Context: an optimization exercise on an open-source flow, tuned for small area, a short achievable clock period and few clock cycles. The choices shown serve that exercise and are no tape-out recipe. Where RTL was checked, it was by simulation tests only, not by an equivalence proof against the original. The series may have gaps, and a smaller design here may also do less where the tests do not look. Only the layout flow was run in runs 2 and 4; the RTL was not checked for function there.

==> flow/design.v <==
module ysyx_22050058_mdu #(parameter MK = 4, parameter DK = 2) (
    input  wire        clk,
    input  wire        rst,
    input  wire        start,
    input  wire [2:0]  f3,
    input  wire        w,
    input  wire [63:0] a,
    input  wire [63:0] b,
    output wire        done,
    output wire [63:0] result
);
    reg        act;
    reg [6:0]  cnt;
    reg [65:0] acc;      
    reg [63:0] q;        
    wire is_div = f3[2];
    wire a_sgn_m = (f3[1:0] == 2'b01) | (f3[1:0] == 2'b10);    
    wire b_sgn_m = (f3[1:0] == 2'b01);                          
    wire        d_sgn = ~f3[0];
    wire        d_rem = f3[1];
    wire [63:0] a_d   = w ? {{32{d_sgn & a[31]}}, a[31:0]} : a;
    wire [63:0] b_d   = w ? {{32{d_sgn & b[31]}}, b[31:0]} : b;
    wire        a_neg = d_sgn & a_d[63];
    wire        b_neg = d_sgn & b_d[63];
    wire        b_nz  = |b_d;
    wire [6:0] nsteps = is_div ? (w ? 7'd32 / DK : 7'd64 / DK)
                               : (w ? 7'd32 / MK : 7'd64 / MK);
    wire last = (cnt == nsteps - 7'd1);
    assign done = act & (cnt == nsteps);
    wire signed [64:0] m65 = {a_sgn_m & a[63], a};
    wire negrow = b_sgn_m & ~w & last;
    reg signed [65+MK:0] ms;
    integer j;
    always @(*) begin
        ms = {{MK{acc[65]}}, acc};
        for (j = 0; j < MK; j = j + 1) begin
            if (q[j]) begin
                if (negrow && j == MK - 1) ms = ms - ($signed({{(MK+1){m65[64]}}, m65}) <<< j);
                else                       ms = ms + ($signed({{(MK+1){m65[64]}}, m65}) <<< j);
            end
        end
    end
    wire [65:0] dsub = {2'b11, b_neg ? b_d : ~b_d};
    reg  [63:0] dr;
    reg  [63:0] dq;
    reg  [65:0] dt;
    reg  [64:0] dx;
    integer k;
    always @(*) begin
        dr = acc[63:0];
        dq = q;
        for (k = 0; k < DK; k = k + 1) begin
            dx = {dr, dq[63]};
            dt = {1'b0, dx} + dsub + {65'd0, ~b_neg};
            if (!dt[65]) dr = dt[63:0];
            else         dr = dx[63:0];
            dq = {dq[62:0], ~dt[65]};
        end
    end
    wire [63:0] val = is_div ? (d_rem ? acc[63:0] : q)
                             : (w ? {32'd0, q[63:32]} : ((f3[1:0] == 2'b00) ? q : acc[63:0]));
    wire        neg_res = is_div & (d_rem ? a_neg : ((a_neg ^ b_neg) & b_nz));
    wire [63:0] neg_in  = act ? val : a_d;
    wire [63:0] neg_out = ~neg_in + 64'd1;
    wire [63:0] a_mag   = a_neg ? neg_out : a_d;
    assign result = neg_res ? neg_out : val;
    always @(posedge clk) begin
        if (rst) begin
            act <= 1'b0;
        end else if (start && !act) begin
            act <= 1'b1;
        end else if (done) begin
            act <= 1'b0;
        end
    end
    always @(posedge clk) begin
        if (start && !act) begin
            cnt <= 7'd0;
            acc <= 66'd0;
            q   <= is_div ? (w ? {a_mag[31:0], 32'd0} : a_mag) : b;
        end else if (act && !done) begin
            cnt <= cnt + 7'd1;
            if (is_div) begin
                acc <= {2'b00, dr};
                q   <= dq;
            end else begin
                acc <= ms[65+MK:MK];
                q   <= {ms[MK-1:0], q[63:MK]};
            end
        end
    end
endmodule
module ysyx_22050058_regfile (
    input  wire        clk,
    input  wire        we,
    input  wire [4:0]  waddr,
    input  wire [63:0] wdata,
    input  wire [4:0]  raddr1,
    output wire [63:0] rdata1,
    input  wire [4:0]  raddr2,
    output wire [63:0] rdata2
);
    reg [63:0] gpr [1:31];
    always @(posedge clk) begin
        if (we && waddr != 5'd0)
            gpr[waddr] <= wdata;
    end
    assign rdata1 = (raddr1 == 5'd0) ? 64'd0 : gpr[raddr1];
    assign rdata2 = (raddr2 == 5'd0) ? 64'd0 : gpr[raddr2];
endmodule
module ysyx_22050058_top(
    input   wire            clk,
    input   wire            rst,
    output  wire [63:0]     imem_addr,
    input   wire [63:0]     imem_rdata,
    output  wire            dmem_ren,
    output  wire [63:0]     dmem_raddr,
    input   wire [63:0]     dmem_rdata,
    output  wire            dmem_wen,
    output  wire [63:0]     dmem_waddr,
    output  wire [63:0]     dmem_wdata,
    output  wire [7:0]      dmem_wmask,
    output  wire            halt
);
    localparam [47:0] PC_HI = 48'h0000_0000_8000;
    localparam R_SUM = 4'd0, R_SLT = 4'd1, R_SLTU = 4'd2, R_XOR = 4'd3, R_OR = 4'd4,
               R_AND = 4'd5, R_SLL = 4'd6, R_SRL = 4'd7, R_SRA = 4'd8, R_LOAD = 4'd9,
               R_LINK = 4'd10, R_MDU = 4'd11;
    reg  [15:2] pc_q;
    reg         x_valid;
    reg  [63:0] x_opa, x_opb, x_rs2;
    reg  [15:2] x_alt;
    reg  [4:0]  x_rd;
    reg         x_wen;
    reg  [3:0]  x_res;
    reg         x_w, x_sub, x_ld, x_st, x_br, x_pred, x_jalr, x_md, x_ebreak;
    reg  [2:0]  x_f3;
    wire        x_stall;
    wire        x_redirect;
    wire [15:2] x_target;
    wire [63:0] x_result;
    assign imem_addr = {PC_HI, pc_q, 2'b00};
    wire [31:0] inst = pc_q[2] ? imem_rdata[63:32] : imem_rdata[31:0];
    wire [6:0] opc = inst[6:0];
    wire [4:0] f_rd  = inst[11:7];
    wire [2:0] f_f3  = inst[14:12];
    wire [4:0] f_rs1 = inst[19:15];
    wire [4:0] f_rs2 = inst[24:20];
    wire op_lui   = opc[6:2] == 5'b01101;
    wire op_auipc = opc[6:2] == 5'b00101;
    wire op_jal   = opc[6:2] == 5'b11011;
    wire op_jalr  = opc[6:2] == 5'b11001;
    wire op_br    = opc[6:2] == 5'b11000;
    wire op_ld    = opc[6:2] == 5'b00000;
    wire op_st    = opc[6:2] == 5'b01000;
    wire op_imm   = opc[6:2] == 5'b00100;
    wire op_imm32 = opc[6:2] == 5'b00110;
    wire op_reg   = opc[6:2] == 5'b01100;
    wire op_reg32 = opc[6:2] == 5'b01110;
    wire op_sys   = opc[6:2] == 5'b11100;
    wire [63:0] imm_i = {{52{inst[31]}}, inst[31:20]};
    wire [63:0] imm_s = {{52{inst[31]}}, inst[31:25], inst[11:7]};
    wire [63:0] imm_u = {{32{inst[31]}}, inst[31:12], 12'b0};
    wire [15:2] imm_b = {{4{inst[31]}}, inst[7], inst[30:25], inst[11:9]};
    wire [15:2] imm_j = {inst[15:12], inst[20], inst[30:22]};
    wire [63:0] rf_rdata1, rf_rdata2;
    wire        rf_we = x_valid & x_wen & ~x_stall;
    ysyx_22050058_regfile u_rf (
        .clk(clk),
        .we(rf_we), .waddr(x_rd), .wdata(x_result),
        .raddr1(f_rs1), .rdata1(rf_rdata1),
        .raddr2(f_rs2), .rdata2(rf_rdata2)
    );
    wire byp1 = x_valid & x_wen & (x_rd == f_rs1);
    wire byp2 = x_valid & x_wen & (x_rd == f_rs2);
    wire [63:0] rs1v = byp1 ? x_result : rf_rdata1;
    wire [63:0] rs2v = byp2 ? x_result : rf_rdata2;
    wire        f_take = op_jal | (op_br & inst[31]);
    wire [15:2] f_seq  = pc_q + 14'd1;
    wire [15:2] f_tgt  = pc_q + (op_jal ? imm_j : imm_b);
    wire [15:2] f_next = f_take ? f_tgt : f_seq;
    wire f_md   = (op_reg | op_reg32) & inst[25];
    wire f_wen  = (op_lui | op_auipc | op_jal | op_jalr | op_ld | op_imm | op_imm32 |
                   op_reg | op_reg32) & (f_rd != 5'd0);
    wire f_isub = (op_reg | op_reg32) & ~inst[25] & inst[30] & (f_f3 == 3'b000);
    wire f_slt  = (op_reg & ~inst[25] | op_imm) & (f_f3[2:1] == 2'b01);
    wire f_sub  = f_isub | f_slt | op_br;
    reg [3:0] f_res;
    always @(*) begin
        f_res = R_SUM;
        if (op_jal | op_jalr)            f_res = R_LINK;
        else if (op_ld)                  f_res = R_LOAD;
        else if (f_md)                   f_res = R_MDU;
        else if (op_imm | op_imm32 | op_reg | op_reg32) begin
            case (f_f3)
                3'b001: f_res = R_SLL;
                3'b010: f_res = R_SLT;
                3'b011: f_res = R_SLTU;
                3'b100: f_res = R_XOR;
                3'b101: f_res = inst[30] ? R_SRA : R_SRL;
                3'b110: f_res = R_OR;
                3'b111: f_res = R_AND;
                default: f_res = R_SUM;
            endcase
        end
    end
    wire [63:0] f_opa = op_lui ? 64'd0 : op_auipc ? {PC_HI, pc_q, 2'b00} : rs1v;
    wire [63:0] f_opb = (op_reg | op_reg32 | op_br) ? rs2v :
                        (op_lui | op_auipc)          ? imm_u :
                        op_st                        ? imm_s : imm_i;
    always @(posedge clk) begin
        if (rst) begin
            pc_q    <= 14'd0;
            x_valid <= 1'b0;
        end else if (!x_stall) begin
            pc_q    <= x_redirect ? x_target : f_next;
            x_valid <= ~x_redirect;
        end
    end
    always @(posedge clk) begin
        if (!x_stall) begin
            x_opa    <= f_opa;
            x_opb    <= f_opb;
            x_rs2    <= rs2v;
            x_alt    <= (op_br & ~f_take) ? f_tgt : f_seq;
            x_rd     <= f_rd;
            x_wen    <= f_wen;
            x_res    <= f_res;
            x_w      <= op_imm32 | op_reg32;
            x_sub    <= f_sub;
            x_ld     <= op_ld;
            x_st     <= op_st;
            x_br     <= op_br;
            x_pred   <= f_take;
            x_jalr   <= op_jalr;
            x_md     <= f_md;
            x_ebreak <= op_sys;
            x_f3     <= f_f3;
        end
    end
    wire [63:0] opb_x = x_opb ^ {64{x_sub}};
    wire [64:0] sum65 = {1'b0, x_opa} + {1'b0, opb_x} + {64'd0, x_sub};
    wire [63:0] sum   = sum65[63:0];
    wire        ltu   = ~sum65[64];
    wire        lts   = (x_opa[63] ^ x_opb[63]) ? x_opa[63] : sum[63];
    wire        eq    = (x_opa == x_opb);
    reg br_cond;
    always @(*) begin
        case (x_f3)
            3'b000: br_cond = eq;
            3'b001: br_cond = ~eq;
            3'b100: br_cond = lts;
            3'b101: br_cond = ~lts;
            3'b110: br_cond = ltu;
            default: br_cond = ~ltu;
        endcase
    end
    assign x_redirect = x_valid & ((x_br & (br_cond ^ x_pred)) | x_jalr);
    assign x_target   = x_jalr ? sum[15:2] : x_alt;
    wire        sh_left = (x_res == R_SLL);
    wire [5:0]  shamt   = {x_opb[5] & ~x_w, x_opb[4:0]};
    reg  [63:0] a_rev;
    integer i;
    always @(*) for (i = 0; i < 64; i = i + 1) a_rev[i] = x_opa[63-i];
    wire [63:0] sh_in   = sh_left ? a_rev :
                          x_w ? {{32{(x_res == R_SRA) & x_opa[31]}}, x_opa[31:0]} : x_opa;
    wire        sh_fill = (x_res == R_SRA) & sh_in[63];
    wire [127:0] sh_ext = {{64{sh_fill}}, sh_in};
    wire [63:0] sh_out  = sh_ext >> shamt;
    reg  [63:0] sh_rev;
    always @(*) for (i = 0; i < 64; i = i + 1) sh_rev[i] = sh_out[63-i];
    wire [2:0]  boff  = sum[2:0];
    wire [63:0] ldw   = dmem_rdata >> {boff, 3'b000};
    reg  [63:0] ld_val;
    always @(*) begin
        case (x_f3)
            3'b000: ld_val = {{56{ldw[7]}},  ldw[7:0]};
            3'b001: ld_val = {{48{ldw[15]}}, ldw[15:0]};
            3'b010: ld_val = {{32{ldw[31]}}, ldw[31:0]};
            3'b100: ld_val = {56'd0, ldw[7:0]};
            3'b101: ld_val = {48'd0, ldw[15:0]};
            3'b110: ld_val = {32'd0, ldw[31:0]};
            default: ld_val = ldw;
        endcase
    end
    wire        md_done;
    wire [63:0] md_result;
    ysyx_22050058_mdu u_mdu (
        .clk(clk), .rst(rst),
        .start(x_valid & x_md),
        .f3(x_f3), .w(x_w),
        .a(x_opa), .b(x_opb),
        .done(md_done), .result(md_result)
    );
    reg [63:0] res;
    always @(*) begin
        case (x_res)
            R_SUM:  res = sum;
            R_SLT:  res = {63'd0, lts};
            R_SLTU: res = {63'd0, ltu};
            R_XOR:  res = x_opa ^ x_opb;
            R_OR:   res = x_opa | x_opb;
            R_AND:  res = x_opa & x_opb;
            R_SLL:  res = sh_rev;
            R_SRL, R_SRA: res = sh_out;
            R_LOAD: res = ld_val;
            R_LINK: res = {PC_HI, x_alt, 2'b00};
            default: res = md_result;
        endcase
    end
    assign x_result = x_w ? {{32{res[31]}}, res[31:0]} : res;
    assign x_stall = x_valid & ((x_md & ~md_done) | x_ebreak);
    assign dmem_ren   = x_valid & x_ld;
    assign dmem_raddr = sum;
    assign dmem_wen   = x_valid & x_st;
    assign dmem_waddr = sum;
    assign dmem_wdata = x_rs2;
    assign dmem_wmask = (x_f3[1:0] == 2'b00) ? (8'h01 << boff) :
                        (x_f3[1:0] == 2'b01) ? (8'h03 << boff) :
                        (x_f3[1:0] == 2'b10) ? (8'h0f << boff) : 8'hff;
    assign halt = x_valid & x_ebreak;
endmodule
==> flow/run.sh <==
#!/bin/bash
# synth_recipe.tcl (not shown) runs the flow's synth.tcl, then flattens the netlist and writes it again
# the make line also repeats each setting of config.mk as NAME=value (left out here)
make -C /OpenROAD-flow-scripts/flow DESIGN_CONFIG=/design/flow/config.mk WORK_HOME=/design/flow/orfs CLKGATE_MAP_FILE= SYNTH_SCRIPT=/design/flow/synth_recipe.tcl finish
==> flow/config.mk <==
export PLATFORM = sky130hd
export DESIGN_NAME = ysyx_22050058_top
export DESIGN_NICKNAME = ysyx_22050058_top
export VERILOG_FILES = /design/flow/design.v
export SDC_FILE = /design/flow/constraint.sdc
export NUM_CORES = 8
export LEC_CHECK = 0
export CAP_MARGIN = 40
export CELL_PAD_IN_SITES_DETAIL_PLACEMENT = 1
export CELL_PAD_IN_SITES_GLOBAL_PLACEMENT = 1
export CORE_MARGIN = 2
export CORE_UTILIZATION = 30
export PLACE_DENSITY = 0.5
export SLEW_MARGIN = 40
==> flow/constraint.sdc <==
create_clock -name core_clock -period 15.0 [get_ports {clk}]
set_input_delay 3.0000 -clock core_clock [delete_from_list [all_inputs] [get_ports {clk}]]
set_output_delay 3.0000 -clock core_clock [all_outputs]
set_load 0.01 [all_outputs]
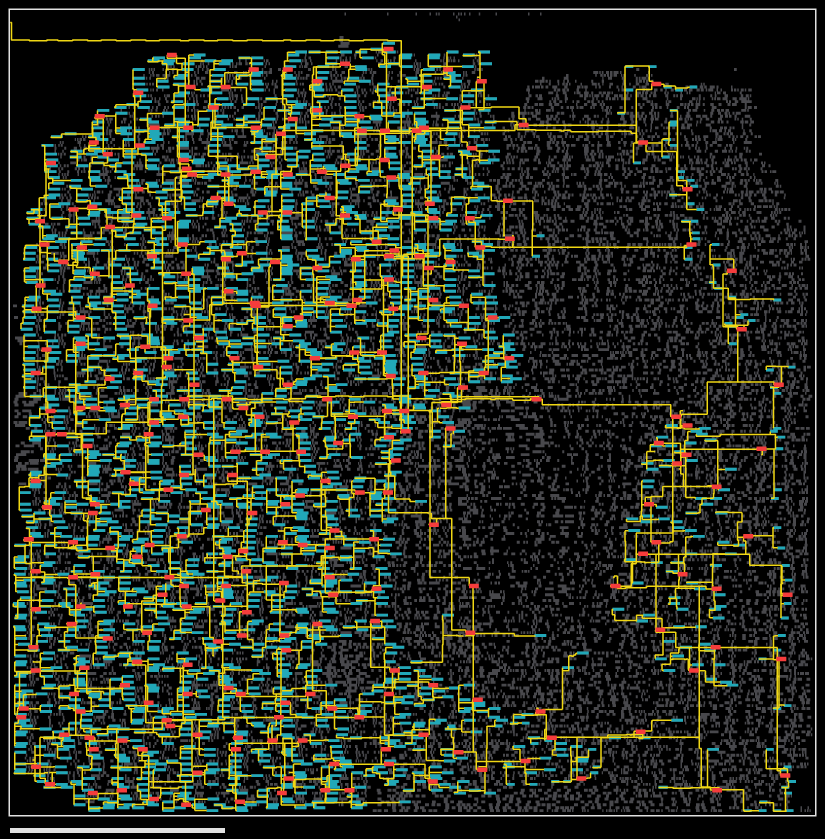
(run_1/clock_wires.png)
Bar = 200 um.
Key: yellow = clock wires [length 40.3 mm]; red = clock-net drivers [count 303]; cyan = flip-flops [count 2,365]
There are 304 routed clock nets.

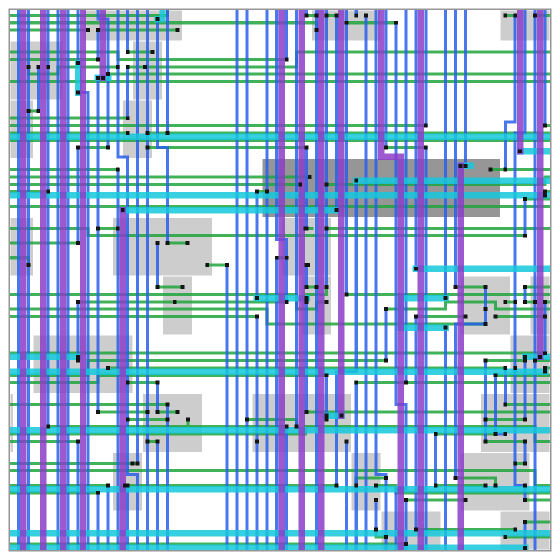
(run_1/closeup.png)
Window x 550 to 575, y 175 to 200 um. Cells in grey, sequential cells in the stronger grey; small squares are vias.
Key: purple = M4; cyan = M3; green = M1; blue = M2
Most frequent: ha_1 (4), nand2_1 (3), inv_1 (3). Netlist names of flops here include x_opa (1). 21 logic cells have their middle in the window. Sequential cells in the window: 1.

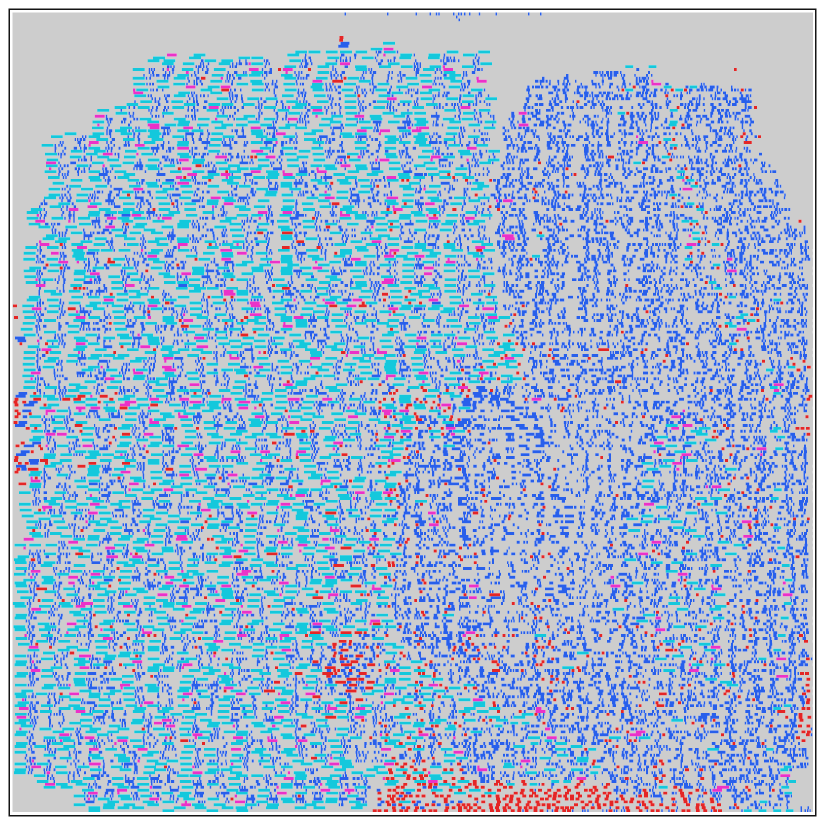
(run_1/class_map.png)
Fill, decap, tap and diode cells in grey.
Key: magenta = clock drivers and dummy loads [cells 550, share of their area 5.3%]; red = remaining buffers and delay cells [cells 1,100, share of their area 5.7%]; blue = remaining logic cells [cells 14,657, share of their area 51%]; cyan = registers [cells 2,365, share of their area 38%]
post-layout utilization of the core: 0.3465
final instance area: 192,700 um^2
FP Rows: 274
Core ar.: 556,100 um^2

==> impl_metrics.csv, run 1 <==
group,metric,value,unit
clock_tree,cts_buffers,303,
synth,synth_seq_cells,2365,
clock_tree,cts_setup_buffers,0,
layout,antenna-diode-count,48,
drt,wl_met3,75320,um
floorplan,dieHeight,750.4,um
sta,worst_pin_slew,1.076,ns
synth,syn-cell-area,167200,um^2
clock_tree,cts_tree,"done",
global_route,grtUsageTotal,0.3491,
sta,setup_ws,1.758,ns
sta,period_minus_slack,13.24,ns
layout,seqCellArea,70130,um^2
global_route,grtUsageMet2,0.5361,
synth,synth-xor-area-share,0.03647,
synth,ys_seq_area_frac,0.4195,
drt,first_pass_iters,6,
worst_setup_path,end_kind,"register",
synth,synthCells,18510,
worst_setup_path,slowest_stage,"nor2_1",
synth,yosys.area_share.adder,0.04722,
drt,wire_per_inst,38.93,um
worst_setup_path,r2r_cells,45,
global_route,grt_pass1_wl,1371000,um
run_status,status,"finished clean",
clock_tree,cts_resized,0,
drt,wl_met2,445500,um
worst_hold_path,min_path_type,"reg2reg",
floorplan,dieWidth,750.4,um
global_route,grt_max_degree,142,
synth,yosys-top-cells-count,"4,209 x nand2_1, 2,276 x edfxtp_1, 1,624 x nand3_1",
sta,maxSlewHeadroom,0.2784,
synth,synth_edf_count,2276,
layout,fin_cells,26170,
layout,multi_input_cells,14300,
global_route,grt_pass1_vias,157100,
drt,ant_nets,0,
worst_setup_path,timing.reg2reg.setup_slack,1.76,ns
layout,clkCellAreaFrac,0.05045,
synth,synth_flop_cell,"edfxtp_1",
sta,hold_viol,0,
worst_setup_path,startpoint,"x_opa[11]$_SDFFCE_PN0N_",
clock_tree,clk_pin_slew,0.06,ns
synth,synthDistinctLibCells,105,
clock_tree,htree_num_levels,5,
Testbench counts for the RTL of run 1, summed over its fixed seeds: cycles 271,989.
==> run 2: a larger rewrite; changed files in full <==
==> flow/design.v <==
module ysyx_22050058_mdu (
    input  wire        clk,
    input  wire        rst,
    input  wire        start,
    input  wire [2:0]  f3_in,
    input  wire        w_in,
    input  wire [4:0]  rd_in,
    input  wire [63:0] a,
    input  wire [63:0] b,
    output wire        busy,
    output wire [4:0]  rd,
    output wire        xhold,
    output wire        sh_req,
    output reg  [63:0] sh_hi,
    output reg  [63:0] sh_lo,
    output reg  [5:0]  sh_amt,
    output wire        sh_rev,
    input  wire [63:0] sh_out,
    output wire        wb,
    output wire [63:0] result
);
    localparam S_IDLE = 3'd0, S_MSTEP = 3'd1, S_DPRE = 3'd2, S_DSTEP = 3'd3, S_DONE = 3'd4;
    reg [2:0]  st;
    reg [4:0]  cnt;      
    reg [3:0]  nst;      
    reg [64:0] acc;      
    reg [63:0] q;        
    reg [64:0] dv;       
    reg [2:0]  f3;
    reg        w;
    reg [4:0]  rd_r;
    reg        an_r, bn_r, bnz_r;
    wire is_div = f3[2];
    wire ld_div = f3_in[2];
    wire sa = ld_div ? ~f3_in[0] : (f3_in[1:0] != 2'b11);
    wire sb = ld_div ? ~f3_in[0] : (f3_in[1:0] == 2'b00) | (f3_in[1:0] == 2'b01);
    wire [63:0] a1 = w_in ? {{32{sa & a[31]}}, a[31:0]} : a;
    wire [63:0] b1 = w_in ? {{32{sb & b[31]}}, b[31:0]} : b;
    wire        an = sa & a1[63];
    wire        bn = sb & b1[63];
    wire [63:0] dval;
    wire [63:0] na_in = (st == S_IDLE) ? a1 : dval;   
    wire [63:0] a_ng  = ~na_in + 64'd1;
    wire [63:0] b_ng  = ~b1 + 64'd1;
    function [4:0] ndig;
        input [63:0] v;
        input        sgn;
        reg [63:0] d;
        integer n;
        begin
            d = sgn ? {v[62:0] ^ {63{v[63]}}, 1'b0} : v;
            ndig = 5'd1;
            for (n = 1; n < 16; n = n + 1)
                if (d[n*4 +: 4] != 4'd0) ndig = n + 1;
        end
    endfunction
    wire [4:0] nda  = ndig(a1, sa);
    wire [4:0] ndb  = ndig(b1, sb);
    wire       swap = (nda < ndb);                
    wire [4:0] ndm  = swap ? nda : ndb;
    wire       mneg = swap ? an : bn;             
    wire [63:0] mc  = swap ? b1 : a1;
    wire        mcs = swap ? sb : sa;
    wire [63:0] mcn = swap ? b_ng : a_ng;
    wire [64:0] mc65 = mneg ? {~(mcs & mc[63]) ^ (mc == 64'd0), mcn} : {mcs & mc[63], mc};
    wire [63:0] mq   = mneg ? (swap ? a_ng : b_ng) : (swap ? a1 : b1);
    wire [68:0] x0 = {{4{acc[64]}}, acc};
    wire [68:0] mx = {{4{dv[64]}}, dv};
    wire [68:0] x1 = q[0] ? mx : 69'd0;
    wire [68:0] x2 = q[1] ? {mx[67:0], 1'b0} : 69'd0;
    wire [68:0] x3 = q[2] ? {mx[66:0], 2'b0} : 69'd0;
    wire [68:0] x4 = q[3] ? {mx[65:0], 3'b0} : 69'd0;
    wire [68:0] s1 = x0 ^ x1 ^ x2;
    wire [68:0] c1 = {(x0[67:0] & x1[67:0]) | (x0[67:0] & x2[67:0]) | (x1[67:0] & x2[67:0]), 1'b0};
    wire [68:0] s2 = s1 ^ c1 ^ x3;
    wire [68:0] c2 = {(s1[67:0] & c1[67:0]) | (s1[67:0] & x3[67:0]) | (c1[67:0] & x3[67:0]), 1'b0};
    wire [68:0] s3 = s2 ^ c2 ^ x4;
    wire [68:0] c3 = {(s2[67:0] & c2[67:0]) | (s2[67:0] & x4[67:0]) | (c2[67:0] & x4[67:0]), 1'b0};
    wire [68:0] ms = s3 + c3;
    function [6:0] clz;
        input [63:0] v;
        integer n;
        begin
            clz = 7'd64;
            for (n = 0; n < 64; n = n + 1)
                if (v[n]) clz = 7'd63 - n[6:0];
        end
    endfunction
    wire [6:0] clz_r  = clz(acc[63:0]);
    wire [6:0] clz_d  = clz(dv[63:0]);
    wire       d_zero = (dv[63:0] == 64'd0);
    wire       d_big  = (clz_d < clz_r);                  
    wire [6:0] nq     = clz_d - clz_r + 7'd1;            
    wire [6:0] nq2    = nq + {6'd0, nq[0]};               
    reg  [63:0] dlow;                                      
    integer m;
    always @(*) begin
        dlow[63] = 1'b0;
        for (m = 62; m >= 0; m = m - 1) dlow[m] = dlow[m+1] | dv[m+1];
    end
    wire       d_pow2 = ~d_zero & ((dv[63:0] & dlow) == 64'd0);
    wire [65:0] t1 = {2'b00, acc[63:0]} - {1'b0, dv};
    wire [63:0] r1 = t1[65] ? acc[63:0] : t1[63:0];
    wire [65:0] t2 = {2'b00, r1} - {2'b00, dv[64:1]};
    wire [63:0] r2 = t2[65] ? r1 : t2[63:0];
    wire mhi = (f3[1:0] != 2'b00);     
    assign sh_req = ((st == S_DPRE) & ~d_zero & ~d_big) | ((st == S_DONE) & ~is_div);
    assign sh_rev = (st == S_DPRE) & ~d_pow2;
    always @(*) begin
        if (st == S_DPRE) begin
            sh_hi  = 64'd0;
            sh_lo  = d_pow2 ? acc[63:0] : dv[63:0];
            sh_amt = d_pow2 ? 6'd63 - clz_d[5:0] : nq2[5:0] - 6'd2;
        end else begin
            sh_hi  = mhi ? {64{acc[64]}} : acc[63:0];
            sh_lo  = mhi ? acc[63:0] : q;
            sh_amt = ~{nst, 2'b11};            
        end
    end
    wire d_rem   = f3[1];
    assign dval  = d_rem ? acc[63:0] : q;
    wire neg_res = d_rem ? an_r : ((an_r ^ bn_r) & bnz_r);
    wire [63:0] res = is_div ? (neg_res ? a_ng : dval) : sh_out;
    assign result = w ? {{32{res[31]}}, res[31:0]} : res;
    assign busy   = (st != S_IDLE);
    assign rd     = rd_r;
    assign wb     = (st == S_DONE) & (rd_r != 5'd0);
    assign xhold  = (st == S_DONE) | ((st == S_DPRE) & ~d_zero & ~d_big);
    always @(posedge clk) begin
        if (rst) begin
            st <= S_IDLE;
        end else begin
            case (st)
                S_IDLE:  if (start) st <= ld_div ? S_DPRE : S_MSTEP;
                S_MSTEP: if (cnt == 5'd1) st <= S_DONE;
                S_DPRE:  st <= (d_zero | d_big | d_pow2) ? S_DONE : S_DSTEP;
                S_DSTEP: if (cnt == 5'd1) st <= S_DONE;
                default: st <= S_IDLE;
            endcase
        end
    end
    always @(posedge clk) begin
        case (st)
            S_IDLE: begin
                f3    <= f3_in;
                w     <= w_in;
                rd_r  <= rd_in;
                an_r  <= an;
                bn_r  <= bn;
                bnz_r <= (b1 != 64'd0);
                if (ld_div) begin
                    acc <= {1'b0, an ? a_ng : a1};
                    dv  <= {1'b0, bn ? b_ng : b1};
                end else begin
                    acc <= 65'd0;
                    dv  <= mc65;
                    q   <= mq;
                    nst <= ndm[3:0] - 4'd1;
                    cnt <= ndm;
                end
            end
            S_MSTEP: begin
                acc <= ms[68:4];
                q   <= {ms[3:0], q[63:4]};
                cnt <= cnt - 5'd1;
            end
            S_DPRE: begin
                q   <= d_zero ? 64'hffff_ffff_ffff_ffff : (d_pow2 & ~d_big) ? sh_out : 64'd0;
                if (d_pow2 & ~d_big) acc <= {1'b0, acc[63:0] & dlow};
                dv  <= {sh_out, 1'b0};
                cnt <= nq2[5:1];
            end
            S_DSTEP: begin
                acc <= {1'b0, r2};
                q   <= {q[61:0], ~t1[65], ~t2[65]};
                dv  <= {2'b00, dv[64:2]};
                cnt <= cnt - 5'd1;
            end
            default: ;
        endcase
    end
endmodule
module ysyx_22050058_regfile (
    input  wire        clk,
    input  wire        we,
    input  wire [4:0]  waddr,
    input  wire [63:0] wdata,
    input  wire [4:0]  raddr1,
    output reg  [63:0] rdata1,
    input  wire [4:0]  raddr2,
    output reg  [63:0] rdata2
);
    reg [63:0] gpr [1:31];
    integer i;
    always @(posedge clk) begin
        if (we && waddr != 5'd0)
            gpr[waddr] <= wdata;
    end
    always @(*) begin
        rdata1 = 64'd0;
        rdata2 = 64'd0;
        for (i = 1; i < 32; i = i + 1) begin
            rdata1 = rdata1 | ({64{raddr1 == i}} & gpr[i]);
            rdata2 = rdata2 | ({64{raddr2 == i}} & gpr[i]);
        end
    end
endmodule
module ysyx_22050058_top(
    input   wire            clk,
    input   wire            rst,
    output  wire [63:0]     imem_addr,
    input   wire [63:0]     imem_rdata,
    output  wire            dmem_ren,
    output  wire [63:0]     dmem_raddr,
    input   wire [63:0]     dmem_rdata,
    output  wire            dmem_wen,
    output  wire [63:0]     dmem_waddr,
    output  wire [63:0]     dmem_wdata,
    output  wire [7:0]      dmem_wmask,
    output  wire            halt
);
    localparam [47:0] PC_HI = 48'h0000_0000_8000;
    localparam R_SUM = 4'd0, R_SLT = 4'd1, R_SLTU = 4'd2, R_XOR = 4'd3, R_OR = 4'd4,
               R_AND = 4'd5, R_SLL = 4'd6, R_SRL = 4'd7, R_SRA = 4'd8, R_LOAD = 4'd9,
               R_LINK = 4'd10;
    reg  [15:2] pc_q;
    reg         x_valid;
    reg  [63:0] x_opa, x_opb, x_rs2;
    reg  [15:2] x_alt;
    reg  [4:0]  x_rd;
    reg         x_wen;
    reg  [3:0]  x_res;
    reg         x_w, x_sub, x_ld, x_st, x_br, x_pred, x_jalr, x_md, x_ebreak, x_auipc;
    reg  [2:0]  x_f3;
    wire        x_stall;
    wire [63:0] sum;
    wire        x_redirect;
    wire [15:2] x_target;
    wire [63:0] x_result;
    assign imem_addr = {PC_HI, pc_q, 2'b00};
    wire [31:0] inst = pc_q[2] ? imem_rdata[63:32] : imem_rdata[31:0];
    wire [6:0] opc = inst[6:0];
    wire [4:0] f_rd  = inst[11:7];
    wire [2:0] f_f3  = inst[14:12];
    wire [4:0] f_rs1 = inst[19:15];
    wire [4:0] f_rs2 = inst[24:20];
    wire op_lui   = opc[6:2] == 5'b01101;
    wire op_auipc = opc[6:2] == 5'b00101;
    wire op_jal   = opc[6:2] == 5'b11011;
    wire op_jalr  = opc[6:2] == 5'b11001;
    wire op_br    = opc[6:2] == 5'b11000;
    wire op_ld    = opc[6:2] == 5'b00000;
    wire op_st    = opc[6:2] == 5'b01000;
    wire op_imm   = opc[6:2] == 5'b00100;
    wire op_imm32 = opc[6:2] == 5'b00110;
    wire op_reg   = opc[6:2] == 5'b01100;
    wire op_reg32 = opc[6:2] == 5'b01110;
    wire op_sys   = opc[6:2] == 5'b11100;
    wire [63:0] imm_i = {{52{inst[31]}}, inst[31:20]};
    wire [63:0] imm_s = {{52{inst[31]}}, inst[31:25], inst[11:7]};
    wire [63:0] imm_u = {{32{inst[31]}}, inst[31:12], 12'b0};
    wire [15:2] imm_b = {{4{inst[31]}}, inst[7], inst[30:25], inst[11:9]};
    wire [15:2] imm_j = {inst[15:12], inst[20], inst[30:22]};
    wire [63:0] rf_rdata1, rf_rdata2;
    wire        md_busy, md_xhold, md_wb;
    wire [4:0]  md_rd;
    wire [63:0] md_result;
    wire        rf_we = (x_valid & x_wen & ~x_stall) | md_wb;
    ysyx_22050058_regfile u_rf (
        .clk(clk),
        .we(rf_we), .waddr(md_wb ? md_rd : x_rd), .wdata(md_wb ? md_result : x_result),
        .raddr1(f_rs1), .rdata1(rf_rdata1),
        .raddr2(f_rs2), .rdata2(rf_rdata2)
    );
    wire byp1 = x_valid & x_wen & (x_rd == f_rs1);
    wire byp2 = x_valid & x_wen & (x_rd == f_rs2);
    wire [63:0] rs1v = byp1 ? x_result : rf_rdata1;
    wire [63:0] rs2v = byp2 ? x_result : rf_rdata2;
    wire        f_take = op_jal | (op_br & (inst[31] | f_f3[0]));
    wire [15:2] f_seq  = pc_q + 14'd1;
    wire [15:2] f_tgt  = pc_q + (op_jal ? imm_j : imm_b);
    wire        f_jpred = op_jalr & x_valid & x_auipc & (x_rd == f_rs1);
    wire [15:0] f_jtgt = sum[15:0] + inst[31:20];
    wire [15:2] f_next = f_jpred ? f_jtgt[15:2] : f_take ? f_tgt : f_seq;
    wire f_md   = (op_reg | op_reg32) & inst[25];
    wire f_wen  = (op_lui | op_auipc | op_jal | op_jalr | op_ld | op_imm | op_imm32 |
                   op_reg | op_reg32) & ~f_md & (f_rd != 5'd0);
    wire f_wr   = f_wen | f_md;
    wire hz_md  = md_busy & (md_rd != 5'd0) &
                  ((f_rs1 == md_rd) | (f_rs2 == md_rd) | (f_wr & (f_rd == md_rd)));
    wire hz_x   = x_valid & x_md & (x_rd != 5'd0) &
                  ((f_rs1 == x_rd) | (f_rs2 == x_rd) | (f_wr & (f_rd == x_rd)));
    wire f_hold = hz_md | hz_x;
    wire f_isub = (op_reg | op_reg32) & ~inst[25] & inst[30] & (f_f3 == 3'b000);
    wire f_slt  = (op_reg & ~inst[25] | op_imm) & (f_f3[2:1] == 2'b01);
    wire f_sub  = f_isub | f_slt | op_br;
    reg [3:0] f_res;
    always @(*) begin
        f_res = R_SUM;
        if (op_jal | op_jalr)            f_res = R_LINK;
        else if (op_ld)                  f_res = R_LOAD;
        else if (op_imm | op_imm32 | op_reg | op_reg32) begin
            case (f_f3)
                3'b001: f_res = R_SLL;
                3'b010: f_res = R_SLT;
                3'b011: f_res = R_SLTU;
                3'b100: f_res = R_XOR;
                3'b101: f_res = inst[30] ? R_SRA : R_SRL;
                3'b110: f_res = R_OR;
                3'b111: f_res = R_AND;
                default: f_res = R_SUM;
            endcase
        end
    end
    wire [63:0] f_opa = op_lui ? 64'd0 : op_auipc ? {PC_HI, pc_q, 2'b00} : rs1v;
    wire [63:0] f_opb = (op_reg | op_reg32 | op_br) ? rs2v :
                        (op_lui | op_auipc)          ? imm_u :
                        op_st                        ? imm_s : imm_i;
    always @(posedge clk) begin
        if (rst) begin
            pc_q    <= 14'd0;
            x_valid <= 1'b0;
        end else if (!x_stall) begin
            if (x_redirect)  pc_q <= x_target;
            else if (!f_hold) pc_q <= f_next;
            x_valid <= ~x_redirect & ~f_hold;
        end
    end
    always @(posedge clk) begin
        if (!x_stall) begin
            x_opa    <= f_opa;
            x_opb    <= f_opb;
            x_rs2    <= rs2v;
            x_alt    <= (op_br & ~f_take) ? f_tgt : f_seq;
            x_rd     <= f_rd;
            x_wen    <= f_wen;
            x_res    <= f_res;
            x_w      <= op_imm32 | op_reg32;
            x_sub    <= f_sub;
            x_ld     <= op_ld;
            x_st     <= op_st;
            x_br     <= op_br;
            x_pred   <= f_take;
            x_jalr   <= op_jalr & ~f_jpred;
            x_auipc  <= op_auipc;
            x_md     <= f_md;
            x_ebreak <= op_sys;
            x_f3     <= f_f3;
        end
    end
    wire [63:0] opb_x = x_opb ^ {64{x_sub}};
    wire [64:0] sum65 = {1'b0, x_opa} + {1'b0, opb_x} + {64'd0, x_sub};
    assign      sum   = sum65[63:0];
    wire        ltu   = ~sum65[64];
    wire        lts   = (x_opa[63] ^ x_opb[63]) ? x_opa[63] : sum[63];
    wire        eq    = (x_opa == x_opb);
    reg br_cond;
    always @(*) begin
        case (x_f3)
            3'b000: br_cond = eq;
            3'b001: br_cond = ~eq;
            3'b100: br_cond = lts;
            3'b101: br_cond = ~lts;
            3'b110: br_cond = ltu;
            default: br_cond = ~ltu;
        endcase
    end
    assign x_redirect = x_valid & ((x_br & (br_cond ^ x_pred)) | x_jalr);
    assign x_target   = x_jalr ? sum[15:2] : x_alt;
    wire        md_sh_req, md_sh_rev;
    wire [63:0] md_sh_hi, md_sh_lo;
    wire [5:0]  md_sh_amt;
    wire        sh_sra  = (x_res == R_SRA);
    wire        sh_rev  = md_sh_req ? md_sh_rev : (x_res == R_SLL);
    wire        sh_sign = sh_sra & (x_w ? x_opa[31] : x_opa[63]);
    wire [63:0] sh_lo0  = md_sh_req ? md_sh_lo :
                          x_w ? {{32{sh_sign}}, x_opa[31:0]} : x_opa;
    wire [63:0] sh_hi   = md_sh_req ? md_sh_hi : {64{sh_sign}};
    wire [5:0]  sh_amt  = md_sh_req ? md_sh_amt : {x_opb[5] & ~x_w, x_opb[4:0]};
    reg  [63:0] sh_lo;
    integer i;
    always @(*) for (i = 0; i < 64; i = i + 1) sh_lo[i] = sh_rev ? sh_lo0[63-i] : sh_lo0[i];
    wire [127:0] sh_cat = {sh_hi, sh_lo} >> sh_amt;
    reg  [63:0] sh_res;
    always @(*) for (i = 0; i < 64; i = i + 1) sh_res[i] = sh_rev ? sh_cat[63-i] : sh_cat[i];
    wire [2:0]  boff  = sum[2:0];
    wire [63:0] ldw   = dmem_rdata >> {boff, 3'b000};
    reg  [63:0] ld_val;
    always @(*) begin
        case (x_f3)
            3'b000: ld_val = {{56{ldw[7]}},  ldw[7:0]};
            3'b001: ld_val = {{48{ldw[15]}}, ldw[15:0]};
            3'b010: ld_val = {{32{ldw[31]}}, ldw[31:0]};
            3'b100: ld_val = {56'd0, ldw[7:0]};
            3'b101: ld_val = {48'd0, ldw[15:0]};
            3'b110: ld_val = {32'd0, ldw[31:0]};
            default: ld_val = ldw;
        endcase
    end
    ysyx_22050058_mdu u_mdu (
        .clk(clk), .rst(rst),
        .start(x_valid & x_md),
        .f3_in(x_f3), .w_in(x_w), .rd_in(x_rd),
        .a(x_opa), .b(x_opb),
        .busy(md_busy), .rd(md_rd), .xhold(md_xhold),
        .sh_req(md_sh_req), .sh_hi(md_sh_hi), .sh_lo(md_sh_lo), .sh_amt(md_sh_amt),
        .sh_rev(md_sh_rev), .sh_out(sh_res),
        .wb(md_wb), .result(md_result)
    );
    reg [63:0] res;
    always @(*) begin
        case (x_res)
            R_SUM:  res = sum;
            R_SLT:  res = {63'd0, lts};
            R_SLTU: res = {63'd0, ltu};
            R_XOR:  res = x_opa ^ x_opb;
            R_OR:   res = x_opa | x_opb;
            R_AND:  res = x_opa & x_opb;
            R_SLL, R_SRL, R_SRA: res = sh_res;
            R_LOAD: res = ld_val;
            default: res = {PC_HI, x_alt, 2'b00};
        endcase
    end
    assign x_result = x_w ? {{32{res[31]}}, res[31:0]} : res;
    assign x_stall = (x_valid & ((x_md & md_busy) | x_ebreak)) | md_xhold;
    assign dmem_ren   = x_valid & x_ld;
    assign dmem_raddr = sum;
    assign dmem_wen   = x_valid & x_st & ~md_xhold;
    assign dmem_waddr = sum;
    assign dmem_wdata = x_rs2;
    assign dmem_wmask = (x_f3[1:0] == 2'b00) ? (8'h01 << boff) :
                        (x_f3[1:0] == 2'b01) ? (8'h03 << boff) :
                        (x_f3[1:0] == 2'b10) ? (8'h0f << boff) : 8'hff;
    assign halt = x_valid & x_ebreak;
endmodule
==> flow/config.mk <==
export PLATFORM = sky130hd
export DESIGN_NAME = ysyx_22050058_top
export DESIGN_NICKNAME = ysyx_22050058_top
export VERILOG_FILES = /design/flow/design.v
export SDC_FILE = /design/flow/constraint.sdc
export NUM_CORES = 8
export LEC_CHECK = 0
export CAP_MARGIN = 40
export CELL_PAD_IN_SITES_DETAIL_PLACEMENT = 1
export CELL_PAD_IN_SITES_GLOBAL_PLACEMENT = 1
export CORE_MARGIN = 2
export CORE_UTILIZATION = 30
export PLACE_DENSITY = 0.5
export SETUP_SLACK_MARGIN = 5
export SLEW_MARGIN = 40
==> run 2 against run 1 <==
Net effect: synthesized area down 3.1%; design area up 2.2%; sequential share of layout area up 0.80 points; highest routed layer unchanged; die area down 3.0%.
==> impl_metrics.csv, run 2 <==
group,metric,value,unit
run_status,status,"finished clean",
clock_tree,htree_num_levels,5,
synth,ys_seq_area_frac,0.4522,
clock_tree,cts_buffers,300,
drt,ant_nets,0,
sta,period_minus_slack,10.19,ns
synth,yosys-top-cells-count,"2,428 x edfxtp_1, 1,261 x nand2_1, 1,042 x nor2_1",
synth,syn-cell-area,162000,um^2
synth,synthCells,16010,
global_route,grtUsageMet2,0.6186,
layout,antenna-diode-count,76,
layout,seq_area_frac,0.3720,
layout,clkCellAreaFrac,0.04957,
sta,maxSlewHeadroom,0.2653,
clock_tree,clk_pin_slew,0.06,ns
floorplan,taps,7181,
layout,seqCellArea,73280,um^2
worst_setup_path,startpoint,"u_mdu.acc[2]$_DFFE_PP_",
drt,wl_met3,131800,um
global_route,grt_max_degree,122,
drt,first_pass_iters,10,
drt,wire_per_inst,49.75,um
worst_hold_path,min_path_type,"reg2reg",
synth,synth-xor-area-share,0.03032,
worst_setup_path,r2r_cells,42,
synth,synth_flop_cell,"edfxtp_1",
layout,utilization,0.3664,
worst_setup_path,end_kind,"register",
floorplan,dieHeight,738.9,um
global_route,grt_pass1_wl,1551000,um
sta,setup_ws,4.813,ns
worst_setup_path,slowest_stage,"nor2_1",
synth,synth_edf_count,2428,
worst_setup_path,timing.reg2reg.setup_slack,4.81,ns
layout,max_flop_register,"u_rf.gpr",
synth,synthDistinctLibCells,122,
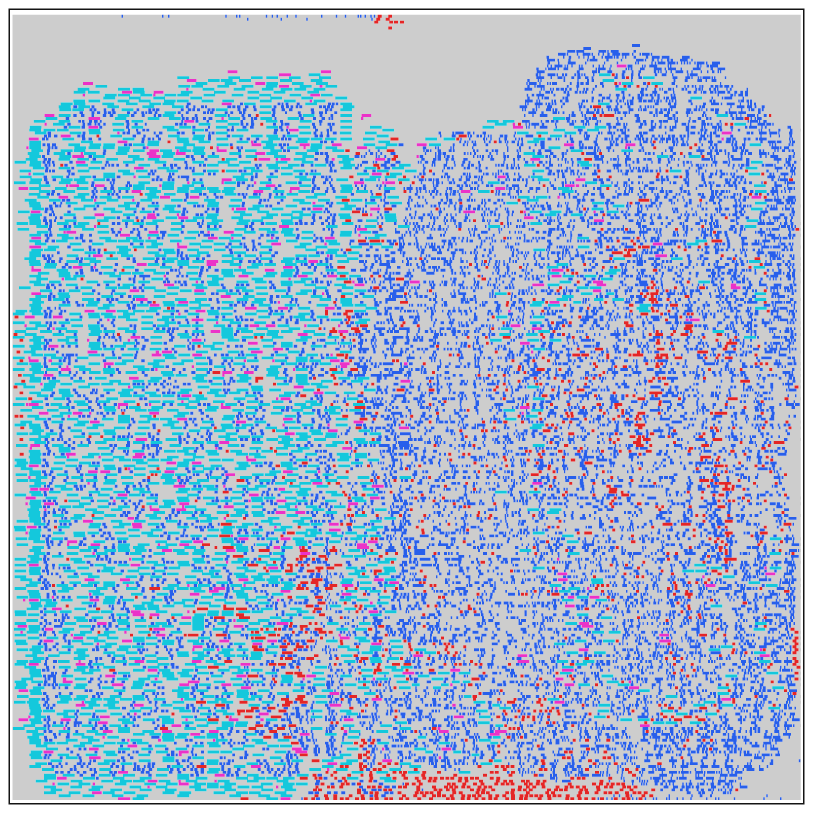
(run_2/class_map.png)
Fill, decap, tap and diode cells in grey.
Key: blue = remaining logic cells [cells 12,268, share of their area 47%]; magenta = clock drivers and dummy loads [cells 539, share of their area 5.2%]; red = remaining buffers and delay cells [cells 1,542, share of their area 8.3%]; cyan = registers [cells 2,446, share of their area 39%]
Core ar.: 537,500 um^2
FP Rows: 269
final instance area: 197,000 um^2

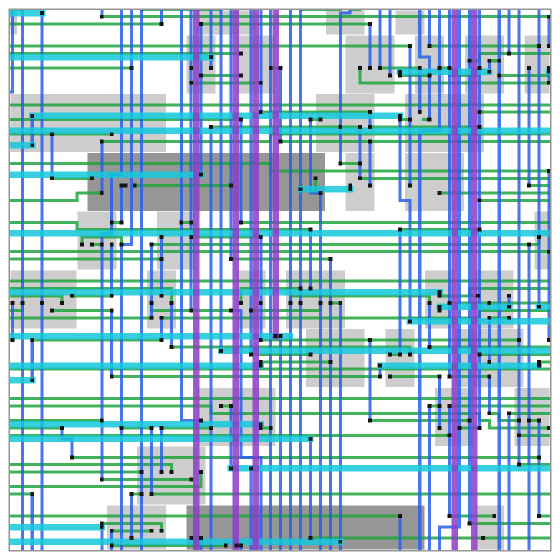
(run_2/closeup.png)
Window x 542 to 567, y 172 to 197 um. Cells in grey, sequential cells in the stronger grey; small squares are vias.
Key: purple = M4; cyan = M3; green = M1; blue = M2
Netlist names of flops here include u_mdu.dv (1), u_mdu.q (1). Sequential cells in the window: 2. 31 logic cells have their middle in the window. Most frequent: nand2_1 (6).

==> run 3, diff against run 2 <==
--- a/flow/design.v
+++ b/flow/design.v
@@ -21,5 +21,6 @@
 );
-    localparam S_IDLE = 3'd0, S_MSTEP = 3'd1, S_DPRE = 3'd2, S_DSTEP = 3'd3, S_DONE = 3'd4;
+    localparam S_IDLE = 3'd0, S_MSTEP = 3'd1, S_DPRE = 3'd2, S_DSH = 3'd3, S_DSTEP = 3'd4,
+               S_DFIN = 3'd5, S_DONE = 3'd6;
     reg [2:0]  st;
-    reg [4:0]  cnt;      
+    reg [6:0]  cnt;      
     reg [3:0]  nst;      
@@ -32,2 +33,20 @@
     reg        an_r, bn_r, bnz_r;
+    reg        dpow;     
+    reg [5:0]  damt;     
+    function [63:0] below;
+        input [63:0] v;
+        integer k;
+        begin
+            below = {v[62:0], 1'b0};
+            for (k = 1; k < 64; k = k * 2) below = below | (below << k);
+        end
+    endfunction
+    function [63:0] above;
+        input [63:0] v;
+        integer k;
+        begin
+            above = {1'b0, v[63:1]};
+            for (k = 1; k < 64; k = k * 2) above = above | (above >> k);
+        end
+    endfunction
     wire is_div = f3[2];
@@ -42,4 +61,4 @@
     wire [63:0] na_in = (st == S_IDLE) ? a1 : dval;   
-    wire [63:0] a_ng  = ~na_in + 64'd1;
-    wire [63:0] b_ng  = ~b1 + 64'd1;
+    wire [63:0] a_ng  = na_in ^ below(na_in);
+    wire [63:0] b_ng  = b1 ^ below(b1);
     function [4:0] ndig;
@@ -64,3 +83,3 @@
     wire [63:0] mcn = swap ? b_ng : a_ng;
-    wire [64:0] mc65 = mneg ? {~(mcs & mc[63]) ^ (mc == 64'd0), mcn} : {mcs & mc[63], mc};
+    wire [64:0] mc65 = mneg ? {(mcs & mc[63]) ^ (mc != 64'd0), mcn} : {mcs & mc[63], mc};
     wire [63:0] mq   = mneg ? (swap ? a_ng : b_ng) : (swap ? a1 : b1);
@@ -94,9 +113,4 @@
     wire [6:0] nq2    = nq + {6'd0, nq[0]};               
-    reg  [63:0] dlow;                                      
-    integer m;
-    always @(*) begin
-        dlow[63] = 1'b0;
-        for (m = 62; m >= 0; m = m - 1) dlow[m] = dlow[m+1] | dv[m+1];
-    end
-    wire       d_pow2 = ~d_zero & ((dv[63:0] & dlow) == 64'd0);
+    wire [63:0] dlow   = above(dv[63:0]);                  
+    wire        d_pow2 = ~d_zero & ((dv[63:0] & dlow) == 64'd0);
     wire [65:0] t1 = {2'b00, acc[63:0]} - {1'b0, dv};
@@ -106,9 +120,9 @@
     wire mhi = (f3[1:0] != 2'b00);     
-    assign sh_req = ((st == S_DPRE) & ~d_zero & ~d_big) | ((st == S_DONE) & ~is_div);
-    assign sh_rev = (st == S_DPRE) & ~d_pow2;
+    assign sh_req = (st == S_DSH) | ((st == S_DONE) & ~is_div);
+    assign sh_rev = (st == S_DSH) & ~dpow;
     always @(*) begin
-        if (st == S_DPRE) begin
+        if (st == S_DSH) begin
             sh_hi  = 64'd0;
-            sh_lo  = d_pow2 ? acc[63:0] : dv[63:0];
-            sh_amt = d_pow2 ? 6'd63 - clz_d[5:0] : nq2[5:0] - 6'd2;
+            sh_lo  = dpow ? acc[63:0] : dv[63:0];
+            sh_amt = damt;
         end else begin
@@ -122,3 +136,3 @@
     wire neg_res = d_rem ? an_r : ((an_r ^ bn_r) & bnz_r);
-    wire [63:0] res = is_div ? (neg_res ? a_ng : dval) : sh_out;
+    wire [63:0] res = is_div ? q : sh_out;
     assign result = w ? {{32{res[31]}}, res[31:0]} : res;
@@ -127,3 +141,3 @@
     assign wb     = (st == S_DONE) & (rd_r != 5'd0);
-    assign xhold  = (st == S_DONE) | ((st == S_DPRE) & ~d_zero & ~d_big);
+    assign xhold  = (st == S_DONE) | (st == S_DSH);
     always @(posedge clk) begin
@@ -134,5 +148,7 @@
                 S_IDLE:  if (start) st <= ld_div ? S_DPRE : S_MSTEP;
-                S_MSTEP: if (cnt == 5'd1) st <= S_DONE;
-                S_DPRE:  st <= (d_zero | d_big | d_pow2) ? S_DONE : S_DSTEP;
-                S_DSTEP: if (cnt == 5'd1) st <= S_DONE;
+                S_MSTEP: if (cnt == 7'd1) st <= S_DONE;
+                S_DPRE:  st <= (d_zero | d_big) ? S_DFIN : S_DSH;
+                S_DSH:   st <= dpow ? S_DFIN : S_DSTEP;
+                S_DSTEP: if (cnt == 7'd1) st <= S_DFIN;
+                S_DFIN:  st <= S_DONE;
                 default: st <= S_IDLE;
@@ -158,3 +174,3 @@
                     nst <= ndm[3:0] - 4'd1;
-                    cnt <= ndm;
+                    cnt <= {2'd0, ndm};
                 end
@@ -164,15 +180,25 @@
                 q   <= {ms[3:0], q[63:4]};
-                cnt <= cnt - 5'd1;
+                cnt <= cnt - 7'd1;
             end
             S_DPRE: begin
-                q   <= d_zero ? 64'hffff_ffff_ffff_ffff : (d_pow2 & ~d_big) ? sh_out : 64'd0;
-                if (d_pow2 & ~d_big) acc <= {1'b0, acc[63:0] & dlow};
-                dv  <= {sh_out, 1'b0};
-                cnt <= nq2[5:1];
+                q    <= d_zero ? 64'hffff_ffff_ffff_ffff : 64'd0;
+                dpow <= d_pow2;
+                damt <= d_pow2 ? 6'd63 - clz_d[5:0] : nq[5:0] - 6'd1;
+                cnt  <= nq;
+            end
+            S_DSH: begin
+                if (dpow) begin
+                    q   <= sh_out;
+                    acc <= {1'b0, acc[63:0] & dlow};
+                end
+                dv  <= {1'b0, sh_out};
+            end
+            S_DFIN: begin
+                q   <= neg_res ? a_ng : dval;
             end
             S_DSTEP: begin
-                acc <= {1'b0, r2};
-                q   <= {q[61:0], ~t1[65], ~t2[65]};
-                dv  <= {2'b00, dv[64:2]};
-                cnt <= cnt - 5'd1;
+                acc <= {1'b0, r1};
+                q   <= {q[62:0], ~t1[65]};
+                dv  <= {1'b0, dv[64:1]};
+                cnt <= cnt - 7'd1;
             end
==> flow/flow/run.sh (new file) <==
#!/bin/bash
set -euo pipefail
bash standard.sh SETUP_SLACK_MARGIN=9 finish > standard_flow.log 2>&1
==> flow/standard.sh (new file) <==
#!/bin/bash
# synth_recipe.tcl (not shown) runs the flow's synth.tcl, then flattens the netlist and writes it again
# the make line also repeats each setting of config.mk as NAME=value (left out here)
make -C /OpenROAD-flow-scripts/flow DESIGN_CONFIG=/design/flow/config.mk WORK_HOME=/design/flow/orfs CLKGATE_MAP_FILE= SYNTH_SCRIPT=/design/flow/synth_recipe.tcl "${@:-finish}"
--- a/flow/config.mk
+++ b/flow/config.mk
@@ -11,5 +11,4 @@
 export CORE_MARGIN = 2
-export CORE_UTILIZATION = 30
-export PLACE_DENSITY = 0.5
-export SETUP_SLACK_MARGIN = 5
+export CORE_UTILIZATION = 50
+export PLACE_DENSITY = 0.65
 export SLEW_MARGIN = 40
removed: flow/run.sh
==> run 3 against run 2 <==
Net effect: synthesized cell count shrank 4.4%; the run now fails in global routing (5_1_grt); synthesized area shrank 2.3%.
==> impl_metrics.csv, run 3 <==
group,metric,value,unit
synth,ys_seq_area_frac,0.4644,
synth,yosysMostFrequentCell,"edfxtp_1",
placed_design,dp.cells,19230,
synth,synth_top_cell_by_area,"edfxtp_1",
clock_tree,cts_hold_buf,0,
global_route,grt_pass1_vias,195300,
run_status,tool.error,"[ERROR GRT-0116] Global routing finished with congestion. Check the congestion regions in the DRC Viewer.",
synth,synth_top_family_by_area,"compound AO/OA/AOI/OAI gates",
synth,synth-compound-area-share,0.2496,
global_route,use_met3,0.6788,
clock_tree,cts_setup_buffers,460,
placed_design,gp_congestion,1.191,
synth,yosysTopAreaCellShare,0.4621,
synth,synth_area_per_cell,10.35,um^2
clock_tree,htree_num_levels,5,
clock_tree,cts_num_sinks,2455,
synth,yosys-top-cells-count,"2,437 x edfxtp_1, 1,251 x nand2_1, 944 x clkbuf_1",
global_route,busiest_layer,"met2",
global_route,overflow,182,
synth,yosys.area_share.adder,0.05585,
global_route,grtUsageTotal,0.7937,
floorplan,dieWidth,566.8,um
synth,synthDistinctLibCells,121,
synth,synth_flop_cell,"edfxtp_1",
synth,yosys.area_share.simple,0.1200,
global_route,grtUsageMet2,0.9231,
synth,synth_seq_cells,2455,
clock_tree,cts_buffer_depth,4,
floorplan,dieHeight,566.8,um
global_route,grt_pass1_wl,1789000,um
placed_design,dp_hpwl,718000,um
synth,async_reset_ff_frac,0,
placed_design,dp_slack,6.134,ns
clock_tree,cts_root_buf,"clkbuf_16",
floorplan,num_io_pins,397,
synth,synth_edf_count,2437,
synth,synthCells,15300,
run_status,status,"aborted with a tool error",
synth,synthMuxAreaShare,0.03122,
global_route,grtUsageMet1,0.8074,
floorplan,rows,206,
synth,synth-xor-area-share,0.02826,
floorplan,start_util,0.5028,
clock_tree,cts_buffers,273,
global_route,grt_max_degree,108,
placed_design,place.port_buffers,342,
synth,yosysWarnings,3,
synth,syn-cell-area,158400,um^2
run_status,lastStage,"global routing (5_1_grt)",
Testbench counts for the RTL of run 3, summed over its fixed seeds: cycles 154,478.
==> run 4, diff against run 3 <==
--- a/flow/design.v
+++ b/flow/design.v
@@ -12,2 +12,4 @@
     output wire        xhold,
+    input  wire        kill_in,      
+    output reg         killed,
     output wire        sh_req,
@@ -140,3 +142,3 @@
     assign rd     = rd_r;
-    assign wb     = (st == S_DONE) & (rd_r != 5'd0);
+    assign wb     = (st == S_DONE) & (rd_r != 5'd0) & ~killed;
     assign xhold  = (st == S_DONE) | (st == S_DSH);
@@ -144,4 +146,7 @@
         if (rst) begin
-            st <= S_IDLE;
+            st     <= S_IDLE;
+            killed <= 1'b0;
         end else begin
+            if (st == S_IDLE) killed <= 1'b0;
+            else if (kill_in) killed <= 1'b1;
             case (st)
@@ -290,3 +295,3 @@
     wire [63:0] rf_rdata1, rf_rdata2;
-    wire        md_busy, md_xhold, md_wb;
+    wire        md_busy, md_xhold, md_wb, md_kill;
     wire [4:0]  md_rd;
@@ -313,7 +318,9 @@
                    op_reg | op_reg32) & ~f_md & (f_rd != 5'd0);
-    wire f_wr   = f_wen | f_md;
-    wire hz_md  = md_busy & (md_rd != 5'd0) &
-                  ((f_rs1 == md_rd) | (f_rs2 == md_rd) | (f_wr & (f_rd == md_rd)));
+    wire f_use1 = ~(op_lui | op_auipc | op_jal);
+    wire f_use2 = op_reg | op_reg32 | op_br | op_st;
+    wire x_wr_md = x_valid & x_wen & (x_rd == md_rd);      
+    wire hz_md  = md_busy & ~md_kill & ~x_wr_md & (md_rd != 5'd0) &
+                  ((f_use1 & (f_rs1 == md_rd)) | (f_use2 & (f_rs2 == md_rd)));
     wire hz_x   = x_valid & x_md & (x_rd != 5'd0) &
-                  ((f_rs1 == x_rd) | (f_rs2 == x_rd) | (f_wr & (f_rd == x_rd)));
+                  ((f_use1 & (f_rs1 == x_rd)) | (f_use2 & (f_rs2 == x_rd)));
     wire f_hold = hz_md | hz_x;
@@ -431,2 +438,3 @@
         .busy(md_busy), .rd(md_rd), .xhold(md_xhold),
+        .kill_in(x_wr_md & ~x_stall), .killed(md_kill),
         .sh_req(md_sh_req), .sh_hi(md_sh_hi), .sh_lo(md_sh_lo), .sh_amt(md_sh_amt),
==> run 4 against run 3 <==
Net effect: the run again fails in global routing (5_1_grt); synthesized area up 1.1%; synthesized cell count up 1.9%.
==> impl_metrics.csv, run 4 <==
group,metric,value,unit
clock_tree,cts_num_sinks,2456,
clock_tree,cts_hold_buf,0,
clock_tree,cts_buffers,272,
run_status,lastStage,"global routing (5_1_grt)",
synth,synthMuxAreaShare,0.03371,
synth,async_reset_ff_frac,0,
synth,synth_top_family_by_area,"compound AO/OA/AOI/OAI gates",
synth,synth_area_per_cell,10.27,um^2
global_route,grtUsageMet1,0.9183,
global_route,grt_pass1_wl,2125000,um
global_route,grtUsageTotal,0.9307,
synth,synth_top_cell_by_area,"edfxtp_1",
synth,yosysWarnings,3,
floorplan,num_io_pins,397,
placed_design,dp.cells,19600,
global_route,grt_pass1_vias,221100,
global_route,use_met3,0.8700,
clock_tree,htree_num_levels,5,
global_route,grt_max_degree,93,
synth,yosysTopAreaCellShare,0.4570,
synth,ys_seq_area_frac,0.4593,
floorplan,dieWidth,569.9,um
run_status,status,"aborted with a tool error",
placed_design,place.port_buffers,342,
synth,syn-cell-area,160100,um^2
synth,yosys.area_share.adder,0.05516,
synth,yosysMostFrequentCell,"edfxtp_1",
global_route,overflow,4641,
floorplan,rows,207,
synth,yosys-top-cells-count,"2,437 x edfxtp_1, 1,174 x nand2_1, 982 x nor2_1",
clock_tree,cts_setup_buffers,523,
placed_design,gp_congestion,1.170,
clock_tree,cts_buffer_depth,4,
global_route,grtUsageMet2,1.001,
synth,synthDistinctLibCells,128,
synth,yosys.area_share.simple,0.1202,
synth,synth-xor-area-share,0.02652,
floorplan,dieHeight,569.9,um
synth,synth_area_leaders,"edfxtp_1 46%, a221oi_1 4.0%, a22oi_1 3.7%, a22o_1 3.2%, ha_1 3.0%",
placed_design,dp_hpwl,763000,um
placed_design,placed_cell_area,172500,um^2
run_status,tool.error,"[ERROR GRT-0116] Global routing finished with congestion. Check the congestion regions in the DRC Viewer.",
synth,synthCells,15590,
floorplan,start_util,0.5031,
synth,synth_seq_cells,2456,
synth,synth_edf_count,2437,
clock_tree,cts_resized,1938,
synth,synth_flop_cell,"edfxtp_1",
clock_tree,cts_root_buf,"clkbuf_16",
placed_design,dp_slack,5.674,ns
global_route,busiest_layer,"met2",
synth,synth-compound-area-share,0.2534,
--- run 5 (changed files replaced; the others as in run 4) ---
removed: flow/flow/run.sh
removed: flow/standard.sh
==> flow/design.v <==
module ysyx_22050058_mdu #(parameter MK = 4) (
    input  wire        clk,
    input  wire        rst,
    input  wire        start,
    input  wire [2:0]  f3_in,
    input  wire        w_in,
    input  wire [4:0]  rd_in,
    input  wire [63:0] a,
    input  wire [63:0] b,
    output wire        busy,
    output wire [4:0]  rd,
    output wire        xhold_sh,     
    output wire        xhold_wb,     
    input  wire        kill_in,      
    output reg         killed,
    output reg         sh_req,
    output reg         sh_rev,
    output reg  [5:0]  sh_amt,
    output reg         sh_lo_acc,
    output reg         sh_lo_q,
    output reg         sh_lo_dv,
    output reg         sh_hi_acc,
    output reg         sh_hi_sgn,
    output wire [64:0] acc_o,
    output wire [63:0] q_o,
    output wire [63:0] dv_o,
    input  wire [63:0] sh_out,
    output wire        wb,
    output wire [63:0] result
);
    localparam S_IDLE = 3'd0, S_MSTEP = 3'd1, S_DPRE = 3'd2, S_DSH = 3'd3, S_DSTEP = 3'd4,
               S_FIN = 3'd5, S_DONE = 3'd6;
    reg [2:0]  st;
    reg [6:0]  cnt;      
    localparam ND = 64 / MK;           
    reg [5:0]  nst;      
    reg [64:0] acc;      
    reg [63:0] q;        
    reg [64:0] dv;       
    reg [2:0]  f3;
    reg        w;
    reg [4:0]  rd_r;
    reg        an_r, bn_r, bnz_r;
    reg        dpow;     
    function [63:0] below;
        input [63:0] v;
        integer k;
        begin
            below = {v[62:0], 1'b0};
            for (k = 1; k < 64; k = k * 2) below = below | (below << k);
        end
    endfunction
    function [63:0] above;
        input [63:0] v;
        integer k;
        begin
            above = {1'b0, v[63:1]};
            for (k = 1; k < 64; k = k * 2) above = above | (above >> k);
        end
    endfunction
    wire is_div = f3[2];
    wire ld_div = f3_in[2];
    wire sa = ld_div ? ~f3_in[0] : (f3_in[1:0] != 2'b11);
    wire sb = ld_div ? ~f3_in[0] : (f3_in[1:0] == 2'b00) | (f3_in[1:0] == 2'b01);
    wire [63:0] a1 = w_in ? {{32{sa & a[31]}}, a[31:0]} : a;
    wire [63:0] b1 = w_in ? {{32{sb & b[31]}}, b[31:0]} : b;
    wire        an = sa & a1[63];
    wire        bn = sb & b1[63];
    wire [63:0] dval;
    wire [63:0] na_in = (st == S_IDLE) ? a1 : dval;   
    wire [63:0] a_ng  = na_in ^ below(na_in);
    wire [63:0] b_ng  = b1 ^ below(b1);
    function [6:0] ndig;
        input [63:0] v;
        input        sgn;
        reg [63:0] d;
        integer n;
        begin
            d = sgn ? {v[62:0] ^ {63{v[63]}}, 1'b0} : v;
            ndig = 7'd1;
            for (n = 1; n < ND; n = n + 1)
                if (d[n*MK +: MK] != {MK{1'b0}}) ndig = n + 1;
        end
    endfunction
    wire [6:0] nda  = ndig(a1, sa);
    wire [6:0] ndb  = ndig(b1, sb);
    wire       swap = (nda < ndb);                
    wire [6:0] ndm  = swap ? nda : ndb;
    wire       mneg = swap ? an : bn;             
    wire [63:0] mc  = swap ? b1 : a1;
    wire        mcs = swap ? sb : sa;
    wire [63:0] mcn = swap ? b_ng : a_ng;
    wire [64:0] mc65 = mneg ? {(mcs & mc[63]) ^ (mc != 64'd0), mcn} : {mcs & mc[63], mc};
    wire [63:0] mq   = mneg ? (swap ? a_ng : b_ng) : (swap ? a1 : b1);
    localparam MW = 65 + MK;
    reg [MW-1:0] cs_s, cs_c, cs_x, cs_t;
    integer j;
    always @(*) begin
        cs_s = {{MK{acc[64]}}, acc};
        cs_c = {MW{1'b0}};
        for (j = 0; j < MK; j = j + 1) begin
            cs_x = q[j] ? ({{MK{dv[64]}}, dv} << j) : {MW{1'b0}};
            cs_t = cs_s ^ cs_c ^ cs_x;
            cs_c = ((cs_s & cs_c) | (cs_s & cs_x) | (cs_c & cs_x)) << 1;
            cs_s = cs_t;
        end
    end
    wire          mstep = (st == S_MSTEP);
    wire [MW-1:0] ad_a  = mstep ? cs_s : {{(MW-64){1'b0}}, acc[63:0]};
    wire [MW-1:0] ad_b  = mstep ? cs_c : ~{{(MW-65){1'b0}}, dv};
    wire [MW-1:0] ms    = ad_a + ad_b + {{(MW-1){1'b0}}, ~mstep};
    function [6:0] clz;
        input [63:0] v;
        integer n;
        begin
            clz = 7'd64;
            for (n = 0; n < 64; n = n + 1)
                if (v[n]) clz = 7'd63 - n[6:0];
        end
    endfunction
    wire [6:0] clz_r  = clz(acc[63:0]);
    wire [6:0] clz_d  = clz(dv[63:0]);
    wire       d_zero = (dv[63:0] == 64'd0);
    wire       d_big  = (clz_d < clz_r);                  
    wire [6:0] nq     = clz_d - clz_r + 7'd1;            
    wire [63:0] dlow   = above(dv[63:0]);                  
    wire        d_pow2 = ~d_zero & ((dv[63:0] & dlow) == 64'd0);
    wire        t1n = ms[MW-1];                           
    wire [63:0] r1 = t1n ? acc[63:0] : ms[63:0];
    wire mhi = (f3[1:0] != 2'b00);     
    assign acc_o = acc;
    assign q_o   = q;
    assign dv_o  = dv[63:0];
    wire d_rem   = f3[1];
    assign dval  = d_rem ? acc[63:0] : q;
    wire neg_res = d_rem ? an_r : ((an_r ^ bn_r) & bnz_r);
    assign result = w ? {{32{q[31]}}, q[31:0]} : q;
    assign busy   = (st != S_IDLE);
    assign rd     = rd_r;
    assign wb     = (st == S_DONE) & (rd_r != 5'd0) & ~killed;
    assign xhold_sh = sh_req;
    assign xhold_wb = (st == S_DONE);
    wire m_fin = (st == S_MSTEP) & (cnt == 7'd1);             
    wire d_sh  = (st == S_DPRE) & ~d_zero & ~d_big;           
    always @(posedge clk) begin
        if (m_fin) sh_amt <= 6'd0 - MK * (nst + 6'd1);         
        else       sh_amt <= d_pow2 ? 6'd63 - clz_d[5:0] : nq[5:0] - 6'd1;
    end
    always @(posedge clk) begin
        if (rst) begin
            st     <= S_IDLE;
            killed <= 1'b0;
            sh_req    <= 1'b0;
            sh_rev    <= 1'b0;
            sh_lo_acc <= 1'b0;
            sh_lo_q   <= 1'b0;
            sh_lo_dv  <= 1'b0;
            sh_hi_acc <= 1'b0;
            sh_hi_sgn <= 1'b0;
        end else begin
            sh_req    <= m_fin | d_sh;
            sh_rev    <= d_sh & ~d_pow2;
            sh_lo_acc <= (m_fin & mhi) | (d_sh & d_pow2);
            sh_lo_q   <= m_fin & ~mhi;
            sh_lo_dv  <= d_sh & ~d_pow2;
            sh_hi_acc <= m_fin & ~mhi;
            sh_hi_sgn <= m_fin & mhi;
            if (st == S_IDLE) killed <= 1'b0;
            else if (kill_in) killed <= 1'b1;
            case (st)
                S_IDLE:  if (start) st <= ld_div ? S_DPRE : S_MSTEP;
                S_MSTEP: if (cnt == 7'd1) st <= S_FIN;
                S_DPRE:  st <= (d_zero | d_big) ? S_FIN : S_DSH;
                S_DSH:   st <= dpow ? S_FIN : S_DSTEP;
                S_DSTEP: if (cnt == 7'd1) st <= S_FIN;
                S_FIN:  st <= S_DONE;
                default: st <= S_IDLE;
            endcase
        end
    end
    always @(posedge clk) begin
        case (st)
            S_IDLE: begin
                f3    <= f3_in;
                w     <= w_in;
                rd_r  <= rd_in;
                an_r  <= an;
                bn_r  <= bn;
                bnz_r <= (b1 != 64'd0);
                if (ld_div) begin
                    acc <= {1'b0, an ? a_ng : a1};
                    dv  <= {1'b0, bn ? b_ng : b1};
                end else begin
                    acc <= 65'd0;
                    dv  <= mc65;
                    q   <= mq;
                    nst <= ndm[5:0] - 6'd1;
                    cnt <= ndm;
                end
            end
            S_MSTEP: begin
                acc <= ms[MW-1:MK];
                q   <= {ms[MK-1:0], q[63:MK]};
                cnt <= cnt - 7'd1;
            end
            S_DPRE: begin
                q    <= d_zero ? 64'hffff_ffff_ffff_ffff : 64'd0;
                dpow <= d_pow2;
                cnt  <= nq;
            end
            S_DSH: begin
                if (dpow) begin
                    q   <= sh_out;
                    acc <= {1'b0, acc[63:0] & dlow};
                end
                dv  <= {1'b0, sh_out};
            end
            S_FIN: begin
                q   <= is_div ? (neg_res ? a_ng : dval) : sh_out;
            end
            S_DSTEP: begin
                acc <= {1'b0, r1};
                q   <= {q[62:0], ~t1n};
                dv  <= {1'b0, dv[64:1]};
                cnt <= cnt - 7'd1;
            end
            default: ;
        endcase
    end
endmodule
module ysyx_22050058_regfile (
    input  wire        clk,
    input  wire        we,
    input  wire [4:0]  waddr,
    input  wire [63:0] wdata,
    input  wire [4:0]  raddr1,
    output reg  [63:0] rdata1,
    input  wire [4:0]  raddr2,
    output reg  [63:0] rdata2
);
    reg [63:0] gpr [1:31];
    integer i;
    always @(posedge clk) begin
        if (we && waddr != 5'd0)
            gpr[waddr] <= wdata;
    end
    always @(*) begin
        rdata1 = 64'd0;
        rdata2 = 64'd0;
        for (i = 1; i < 32; i = i + 1) begin
            rdata1 = rdata1 | ({64{raddr1 == i}} & gpr[i]);
            rdata2 = rdata2 | ({64{raddr2 == i}} & gpr[i]);
        end
    end
endmodule
module ysyx_22050058_ifu (
    input  wire [15:2] pc,
    input  wire [63:0] imem_rdata,
    input  wire        d_valid,
    input  wire [31:0] d_ir,
    input  wire [15:2] d_pc,
    input  wire        flip,      
    output wire [31:0] ir,
    output wire [15:2] next,
    output wire [15:2] alt,       
    output wire        take,
    output wire        hint,      
    output wire        jpred
);
    assign ir = pc[2] ? imem_rdata[63:32] : imem_rdata[31:0];
    wire is_jal  = ir[6:2] == 5'b11011;
    wire is_jalr = ir[6:2] == 5'b11001;
    wire is_br   = ir[6:2] == 5'b11000;
    wire [15:2] immb = {{4{ir[31]}}, ir[7], ir[30:25], ir[11:9]};
    wire [15:2] immj = {ir[15:12], ir[20], ir[30:22]};
    wire [15:2] seq  = pc + 14'd1;
    wire [15:2] tgtb = pc + immb;
    wire [15:2] tgtj = pc + immj;
    wire        d_auipc = d_ir[6:2] == 5'b00101;
    wire [15:0] tgtr = {d_pc, 2'b00} + {d_ir[15:12], 12'd0} + {{4{ir[31]}}, ir[31:20]};
    assign hint = ir[31] | ir[12];
    wire take_b = is_br & (hint ^ flip);
    assign take  = is_jal | take_b;
    assign jpred = is_jalr & d_valid & d_auipc & (d_ir[11:7] == ir[19:15]) & (d_ir[11:7] != 5'd0);
    assign next  = jpred ? tgtr[15:2] : is_jal ? tgtj : take_b ? tgtb : seq;
    assign alt   = (is_br & ~take_b) ? tgtb : seq;
endmodule
module ysyx_22050058_bht (
    input  wire        clk,
    input  wire        rst,
    input  wire [4:0]  ridx,
    output wire        flip,
    input  wire        upd,
    input  wire [4:0]  widx,
    input  wire        agree
);
    reg [1:0] cnt [0:31];
    integer i;
    always @(posedge clk) begin
        if (rst) begin
            for (i = 0; i < 32; i = i + 1) cnt[i] <= 2'b01;
        end else if (upd) begin
            if (agree) begin
                if (cnt[widx] != 2'b00) cnt[widx] <= cnt[widx] - 2'b01;
            end else begin
                if (cnt[widx] != 2'b11) cnt[widx] <= cnt[widx] + 2'b01;
            end
        end
    end
    assign flip = cnt[ridx][1];
endmodule
module ysyx_22050058_dec (
    input  wire [31:0] ir,
    output wire [4:0]  rd,
    output wire [4:0]  rs1,
    output wire [4:0]  rs2,
    output wire [2:0]  f3,
    output wire        wen,        
    output wire        md,
    output wire        use1,       
    output wire        use2,       
    output wire        sub,        
    output reg  [3:0]  res_sel,
    output wire        w,
    output wire        ld,
    output wire        st,
    output wire        br,
    output wire        jalr,
    output wire        ebreak,
    output wire        opa_zero,
    output wire        opa_pc,
    output wire        opb_rs2,
    output wire        mem,        
    output wire        shift,      
    output wire [63:0] imm
);
    localparam R_SUM = 4'd0, R_SLT = 4'd1, R_SLTU = 4'd2, R_XOR = 4'd3, R_OR = 4'd4,
               R_AND = 4'd5, R_SLL = 4'd6, R_SRL = 4'd7, R_SRA = 4'd8, R_LOAD = 4'd9,
               R_LINK = 4'd10;
    wire [4:0] op = ir[6:2];
    wire op_lui   = op == 5'b01101;
    wire op_auipc = op == 5'b00101;
    wire op_jal   = op == 5'b11011;
    wire op_jalr  = op == 5'b11001;
    wire op_br    = op == 5'b11000;
    wire op_ld    = op == 5'b00000;
    wire op_st    = op == 5'b01000;
    wire op_imm   = op == 5'b00100;
    wire op_imm32 = op == 5'b00110;
    wire op_reg   = op == 5'b01100;
    wire op_reg32 = op == 5'b01110;
    wire op_sys   = op == 5'b11100;
    assign rd  = ir[11:7];
    assign rs1 = ir[19:15];
    assign rs2 = ir[24:20];
    assign f3  = ir[14:12];
    assign md   = (op_reg | op_reg32) & ir[25];
    assign wen  = (op_lui | op_auipc | op_jal | op_jalr | op_ld | op_imm | op_imm32 |
                   op_reg | op_reg32) & ~md & (rd != 5'd0);
    assign use1 = ~(op_lui | op_auipc | op_jal);
    assign use2 = op_reg | op_reg32 | op_br | op_st;
    wire isub   = (op_reg | op_reg32) & ~ir[25] & ir[30] & (f3 == 3'b000);
    wire slt    = (op_reg & ~ir[25] | op_imm) & (f3[2:1] == 2'b01);
    assign sub  = isub | slt | op_br;
    assign w    = op_imm32 | op_reg32;
    assign ld   = op_ld;
    assign st   = op_st;
    assign br   = op_br;
    assign jalr = op_jalr;
    assign ebreak = op_sys;
    assign opa_zero = op_lui;
    assign opa_pc   = op_auipc;
    assign opb_rs2  = op_reg | op_reg32 | op_br | op_st;
    assign mem      = op_ld | op_st;
    assign shift    = (op_imm | op_imm32 | op_reg | op_reg32) & ~md & (f3[1:0] == 2'b01);
    assign imm = (op_lui | op_auipc) ? {{32{ir[31]}}, ir[31:12], 12'b0} :
                 op_st               ? {{52{ir[31]}}, ir[31:25], ir[11:7]} :
                                       {{52{ir[31]}}, ir[31:20]};
    always @(*) begin
        res_sel = R_SUM;
        if (op_jal | op_jalr)            res_sel = R_LINK;
        else if (op_ld)                  res_sel = R_LOAD;
        else if (op_imm | op_imm32 | op_reg | op_reg32) begin
            case (f3)
                3'b001: res_sel = R_SLL;
                3'b010: res_sel = R_SLT;
                3'b011: res_sel = R_SLTU;
                3'b100: res_sel = R_XOR;
                3'b101: res_sel = ir[30] ? R_SRA : R_SRL;
                3'b110: res_sel = R_OR;
                3'b111: res_sel = R_AND;
                default: res_sel = R_SUM;
            endcase
        end
    end
endmodule
module ysyx_22050058_opsel (
    input  wire [63:0] rf1,
    input  wire [63:0] rf2,
    input  wire [63:0] xres,
    input  wire        byp1,
    input  wire        byp2,
    input  wire        opa_zero,
    input  wire        opa_pc,
    input  wire [63:0] pcv,
    input  wire        opb_rs2,
    input  wire        mem,
    input  wire        sub,
    input  wire [63:0] imm,
    output wire [63:0] opa,
    output wire [63:0] opb
);
    wire [63:0] inv = {64{sub}};
    wire [63:0] addr = rf1 + imm;
    wire [63:0] opa_base = mem ? addr : opa_zero ? 64'd0 : opa_pc ? pcv : rf1;
    wire [63:0] opb_base = (opb_rs2 ? rf2 : imm) ^ inv;
    assign opa  = (byp1 & ~opa_zero & ~opa_pc & ~mem) ? xres : opa_base;
    assign opb  = (byp2 & opb_rs2) ? (xres ^ inv) : opb_base;
endmodule
module ysyx_22050058_alu (
    input  wire [63:0] opa,
    input  wire [63:0] opb,
    input  wire        cin,
    input  wire [3:0]  res_sel,
    input  wire        w,
    input  wire [2:0]  f3,
    input  wire [15:2] alt,
    input  wire        md_sh_req,
    input  wire        md_sh_rev,
    input  wire [5:0]  md_sh_amt,
    input  wire        md_lo_acc,
    input  wire        md_lo_q,
    input  wire        md_lo_dv,
    input  wire        md_hi_acc,
    input  wire        md_hi_sgn,
    input  wire [64:0] md_acc,
    input  wire [63:0] md_q,
    input  wire [63:0] md_dv,
    output wire [63:0] sum,
    output reg         br_cond,
    output wire [63:0] sh_res_o,
    output wire [63:0] alu_res
);
    localparam [47:0] PC_HI = 48'h0000_0000_8000;
    localparam R_SUM = 4'd0, R_SLT = 4'd1, R_SLTU = 4'd2, R_XOR = 4'd3, R_OR = 4'd4,
               R_AND = 4'd5, R_SLL = 4'd6, R_SRL = 4'd7, R_SRA = 4'd8, R_LOAD = 4'd9,
               R_LINK = 4'd10;
    wire [64:0] sum65 = {1'b0, opa} + {1'b0, opb} + {64'd0, cin};
    assign      sum   = sum65[63:0];
    wire        ltu   = ~sum65[64];
    wire        lts   = (opa[63] == opb[63]) ? opa[63] : sum[63];
    wire        eq    = &(opa ^ opb);
    always @(*) begin
        case (f3)
            3'b000: br_cond = eq;
            3'b001: br_cond = ~eq;
            3'b100: br_cond = lts;
            3'b101: br_cond = ~lts;
            3'b110: br_cond = ltu;
            default: br_cond = ~ltu;
        endcase
    end
    wire        own     = ~md_sh_req;
    wire        sh_sra  = (res_sel == R_SRA);
    wire        sh_rev  = md_sh_req ? md_sh_rev : (res_sel == R_SLL);
    wire        sh_sign = sh_sra & (w ? opa[31] : opa[63]);
    wire [63:0] sh_lo0  = ({64{own & ~w}} & opa) |
                          ({64{own & w}} & {{32{sh_sign}}, opa[31:0]}) |
                          ({64{md_lo_acc}} & md_acc[63:0]) |
                          ({64{md_lo_q}} & md_q) |
                          ({64{md_lo_dv}} & md_dv);
    wire [63:0] sh_hi   = ({64{own & sh_sign}}) |
                          ({64{md_hi_acc}} & md_acc[63:0]) |
                          ({64{md_hi_sgn & md_acc[64]}});
    wire [5:0]  sh_amt  = md_sh_req ? md_sh_amt : {opb[5] & ~w, opb[4:0]};
    reg  [63:0] sh_lo;
    integer i;
    always @(*) for (i = 0; i < 64; i = i + 1) sh_lo[i] = sh_rev ? sh_lo0[63-i] : sh_lo0[i];
    wire [127:0] sh_cat = {sh_hi, sh_lo} >> sh_amt;
    reg  [63:0] sh_res;
    always @(*) for (i = 0; i < 64; i = i + 1) sh_res[i] = sh_rev ? sh_cat[63-i] : sh_cat[i];
    assign sh_res_o = sh_res;
    reg [63:0] res;
    always @(*) begin
        case (res_sel)
            R_SUM:  res = sum;
            R_SLT:  res = {63'd0, lts};
            R_SLTU: res = {63'd0, ltu};
            R_XOR:  res = opa ^ opb;
            R_OR:   res = opa | opb;
            R_AND:  res = opa & opb;
            R_SLL, R_SRL, R_SRA: res = sh_res;
            default: res = {PC_HI, alt, 2'b00};
        endcase
    end
    assign alu_res = w ? {{32{res[31]}}, res[31:0]} : res;
endmodule
module ysyx_22050058_lsu (
    input  wire [63:0] dmem_rdata,
    input  wire [2:0]  boff,
    input  wire [2:0]  f3,
    input  wire        is_ld,
    input  wire [63:0] alu_res,
    output wire [63:0] result,
    output wire [7:0]  wmask
);
    wire [63:0] ldw = dmem_rdata >> {boff, 3'b000};
    reg  [63:0] ld_val;
    always @(*) begin
        case (f3)
            3'b000: ld_val = {{56{ldw[7]}},  ldw[7:0]};
            3'b001: ld_val = {{48{ldw[15]}}, ldw[15:0]};
            3'b010: ld_val = {{32{ldw[31]}}, ldw[31:0]};
            3'b100: ld_val = {56'd0, ldw[7:0]};
            3'b101: ld_val = {48'd0, ldw[15:0]};
            3'b110: ld_val = {32'd0, ldw[31:0]};
            default: ld_val = ldw;
        endcase
    end
    assign result = is_ld ? ld_val : alu_res;
    assign wmask  = (f3[1:0] == 2'b00) ? (8'h01 << boff) :
                    (f3[1:0] == 2'b01) ? (8'h03 << boff) :
                    (f3[1:0] == 2'b10) ? (8'h0f << boff) : 8'hff;
endmodule
module ysyx_22050058_top(
    input   wire            clk,
    input   wire            rst,
    output  wire [63:0]     imem_addr,
    input   wire [63:0]     imem_rdata,
    output  wire            dmem_ren,
    output  wire [63:0]     dmem_raddr,
    input   wire [63:0]     dmem_rdata,
    output  wire            dmem_wen,
    output  wire [63:0]     dmem_waddr,
    output  wire [63:0]     dmem_wdata,
    output  wire [7:0]      dmem_wmask,
    output  wire            halt
);
    localparam [47:0] PC_HI = 48'h0000_0000_8000;
    reg  [15:2] pc_q;
    reg         d_valid;
    reg  [31:0] d_ir;
    reg  [15:2] d_pc;
    reg  [15:2] d_alt;       
    reg         d_pred;      
    reg         d_jpred;     
    reg         d_hint;      
    reg  [4:0]  d_bidx;      
    reg         x_valid;
    reg  [63:0] x_opa, x_opb;      
    reg  [15:2] x_alt;
    reg  [4:0]  x_rd;
    reg         x_wen;
    reg  [3:0]  x_res;
    reg         x_w, x_sub, x_ld, x_st, x_br, x_pred, x_jalr, x_md, x_ebreak, x_sh;
    reg  [2:0]  x_f3;
    reg         x_hint;
    reg  [4:0]  x_bidx;
    wire        x_stall;
    wire        x_redirect;
    wire [15:2] x_target;
    wire [63:0] x_result;
    wire [31:0] f_ir;
    wire [15:2] f_next, f_alt;
    wire        f_take, f_jpred, f_hint, f_flip;
    assign imem_addr = {PC_HI, pc_q, 2'b00};
    ysyx_22050058_ifu u_ifu (
        .pc(pc_q), .imem_rdata(imem_rdata),
        .d_valid(d_valid), .d_ir(d_ir), .d_pc(d_pc), .flip(f_flip),
        .ir(f_ir), .next(f_next), .alt(f_alt), .take(f_take), .hint(f_hint), .jpred(f_jpred)
    );
    wire [4:0]  d_rd, d_rs1, d_rs2;
    wire [2:0]  d_f3;
    wire        d_wen, d_md, d_use1, d_use2, d_sub, d_w, d_ld, d_st, d_br, d_jalr, d_ebreak;
    wire        d_opa_zero, d_opa_pc, d_opb_rs2, d_mem, d_shift;
    wire [3:0]  d_res;
    wire [63:0] d_imm;
    ysyx_22050058_dec u_dec (
        .ir(d_ir), .rd(d_rd), .rs1(d_rs1), .rs2(d_rs2), .f3(d_f3),
        .wen(d_wen), .md(d_md), .use1(d_use1), .use2(d_use2), .sub(d_sub),
        .res_sel(d_res), .w(d_w), .ld(d_ld), .st(d_st), .br(d_br), .jalr(d_jalr),
        .ebreak(d_ebreak), .opa_zero(d_opa_zero), .opa_pc(d_opa_pc),
        .opb_rs2(d_opb_rs2), .mem(d_mem), .shift(d_shift), .imm(d_imm)
    );
    wire [63:0] rf_rdata1, rf_rdata2;
    wire        md_busy, md_xh_sh, md_xh_wb, md_wb, md_kill;
    wire [4:0]  md_rd;
    wire [63:0] md_result;
    wire        rf_we = (x_valid & x_wen & ~x_stall) | md_wb;
    ysyx_22050058_regfile u_rf (
        .clk(clk),
        .we(rf_we), .waddr(md_wb ? md_rd : x_rd), .wdata(md_wb ? md_result : x_result),
        .raddr1(d_rs1), .rdata1(rf_rdata1),
        .raddr2(d_rs2), .rdata2(rf_rdata2)
    );
    wire byp1 = x_valid & x_wen & (x_rd == d_rs1);
    wire byp2 = x_valid & x_wen & (x_rd == d_rs2);
    wire [63:0] d_opa, d_opb;
    ysyx_22050058_opsel u_opsel (
        .rf1(rf_rdata1), .rf2(rf_rdata2), .xres(x_result), .byp1(byp1), .byp2(byp2),
        .opa_zero(d_opa_zero), .opa_pc(d_opa_pc), .pcv({PC_HI, d_pc, 2'b00}),
        .opb_rs2(d_opb_rs2), .mem(d_mem), .sub(d_sub), .imm(d_imm),
        .opa(d_opa), .opb(d_opb)
    );
    wire x_wr_md = x_valid & x_wen & (x_rd == md_rd);      
    wire hz_md  = md_busy & ~md_kill & ~x_wr_md & (md_rd != 5'd0) &
                  ((d_use1 & (d_rs1 == md_rd)) | (d_use2 & (d_rs2 == md_rd)));
    wire hz_x   = x_valid & x_md & (x_rd != 5'd0) &
                  ((d_use1 & (d_rs1 == x_rd)) | (d_use2 & (d_rs2 == x_rd)));
    wire hz_agu = d_mem & x_valid & x_wen & (x_rd == d_rs1);
    wire d_hold = d_valid & (hz_md | hz_x | hz_agu);
    always @(posedge clk) begin
        if (rst) begin
            pc_q    <= 14'd0;
            d_valid <= 1'b0;
            x_valid <= 1'b0;
        end else if (!x_stall) begin
            if (x_redirect) begin
                pc_q    <= x_target;
                d_valid <= 1'b0;
                x_valid <= 1'b0;
            end else if (d_hold) begin
                x_valid <= 1'b0;
            end else begin
                pc_q    <= f_next;
                d_valid <= 1'b1;
                x_valid <= d_valid;
            end
        end
    end
    always @(posedge clk) begin
        if (!x_stall && !d_hold) begin
            d_ir    <= f_ir;
            d_pc    <= pc_q;
            d_alt   <= f_alt;
            d_pred  <= f_take;
            d_jpred <= f_jpred;
            d_hint  <= f_hint;
            d_bidx  <= pc_q[6:2];
        end
    end
    always @(posedge clk) begin
        if (!x_stall) begin
            x_opa    <= d_opa;
            x_opb    <= d_opb;
            x_alt    <= d_alt;
            x_rd     <= d_rd;
            x_wen    <= d_wen;
            x_res    <= d_res;
            x_w      <= d_w;
            x_sub    <= d_sub;
            x_ld     <= d_ld;
            x_st     <= d_st;
            x_br     <= d_br;
            x_pred   <= d_pred;
            x_jalr   <= d_jalr & ~d_jpred;
            x_md     <= d_md;
            x_ebreak <= d_ebreak;
            x_f3     <= d_f3;
            x_sh     <= d_shift;
            x_hint   <= d_hint;
            x_bidx   <= d_bidx;
        end
    end
    wire        md_sh_req, md_sh_rev, md_lo_acc, md_lo_q, md_lo_dv, md_hi_acc, md_hi_sgn;
    wire [5:0]  md_sh_amt;
    wire [64:0] md_acc;
    wire [63:0] md_q, md_dv;
    wire [63:0] sum, sh_res, alu_res;
    wire        br_cond;
    ysyx_22050058_alu u_alu (
        .opa(x_opa), .opb(x_opb), .cin(x_sub), .res_sel(x_res), .w(x_w), .f3(x_f3),
        .alt(x_alt),
        .md_sh_req(md_sh_req), .md_sh_rev(md_sh_rev), .md_sh_amt(md_sh_amt),
        .md_lo_acc(md_lo_acc), .md_lo_q(md_lo_q), .md_lo_dv(md_lo_dv),
        .md_hi_acc(md_hi_acc), .md_hi_sgn(md_hi_sgn),
        .md_acc(md_acc), .md_q(md_q), .md_dv(md_dv),
        .sum(sum), .br_cond(br_cond), .sh_res_o(sh_res), .alu_res(alu_res)
    );
    assign x_redirect = x_valid & ((x_br & (br_cond ^ x_pred)) | x_jalr);
    ysyx_22050058_bht u_bht (
        .clk(clk), .rst(rst),
        .ridx(pc_q[6:2]), .flip(f_flip),
        .upd(x_valid & x_br & ~x_stall), .widx(x_bidx), .agree(br_cond == x_hint)
    );
    assign x_target   = x_jalr ? sum[15:2] : x_alt;
    wire [7:0] wmask;
    ysyx_22050058_lsu u_lsu (
        .dmem_rdata(dmem_rdata), .boff(x_opa[2:0]), .f3(x_f3), .is_ld(x_ld),
        .alu_res(alu_res), .result(x_result), .wmask(wmask)
    );
    ysyx_22050058_mdu u_mdu (
        .clk(clk), .rst(rst),
        .start(x_valid & x_md),
        .f3_in(x_f3), .w_in(x_w), .rd_in(x_rd),
        .a(x_opa), .b(x_opb),
        .busy(md_busy), .rd(md_rd), .xhold_sh(md_xh_sh), .xhold_wb(md_xh_wb),
        .kill_in(x_wr_md & ~x_stall), .killed(md_kill),
        .sh_req(md_sh_req), .sh_rev(md_sh_rev), .sh_amt(md_sh_amt),
        .sh_lo_acc(md_lo_acc), .sh_lo_q(md_lo_q), .sh_lo_dv(md_lo_dv),
        .sh_hi_acc(md_hi_acc), .sh_hi_sgn(md_hi_sgn),
        .acc_o(md_acc), .q_o(md_q), .dv_o(md_dv), .sh_out(sh_res),
        .wb(md_wb), .result(md_result)
    );
    wire md_stall  = x_valid & ((md_xh_sh & x_sh) | (md_xh_wb & x_wen));
    assign x_stall = (x_valid & ((x_md & md_busy) | x_ebreak)) | md_stall;
    assign dmem_ren   = x_valid & x_ld;
    assign dmem_raddr = x_opa;
    assign dmem_wen   = x_valid & x_st;
    assign dmem_waddr = x_opa;
    assign dmem_wdata = x_opb;
    assign dmem_wmask = wmask;
    assign halt = x_valid & x_ebreak;
endmodule
==> flow/run.sh <==
#!/bin/bash
# synth_recipe.tcl (not shown) runs the flow's synth.tcl, then flattens the netlist and writes it again
# the make line also repeats each setting of config.mk as NAME=value (left out here)
make -C /OpenROAD-flow-scripts/flow DESIGN_CONFIG=/design/flow/config.mk WORK_HOME=/design/flow/orfs CLKGATE_MAP_FILE= SYNTH_SCRIPT=/design/flow/synth_recipe.tcl finish
==> flow/config.mk <==
export PLATFORM = sky130hd
export DESIGN_NAME = ysyx_22050058_top
export DESIGN_NICKNAME = ysyx_22050058_top
export VERILOG_FILES = /design/flow/design.v
export SDC_FILE = /design/flow/constraint.sdc
export NUM_CORES = 8
export LEC_CHECK = 0
export CAP_MARGIN = 40
export CELL_PAD_IN_SITES_DETAIL_PLACEMENT = 1
export CELL_PAD_IN_SITES_GLOBAL_PLACEMENT = 1
export CORE_MARGIN = 2
export CORE_UTILIZATION = 35
export PLACE_DENSITY = 0.55
export SETUP_SLACK_MARGIN = 5
export SLEW_MARGIN = 40
export SYNTH_HIERARCHICAL = 1
export SYNTH_MINIMUM_KEEP_SIZE = 0
==> run 5 against run 4 <==
Net effect: synthesized cell count grew 14%; now clean on timing, DRC and antenna; synthesized area increased by 11%.
==> impl_metrics.csv, run 5 <==
group,metric,value,unit
run_status,status,"finished clean",
clock_tree,cts_num_sinks,2529,
global_route,grtUsageMet1,0.5539,
synth,syn-cell-area,177000,um^2
clock_tree,cts_resized,0,
clock_tree,htree_num_levels,5,
worst_setup_path,start_kind,"register",
sta,fin_setup_tns,0,ns
layout,final_common_cell,"edfxtp_1",
clock_tree,cts_hold_buf,0,
sta,setup_ws,5.546,ns
synth,synthCells,17730,
layout,inv_count,631,
worst_setup_path,crit_path_max_incr_delay,0.64,ns
floorplan,start_util,0.3508,
drt,ant_nets,0,
layout,multi_input_area,92850,um^2
placed_design,dp_slack,5.623,ns
global_route,grt_max_degree,125,
synth,synth_area_per_cell,9.982,um^2
global_route,grtUsageMet2,0.6743,
clock_tree,cts_buffers,304,
layout,seqCellArea,75650,um^2
worst_setup_path,cp.depth,22,
layout,n_all_buffers,1242,
layout,syn_to_final_growth,13.59,%
global_route,grtUsageTotal,0.4741,
synth,yosysWarnings,13,
placed_design,placed_cell_area,190000,um^2
placed_design,place.port_buffers,342,
placed_design,dp.cells,24070,
clock_tree,cts_root_buf,"clkbuf_16",
global_route,busiest_layer,"met2",
clock_tree,cts_buffer_depth,4,
global_route,use_met3,0.1705,
worst_setup_path,timing.critical_path.buf_inv,7,
clock_tree,cts_setup_buffers,0,
sta,period_minus_slack,9.454,ns
worst_setup_path,r2r-start,"x_w$_DFFE_PP_",
global_route,grt_pass1_wl,1634000,um
global_route,grt_pass1_vias,168300,
worst_hold_path,min_path_cells,0,
layout,clkCellAreaFrac,0.04941,
worst_setup_path,r2r-end,"u_mdu.dv[35]$_DFFE_PP_",
floorplan,dieWidth,715.1,um
placed_design,dp_hpwl,856400,um
layout,reg_top3,"u_rf.gpr x1984, u_mdu.acc x65, u_mdu.dv x65",
drt,drc,0,
floorplan,dieHeight,715.1,um
global_route,overflow,0,
placed_design,gp_congestion,1.074,
floorplan,num_io_pins,397,
Testbench counts for the RTL of run 5, summed over its fixed seeds: cycles 152,103.
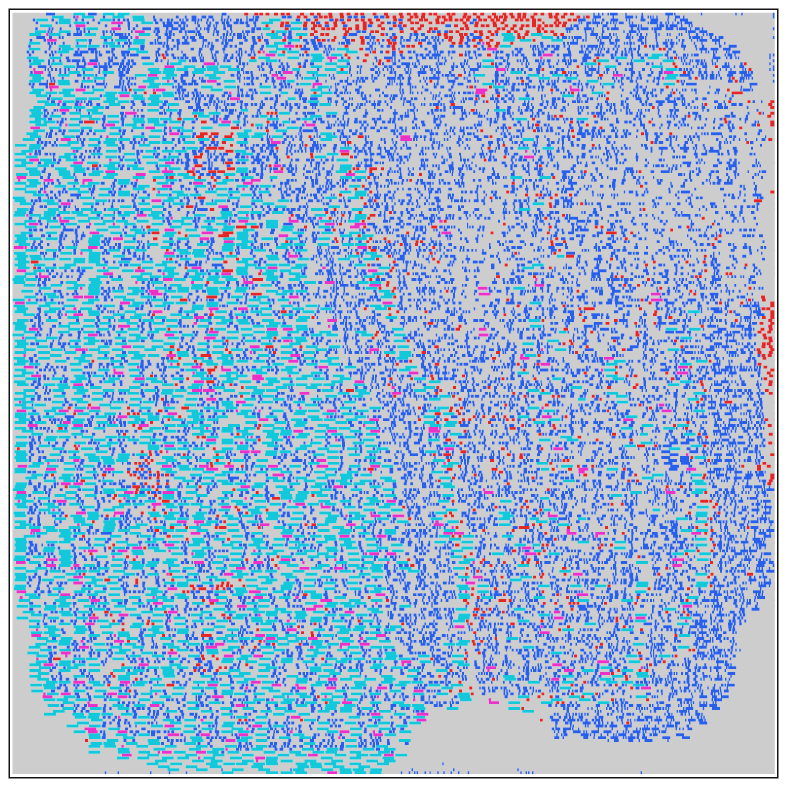
(run_5/class_map.png)
Fill, decap, tap and diode cells in grey.
Key: red = remaining buffers and delay cells [cells 1,242, share of their area 5.9%]; cyan = registers [cells 2,529, share of their area 39%]; blue = remaining logic cells [cells 13,619, share of their area 50%]; magenta = clock drivers and dummy loads [cells 551, share of their area 5.2%]
Core ar.: 504,500 um^2
final instance area: 201,000 um^2
Seq/total area: 0.3763
FP Rows: 261
post-layout utilization of the core: 0.3984

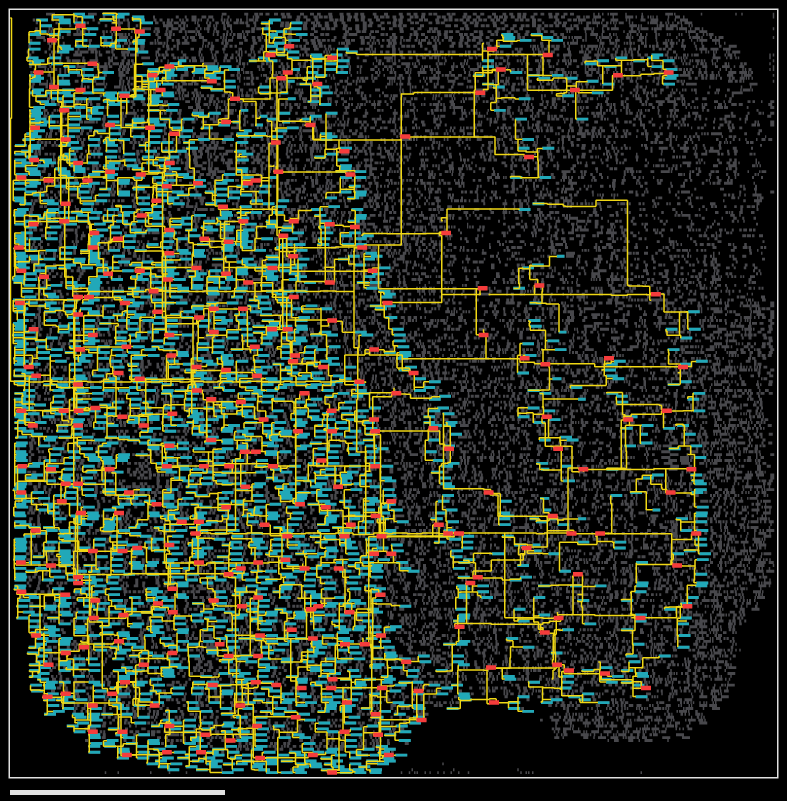
(run_5/clock_wires.png)
Bar = 200 um.
Key: cyan = flip-flops [count 2,529]; yellow = clock wires [length 40.4 mm]; red = clock-net drivers [count 304]
There are 305 routed clock nets.
Worst-Skew Late Latency: 1.04 ns
Clock Skew: 0.08301 ns

==> run 6, diff against run 5 <==
--- a/flow/design.v
+++ b/flow/design.v
@@ -10,5 +10,7 @@
     output wire        busy,
+    output wire        accept,       
+    output wire        ready,        
     output wire [4:0]  rd,
     output wire        xhold_sh,     
-    output wire        xhold_wb,     
+    input  wire        port_free,    
     input  wire        kill_in,      
@@ -30,5 +32,5 @@
 );
-    localparam S_IDLE = 3'd0, S_MSTEP = 3'd1, S_DPRE = 3'd2, S_DSH = 3'd3, S_DSTEP = 3'd4,
-               S_FIN = 3'd5, S_DONE = 3'd6;
-    reg [2:0]  st;
+    localparam S_IDLE = 4'd0, S_MSTEP = 4'd1, S_MCOR = 4'd2, S_DNEG = 4'd3, S_DPRE = 4'd4,
+               S_DSH = 4'd5, S_DSTEP = 4'd6, S_FIN = 4'd7, S_DONE = 4'd8, S_DCOR = 4'd9;
+    reg [3:0]  st;
     reg [6:0]  cnt;      
@@ -43,2 +45,3 @@
     reg        an_r, bn_r, bnz_r;
+    reg        mneg_r;   
     reg        dpow;     
@@ -69,5 +72,4 @@
     wire [63:0] dval;
-    wire [63:0] na_in = (st == S_IDLE) ? a1 : dval;   
-    wire [63:0] a_ng  = na_in ^ below(na_in);
-    wire [63:0] b_ng  = b1 ^ below(b1);
+    wire [63:0] ng_in = (st == S_FIN) ? dval : q;
+    wire [63:0] ng    = ng_in ^ below(ng_in);
     function [6:0] ndig;
@@ -88,8 +90,5 @@
     wire [6:0] ndm  = swap ? nda : ndb;
-    wire       mneg = swap ? an : bn;             
+    wire       mneg = swap ? an : bn;
     wire [63:0] mc  = swap ? b1 : a1;
     wire        mcs = swap ? sb : sa;
-    wire [63:0] mcn = swap ? b_ng : a_ng;
-    wire [64:0] mc65 = mneg ? {(mcs & mc[63]) ^ (mc != 64'd0), mcn} : {mcs & mc[63], mc};
-    wire [63:0] mq   = mneg ? (swap ? a_ng : b_ng) : (swap ? a1 : b1);
     localparam MW = 65 + MK;
@@ -108,5 +107,6 @@
     wire          mstep = (st == S_MSTEP);
-    wire [MW-1:0] ad_a  = mstep ? cs_s : {{(MW-64){1'b0}}, acc[63:0]};
-    wire [MW-1:0] ad_b  = mstep ? cs_c : ~{{(MW-65){1'b0}}, dv};
-    wire [MW-1:0] ms    = ad_a + ad_b + {{(MW-1){1'b0}}, ~mstep};
+    wire          dadd  = acc[64] & ((st == S_DSTEP) | (st == S_DCOR));
+    wire [MW-1:0] ad_a  = mstep ? cs_s : {{MK{acc[64]}}, acc};
+    wire [MW-1:0] ad_b  = mstep ? cs_c : ({{MK{dv[64]}}, dv} ^ {MW{~dadd}});
+    wire [MW-1:0] ms    = ad_a + ad_b + {{(MW-1){1'b0}}, ~mstep & ~dadd};
     function [6:0] clz;
@@ -128,3 +128,2 @@
     wire        t1n = ms[MW-1];                           
-    wire [63:0] r1 = t1n ? acc[63:0] : ms[63:0];
     wire mhi = (f3[1:0] != 2'b00);     
@@ -138,8 +137,11 @@
     assign busy   = (st != S_IDLE);
+    assign accept = (st == S_IDLE) | (st == S_DONE);
+    wire   load   = start & accept;
+    assign ready  = (st == S_DONE);
     assign rd     = rd_r;
-    assign wb     = (st == S_DONE) & (rd_r != 5'd0) & ~killed;
+    assign wb     = (st == S_DONE) & (rd_r != 5'd0) & ~killed & port_free;
     assign xhold_sh = sh_req;
-    assign xhold_wb = (st == S_DONE);
-    wire m_fin = (st == S_MSTEP) & (cnt == 7'd1);             
-    wire d_sh  = (st == S_DPRE) & ~d_zero & ~d_big;           
+    wire m_last = (st == S_MSTEP) & (cnt == 7'd1);
+    wire m_fin  = (m_last & ~mneg_r) | (st == S_MCOR);       
+    wire d_sh   = (st == S_DPRE) & ~d_zero & ~d_big;         
     always @(posedge clk) begin
@@ -167,11 +169,16 @@
             sh_hi_sgn <= m_fin & mhi;
-            if (st == S_IDLE) killed <= 1'b0;
+            if (load) killed <= 1'b0;
             else if (kill_in) killed <= 1'b1;
-            case (st)
-                S_IDLE:  if (start) st <= ld_div ? S_DPRE : S_MSTEP;
-                S_MSTEP: if (cnt == 7'd1) st <= S_FIN;
+            if (load) st <= ld_div ? ((an | bn) ? S_DNEG : S_DPRE) : S_MSTEP;
+            else case (st)
+                S_IDLE:  ;
+                S_MSTEP: if (cnt == 7'd1) st <= mneg_r ? S_MCOR : S_FIN;
+                S_MCOR:  st <= S_FIN;
+                S_DNEG:  st <= S_DPRE;
                 S_DPRE:  st <= (d_zero | d_big) ? S_FIN : S_DSH;
                 S_DSH:   st <= dpow ? S_FIN : S_DSTEP;
-                S_DSTEP: if (cnt == 7'd1) st <= S_FIN;
-                S_FIN:  st <= S_DONE;
+                S_DSTEP: if (cnt == 7'd1) st <= t1n ? S_DCOR : S_FIN;
+                S_DCOR:  st <= S_FIN;
+                S_FIN:   st <= S_DONE;
+                S_DONE:  if (port_free | killed | (rd_r == 5'd0)) st <= S_IDLE;
                 default: st <= S_IDLE;
@@ -181,21 +188,22 @@
     always @(posedge clk) begin
-        case (st)
-            S_IDLE: begin
-                f3    <= f3_in;
-                w     <= w_in;
-                rd_r  <= rd_in;
-                an_r  <= an;
-                bn_r  <= bn;
-                bnz_r <= (b1 != 64'd0);
-                if (ld_div) begin
-                    acc <= {1'b0, an ? a_ng : a1};
-                    dv  <= {1'b0, bn ? b_ng : b1};
-                end else begin
-                    acc <= 65'd0;
-                    dv  <= mc65;
-                    q   <= mq;
-                    nst <= ndm[5:0] - 6'd1;
-                    cnt <= ndm;
-                end
+        if (load) begin
+            f3    <= f3_in;
+            w     <= w_in;
+            rd_r  <= rd_in;
+            an_r  <= an;
+            bn_r  <= bn;
+            bnz_r <= (b1 != 64'd0);
+            if (ld_div) begin
+                acc <= (an | bn) ? 65'd0 : {1'b0, a1};
+                q   <= a1;
+                dv  <= {1'b0, b1};
+            end else begin
+                acc    <= 65'd0;
+                dv     <= {mcs & mc[63], mc};
+                q      <= swap ? a1 : b1;
+                mneg_r <= mneg;
+                nst    <= ndm[5:0] - 6'd1;
+                cnt    <= ndm;
             end
+        end else case (st)
             S_MSTEP: begin
@@ -205,2 +213,9 @@
             end
+            S_MCOR: begin
+                acc <= ms[64:0];
+            end
+            S_DNEG: begin
+                acc <= {1'b0, an_r ? ng : q};
+                if (bn_r) dv <= {1'b0, ms[63:0]};
+            end
             S_DPRE: begin
@@ -218,10 +233,13 @@
             S_FIN: begin
-                q   <= is_div ? (neg_res ? a_ng : dval) : sh_out;
+                q   <= is_div ? (neg_res ? ng : dval) : sh_out;
             end
             S_DSTEP: begin
-                acc <= {1'b0, r1};
+                acc <= ms[64:0];
                 q   <= {q[62:0], ~t1n};
-                dv  <= {1'b0, dv[64:1]};
+                if (cnt != 7'd1) dv <= {1'b0, dv[64:1]};
                 cnt <= cnt - 7'd1;
             end
+            S_DCOR: begin
+                acc <= ms[64:0];
+            end
             default: ;
@@ -235,5 +253,5 @@
     input  wire [63:0] wdata,
-    input  wire [4:0]  raddr1,
+    input  wire [31:0] rsel1,
     output reg  [63:0] rdata1,
-    input  wire [4:0]  raddr2,
+    input  wire [31:0] rsel2,
     output reg  [63:0] rdata2
@@ -250,4 +268,4 @@
         for (i = 1; i < 32; i = i + 1) begin
-            rdata1 = rdata1 | ({64{raddr1 == i}} & gpr[i]);
-            rdata2 = rdata2 | ({64{raddr2 == i}} & gpr[i]);
+            rdata1 = rdata1 | ({64{rsel1[i]}} & gpr[i]);
+            rdata2 = rdata2 | ({64{rsel2[i]}} & gpr[i]);
         end
@@ -402,2 +420,5 @@
     input  wire        byp2,
+    input  wire [63:0] mdres,      
+    input  wire        mbyp1,
+    input  wire        mbyp2,
     input  wire        opa_zero,
@@ -408,5 +429,7 @@
     input  wire        sub,
+    input  wire [2:0]  f3,
     input  wire [63:0] imm,
     output wire [63:0] opa,
-    output wire [63:0] opb
+    output wire [63:0] opb,
+    output wire [7:0]  wmask       
 );
@@ -414,4 +437,9 @@
     wire [63:0] addr = rf1 + imm;
-    wire [63:0] opa_base = mem ? addr : opa_zero ? 64'd0 : opa_pc ? pcv : rf1;
-    wire [63:0] opb_base = (opb_rs2 ? rf2 : imm) ^ inv;
+    assign wmask = (f3[1:0] == 2'b00) ? (8'h01 << addr[2:0]) :
+                   (f3[1:0] == 2'b01) ? (8'h03 << addr[2:0]) :
+                   (f3[1:0] == 2'b10) ? (8'h0f << addr[2:0]) : 8'hff;
+    wire [63:0] r1 = mbyp1 ? mdres : rf1;
+    wire [63:0] r2 = mbyp2 ? mdres : rf2;
+    wire [63:0] opa_base = mem ? addr : opa_zero ? 64'd0 : opa_pc ? pcv : r1;
+    wire [63:0] opb_base = (opb_rs2 ? r2 : imm) ^ inv;
     assign opa  = (byp1 & ~opa_zero & ~opa_pc & ~mem) ? xres : opa_base;
@@ -482,2 +510,3 @@
     assign sh_res_o = sh_res;
+    wire        slt_bit = ((res_sel == R_SLT) & lts) | ((res_sel == R_SLTU) & ltu);
     reg [63:0] res;
@@ -486,4 +515,2 @@
             R_SUM:  res = sum;
-            R_SLT:  res = {63'd0, lts};
-            R_SLTU: res = {63'd0, ltu};
             R_XOR:  res = opa ^ opb;
@@ -492,2 +519,3 @@
             R_SLL, R_SRL, R_SRA: res = sh_res;
+            R_SLT, R_SLTU: res = 64'd0;
             default: res = {PC_HI, alt, 2'b00};
@@ -495,3 +523,4 @@
     end
-    assign alu_res = w ? {{32{res[31]}}, res[31:0]} : res;
+    wire [63:0] res_w = w ? {{32{res[31]}}, res[31:0]} : res;
+    assign alu_res = {res_w[63:1], res_w[0] | slt_bit};
 endmodule
@@ -503,4 +532,3 @@
     input  wire [63:0] alu_res,
-    output wire [63:0] result,
-    output wire [7:0]  wmask
+    output wire [63:0] result
 );
@@ -520,5 +548,2 @@
     assign result = is_ld ? ld_val : alu_res;
-    assign wmask  = (f3[1:0] == 2'b00) ? (8'h01 << boff) :
-                    (f3[1:0] == 2'b01) ? (8'h03 << boff) :
-                    (f3[1:0] == 2'b10) ? (8'h0f << boff) : 8'hff;
 endmodule
@@ -546,2 +571,3 @@
     reg         d_jpred;     
+    reg  [31:0] d_rsel1, d_rsel2;    
     reg         d_hint;      
@@ -549,3 +575,4 @@
     reg         x_valid;
-    reg  [63:0] x_opa, x_opb;      
+    reg  [63:0] x_opa, x_opb;
+    reg  [63:0] x_addr, x_wdata;   
     reg  [15:2] x_alt;
@@ -556,2 +583,3 @@
     reg  [2:0]  x_f3;
+    reg  [7:0]  x_wmask;
     reg         x_hint;
@@ -585,3 +613,3 @@
     wire [63:0] rf_rdata1, rf_rdata2;
-    wire        md_busy, md_xh_sh, md_xh_wb, md_wb, md_kill;
+    wire        md_busy, md_accept, md_ready, md_xh_sh, md_wb, md_kill;
     wire [4:0]  md_rd;
@@ -592,4 +620,4 @@
         .we(rf_we), .waddr(md_wb ? md_rd : x_rd), .wdata(md_wb ? md_result : x_result),
-        .raddr1(d_rs1), .rdata1(rf_rdata1),
-        .raddr2(d_rs2), .rdata2(rf_rdata2)
+        .rsel1(d_rsel1), .rdata1(rf_rdata1),
+        .rsel2(d_rsel2), .rdata2(rf_rdata2)
     );
@@ -598,11 +626,15 @@
     wire [63:0] d_opa, d_opb;
+    wire [7:0]  d_wmask;
     ysyx_22050058_opsel u_opsel (
         .rf1(rf_rdata1), .rf2(rf_rdata2), .xres(x_result), .byp1(byp1), .byp2(byp2),
+        .mdres(md_result), .mbyp1(md_m1 & md_ready), .mbyp2(md_m2 & md_ready),
         .opa_zero(d_opa_zero), .opa_pc(d_opa_pc), .pcv({PC_HI, d_pc, 2'b00}),
-        .opb_rs2(d_opb_rs2), .mem(d_mem), .sub(d_sub), .imm(d_imm),
-        .opa(d_opa), .opb(d_opb)
+        .opb_rs2(d_opb_rs2), .mem(d_mem), .sub(d_sub), .f3(d_f3), .imm(d_imm),
+        .opa(d_opa), .opb(d_opb), .wmask(d_wmask)
     );
     wire x_wr_md = x_valid & x_wen & (x_rd == md_rd);      
-    wire hz_md  = md_busy & ~md_kill & ~x_wr_md & (md_rd != 5'd0) &
-                  ((d_use1 & (d_rs1 == md_rd)) | (d_use2 & (d_rs2 == md_rd)));
+    wire md_live = md_busy & ~md_kill & ~x_wr_md & (md_rd != 5'd0);
+    wire md_m1   = md_live & (d_rs1 == md_rd);
+    wire md_m2   = md_live & (d_rs2 == md_rd);
+    wire hz_md   = (d_use1 & md_m1 & (~md_ready | d_mem)) | (d_use2 & md_m2 & ~md_ready);
     wire hz_x   = x_valid & x_md & (x_rd != 5'd0) &
@@ -633,2 +665,4 @@
             d_ir    <= f_ir;
+            d_rsel1 <= 32'd1 << f_ir[19:15];
+            d_rsel2 <= 32'd1 << f_ir[24:20];
             d_pc    <= pc_q;
@@ -642,2 +676,6 @@
     always @(posedge clk) begin
+        if (!x_stall && d_mem) x_addr  <= d_opa;
+        if (!x_stall && d_st)  x_wdata <= d_opb;
+    end
+    always @(posedge clk) begin
         if (!x_stall) begin
@@ -659,2 +697,3 @@
             x_f3     <= d_f3;
+            x_wmask  <= d_wmask;
             x_sh     <= d_shift;
@@ -686,6 +725,5 @@
     assign x_target   = x_jalr ? sum[15:2] : x_alt;
-    wire [7:0] wmask;
     ysyx_22050058_lsu u_lsu (
-        .dmem_rdata(dmem_rdata), .boff(x_opa[2:0]), .f3(x_f3), .is_ld(x_ld),
-        .alu_res(alu_res), .result(x_result), .wmask(wmask)
+        .dmem_rdata(dmem_rdata), .boff(x_addr[2:0]), .f3(x_f3), .is_ld(x_ld),
+        .alu_res(alu_res), .result(x_result)
     );
@@ -696,3 +734,3 @@
         .a(x_opa), .b(x_opb),
-        .busy(md_busy), .rd(md_rd), .xhold_sh(md_xh_sh), .xhold_wb(md_xh_wb),
+        .busy(md_busy), .accept(md_accept), .ready(md_ready), .rd(md_rd), .xhold_sh(md_xh_sh), .port_free(~(x_valid & x_wen) | x_stall),
         .kill_in(x_wr_md & ~x_stall), .killed(md_kill),
@@ -704,10 +742,10 @@
     );
-    wire md_stall  = x_valid & ((md_xh_sh & x_sh) | (md_xh_wb & x_wen));
-    assign x_stall = (x_valid & ((x_md & md_busy) | x_ebreak)) | md_stall;
+    wire md_stall  = x_valid & md_xh_sh & x_sh;
+    assign x_stall = (x_valid & ((x_md & ~md_accept) | x_ebreak)) | md_stall;
     assign dmem_ren   = x_valid & x_ld;
-    assign dmem_raddr = x_opa;
+    assign dmem_raddr = x_addr;
     assign dmem_wen   = x_valid & x_st;
-    assign dmem_waddr = x_opa;
-    assign dmem_wdata = x_opb;
-    assign dmem_wmask = wmask;
+    assign dmem_waddr = x_addr;
+    assign dmem_wdata = x_wdata;
+    assign dmem_wmask = x_wmask;
     assign halt = x_valid & x_ebreak;
==> flow/flow/run.sh (new file) <==
#!/bin/bash
set -euo pipefail
bash standard.sh SETUP_SLACK_MARGIN=12 finish > standard_flow.log 2>&1
==> flow/standard.sh (new file) <==
#!/bin/bash
# synth_recipe.tcl (not shown) runs the flow's synth.tcl, then flattens the netlist and writes it again
# the make line also repeats each setting of config.mk as NAME=value (left out here)
make -C /OpenROAD-flow-scripts/flow DESIGN_CONFIG=/design/flow/config.mk WORK_HOME=/design/flow/orfs CLKGATE_MAP_FILE= SYNTH_SCRIPT=/design/flow/synth_recipe.tcl "${@:-finish}"
--- a/flow/config.mk
+++ b/flow/config.mk
@@ -7,3 +7,3 @@
 export LEC_CHECK = 0
-export CAP_MARGIN = 40
+export CAP_MARGIN = 20
 export CELL_PAD_IN_SITES_DETAIL_PLACEMENT = 1
@@ -11,7 +11,9 @@
 export CORE_MARGIN = 2
-export CORE_UTILIZATION = 35
-export PLACE_DENSITY = 0.55
-export SETUP_SLACK_MARGIN = 5
-export SLEW_MARGIN = 40
+export CORE_UTILIZATION = 40
+export CTS_CLUSTER_DIAMETER = 60
+export CTS_CLUSTER_SIZE = 20
+export PLACE_DENSITY = 0.6
+export SLEW_MARGIN = 20
 export SYNTH_HIERARCHICAL = 1
 export SYNTH_MINIMUM_KEEP_SIZE = 0
+export TNS_END_PERCENT = 0
removed: flow/run.sh
==> run 6 against run 5 <==
Net effect: clock skew grew 0.012 ns; register-to-register slack gained 2.6 ns; non-clock buffer count shrank 27; worst hold slack is essentially flat; critical endpoint is now u_rf.gpr[6][44]$_DFFE_PP_; highest routed layer unchanged.
==> impl_metrics.csv, run 6 <==
group,metric,value,unit
worst_hold_path,min_path_cells,0,
global_route,busiest_layer,"met2",
floorplan,dieWidth,670.8,um
global_route,grt_pass1_wl,1428000,um
placed_design,gp_congestion,1.128,
layout,reg_top3,"u_rf.gpr x1984, u_mdu.acc x65, u_mdu.dv x65",
global_route,use_met3,0.1290,
layout,post-route-cell-area,202700,um^2
layout,n_all_buffers,1215,
sta,setup_viol,0,
drt,ant_nets,0,
synth,yosysWarnings,13,
layout,multi_input_area,89760,um^2
worst_setup_path,crit_path_max_incr_delay,0.79,ns
clock_tree,cts_root_buf,"clkbuf_16",
layout,clkCellAreaFrac,0.05081,
global_route,grtUsageTotal,0.4586,
synth,synth_area_per_cell,10.30,um^2
worst_setup_path,r2r-start,"u_mdu.q[0]$_DFFE_PP_",
placed_design,dp.cells,22610,
layout,inv_count,598,
placed_design,dp_hpwl,734000,um
sta,setup_ws,8.190,ns
clock_tree,cts_buffers,296,
layout,drive_gt1_frac,0.1397,
worst_setup_path,timing.critical_path.buf_inv,4,
layout,utilization,0.4584,
global_route,grt_pass1_vias,163900,
global_route,grt_max_degree,89,
clock_tree,cts_setup_buffers,134,
worst_setup_path,r2r-end,"u_rf.gpr[6][44]$_DFFE_PP_",
run_status,status,"finished clean",
floorplan,dieHeight,670.8,um
synth,synthCells,17260,
clock_tree,cts_resized,558,
layout,seq_area_frac,0.4029,
layout,final_common_cell,"edfxtp_1",
global_route,overflow,0,
clock_tree,htree_num_levels,5,
floorplan,num_io_pins,397,
placed_design,dp_slack,6.542,ns
layout,seqCellArea,81650,um^2
placed_design,place.port_buffers,342,
synth,syn-cell-area,177800,um^2
sta,period_minus_slack,6.810,ns
worst_setup_path,cp.depth,17,
drt,drc,0,
placed_design,placed_cell_area,187300,um^2
worst_setup_path,start_kind,"register",
global_route,grtUsageMet2,0.6751,
clock_tree,cts_tree,"done",
layout,syn_to_final_growth,13.96,%
layout,final_cell_mix,"2,697 x edfxtp_1, 1,631 x a22oi_1, 1,408 x nand2_1",
clock_tree,cts_hold_buf,0,
floorplan,core-area,442100,um^2
Testbench counts for the RTL of run 6, summed over its fixed seeds: cycles 147,581.
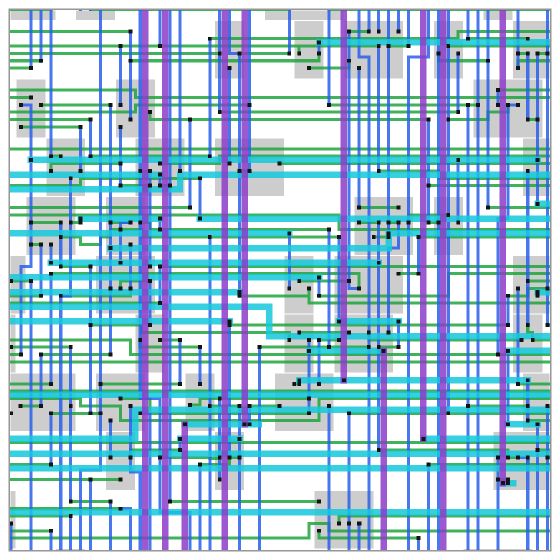
(run_6/closeup.png)
Window x 491 to 516, y 155 to 180 um. Cells in grey, sequential cells in the stronger grey; small squares are vias.
Key: purple = M4; cyan = M3; green = M1; blue = M2
Most frequent: nand2_1 (6), nor2_1 (5). 29 logic cells have their middle in the window. Sequential cells in the window: 0.

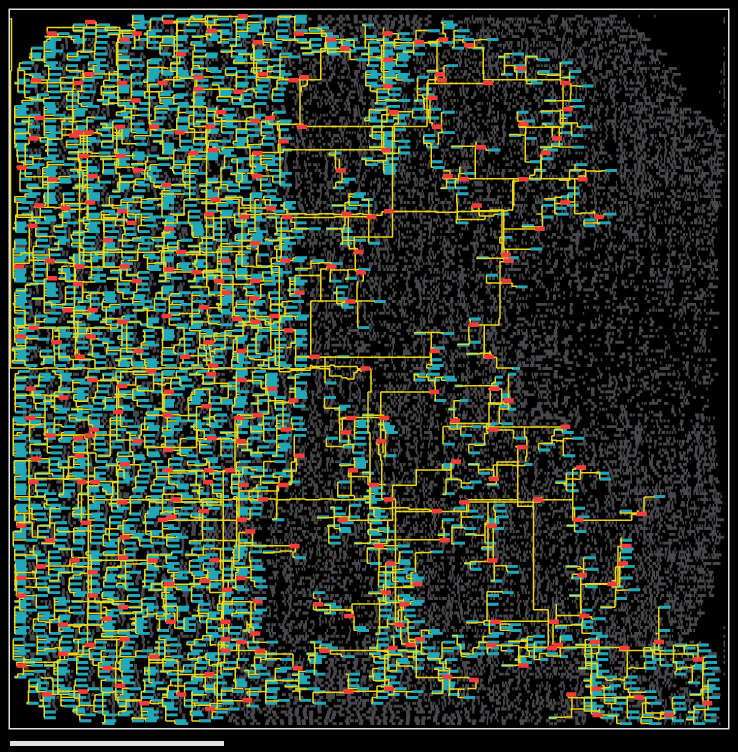
(run_6/clock_wires.png)
Bar = 200 um.
Key: red = clock-net drivers [count 296]; cyan = flip-flops [count 2,729]; yellow = clock wires [length 38.0 mm]
There are 297 routed clock nets.
Worst-Skew Late Latency: 1.03 ns
Clock Skew: 0.09499 ns

==> re-timing with driven ports <==
In the flow no input, the clock included, has a driving cell. The finished layouts below were timed again as built, in two steps. Step 1 assumes that a clkbuf_16 drives the clock port and a buf_2 every other input. Step 2, shift: input delay + t, output delay - t, t = (earliest + latest rising clock arrival at the registers) / 2. This alone moves slack from input paths to output paths. Three values: ideal, step 1, step 2; two values: the first two.
run | t (ns) | setup WS [ns] | hold slack, ns | latest minus earliest clock arrival (ns)
run 1 | 1.091 | 1.758 / 1.758 / 1.758 | 0.521 / 0.521 / 0.521 | 0.109 / 0.109
run 2 | 1.114 | 4.813 / 4.813 / 4.813 | 0.684 / 0.684 / 0.684 | 0.081 / 0.080
run 5 | 1.119 | 5.546 / 5.546 / 5.546 | 0.380 / 0.380 / 0.380 | 0.083 / 0.083
run 6 | 1.111 | 8.190 / 8.190 / 7.473 | 0.380 / 0.380 / 0.380 | 0.095 / 0.095
After both steps setup and hold are still met in every run listed. For run 6, which loses most, drivers alone change the setup slack by 0.000 ns; drivers and shift together by -0.717 ns.
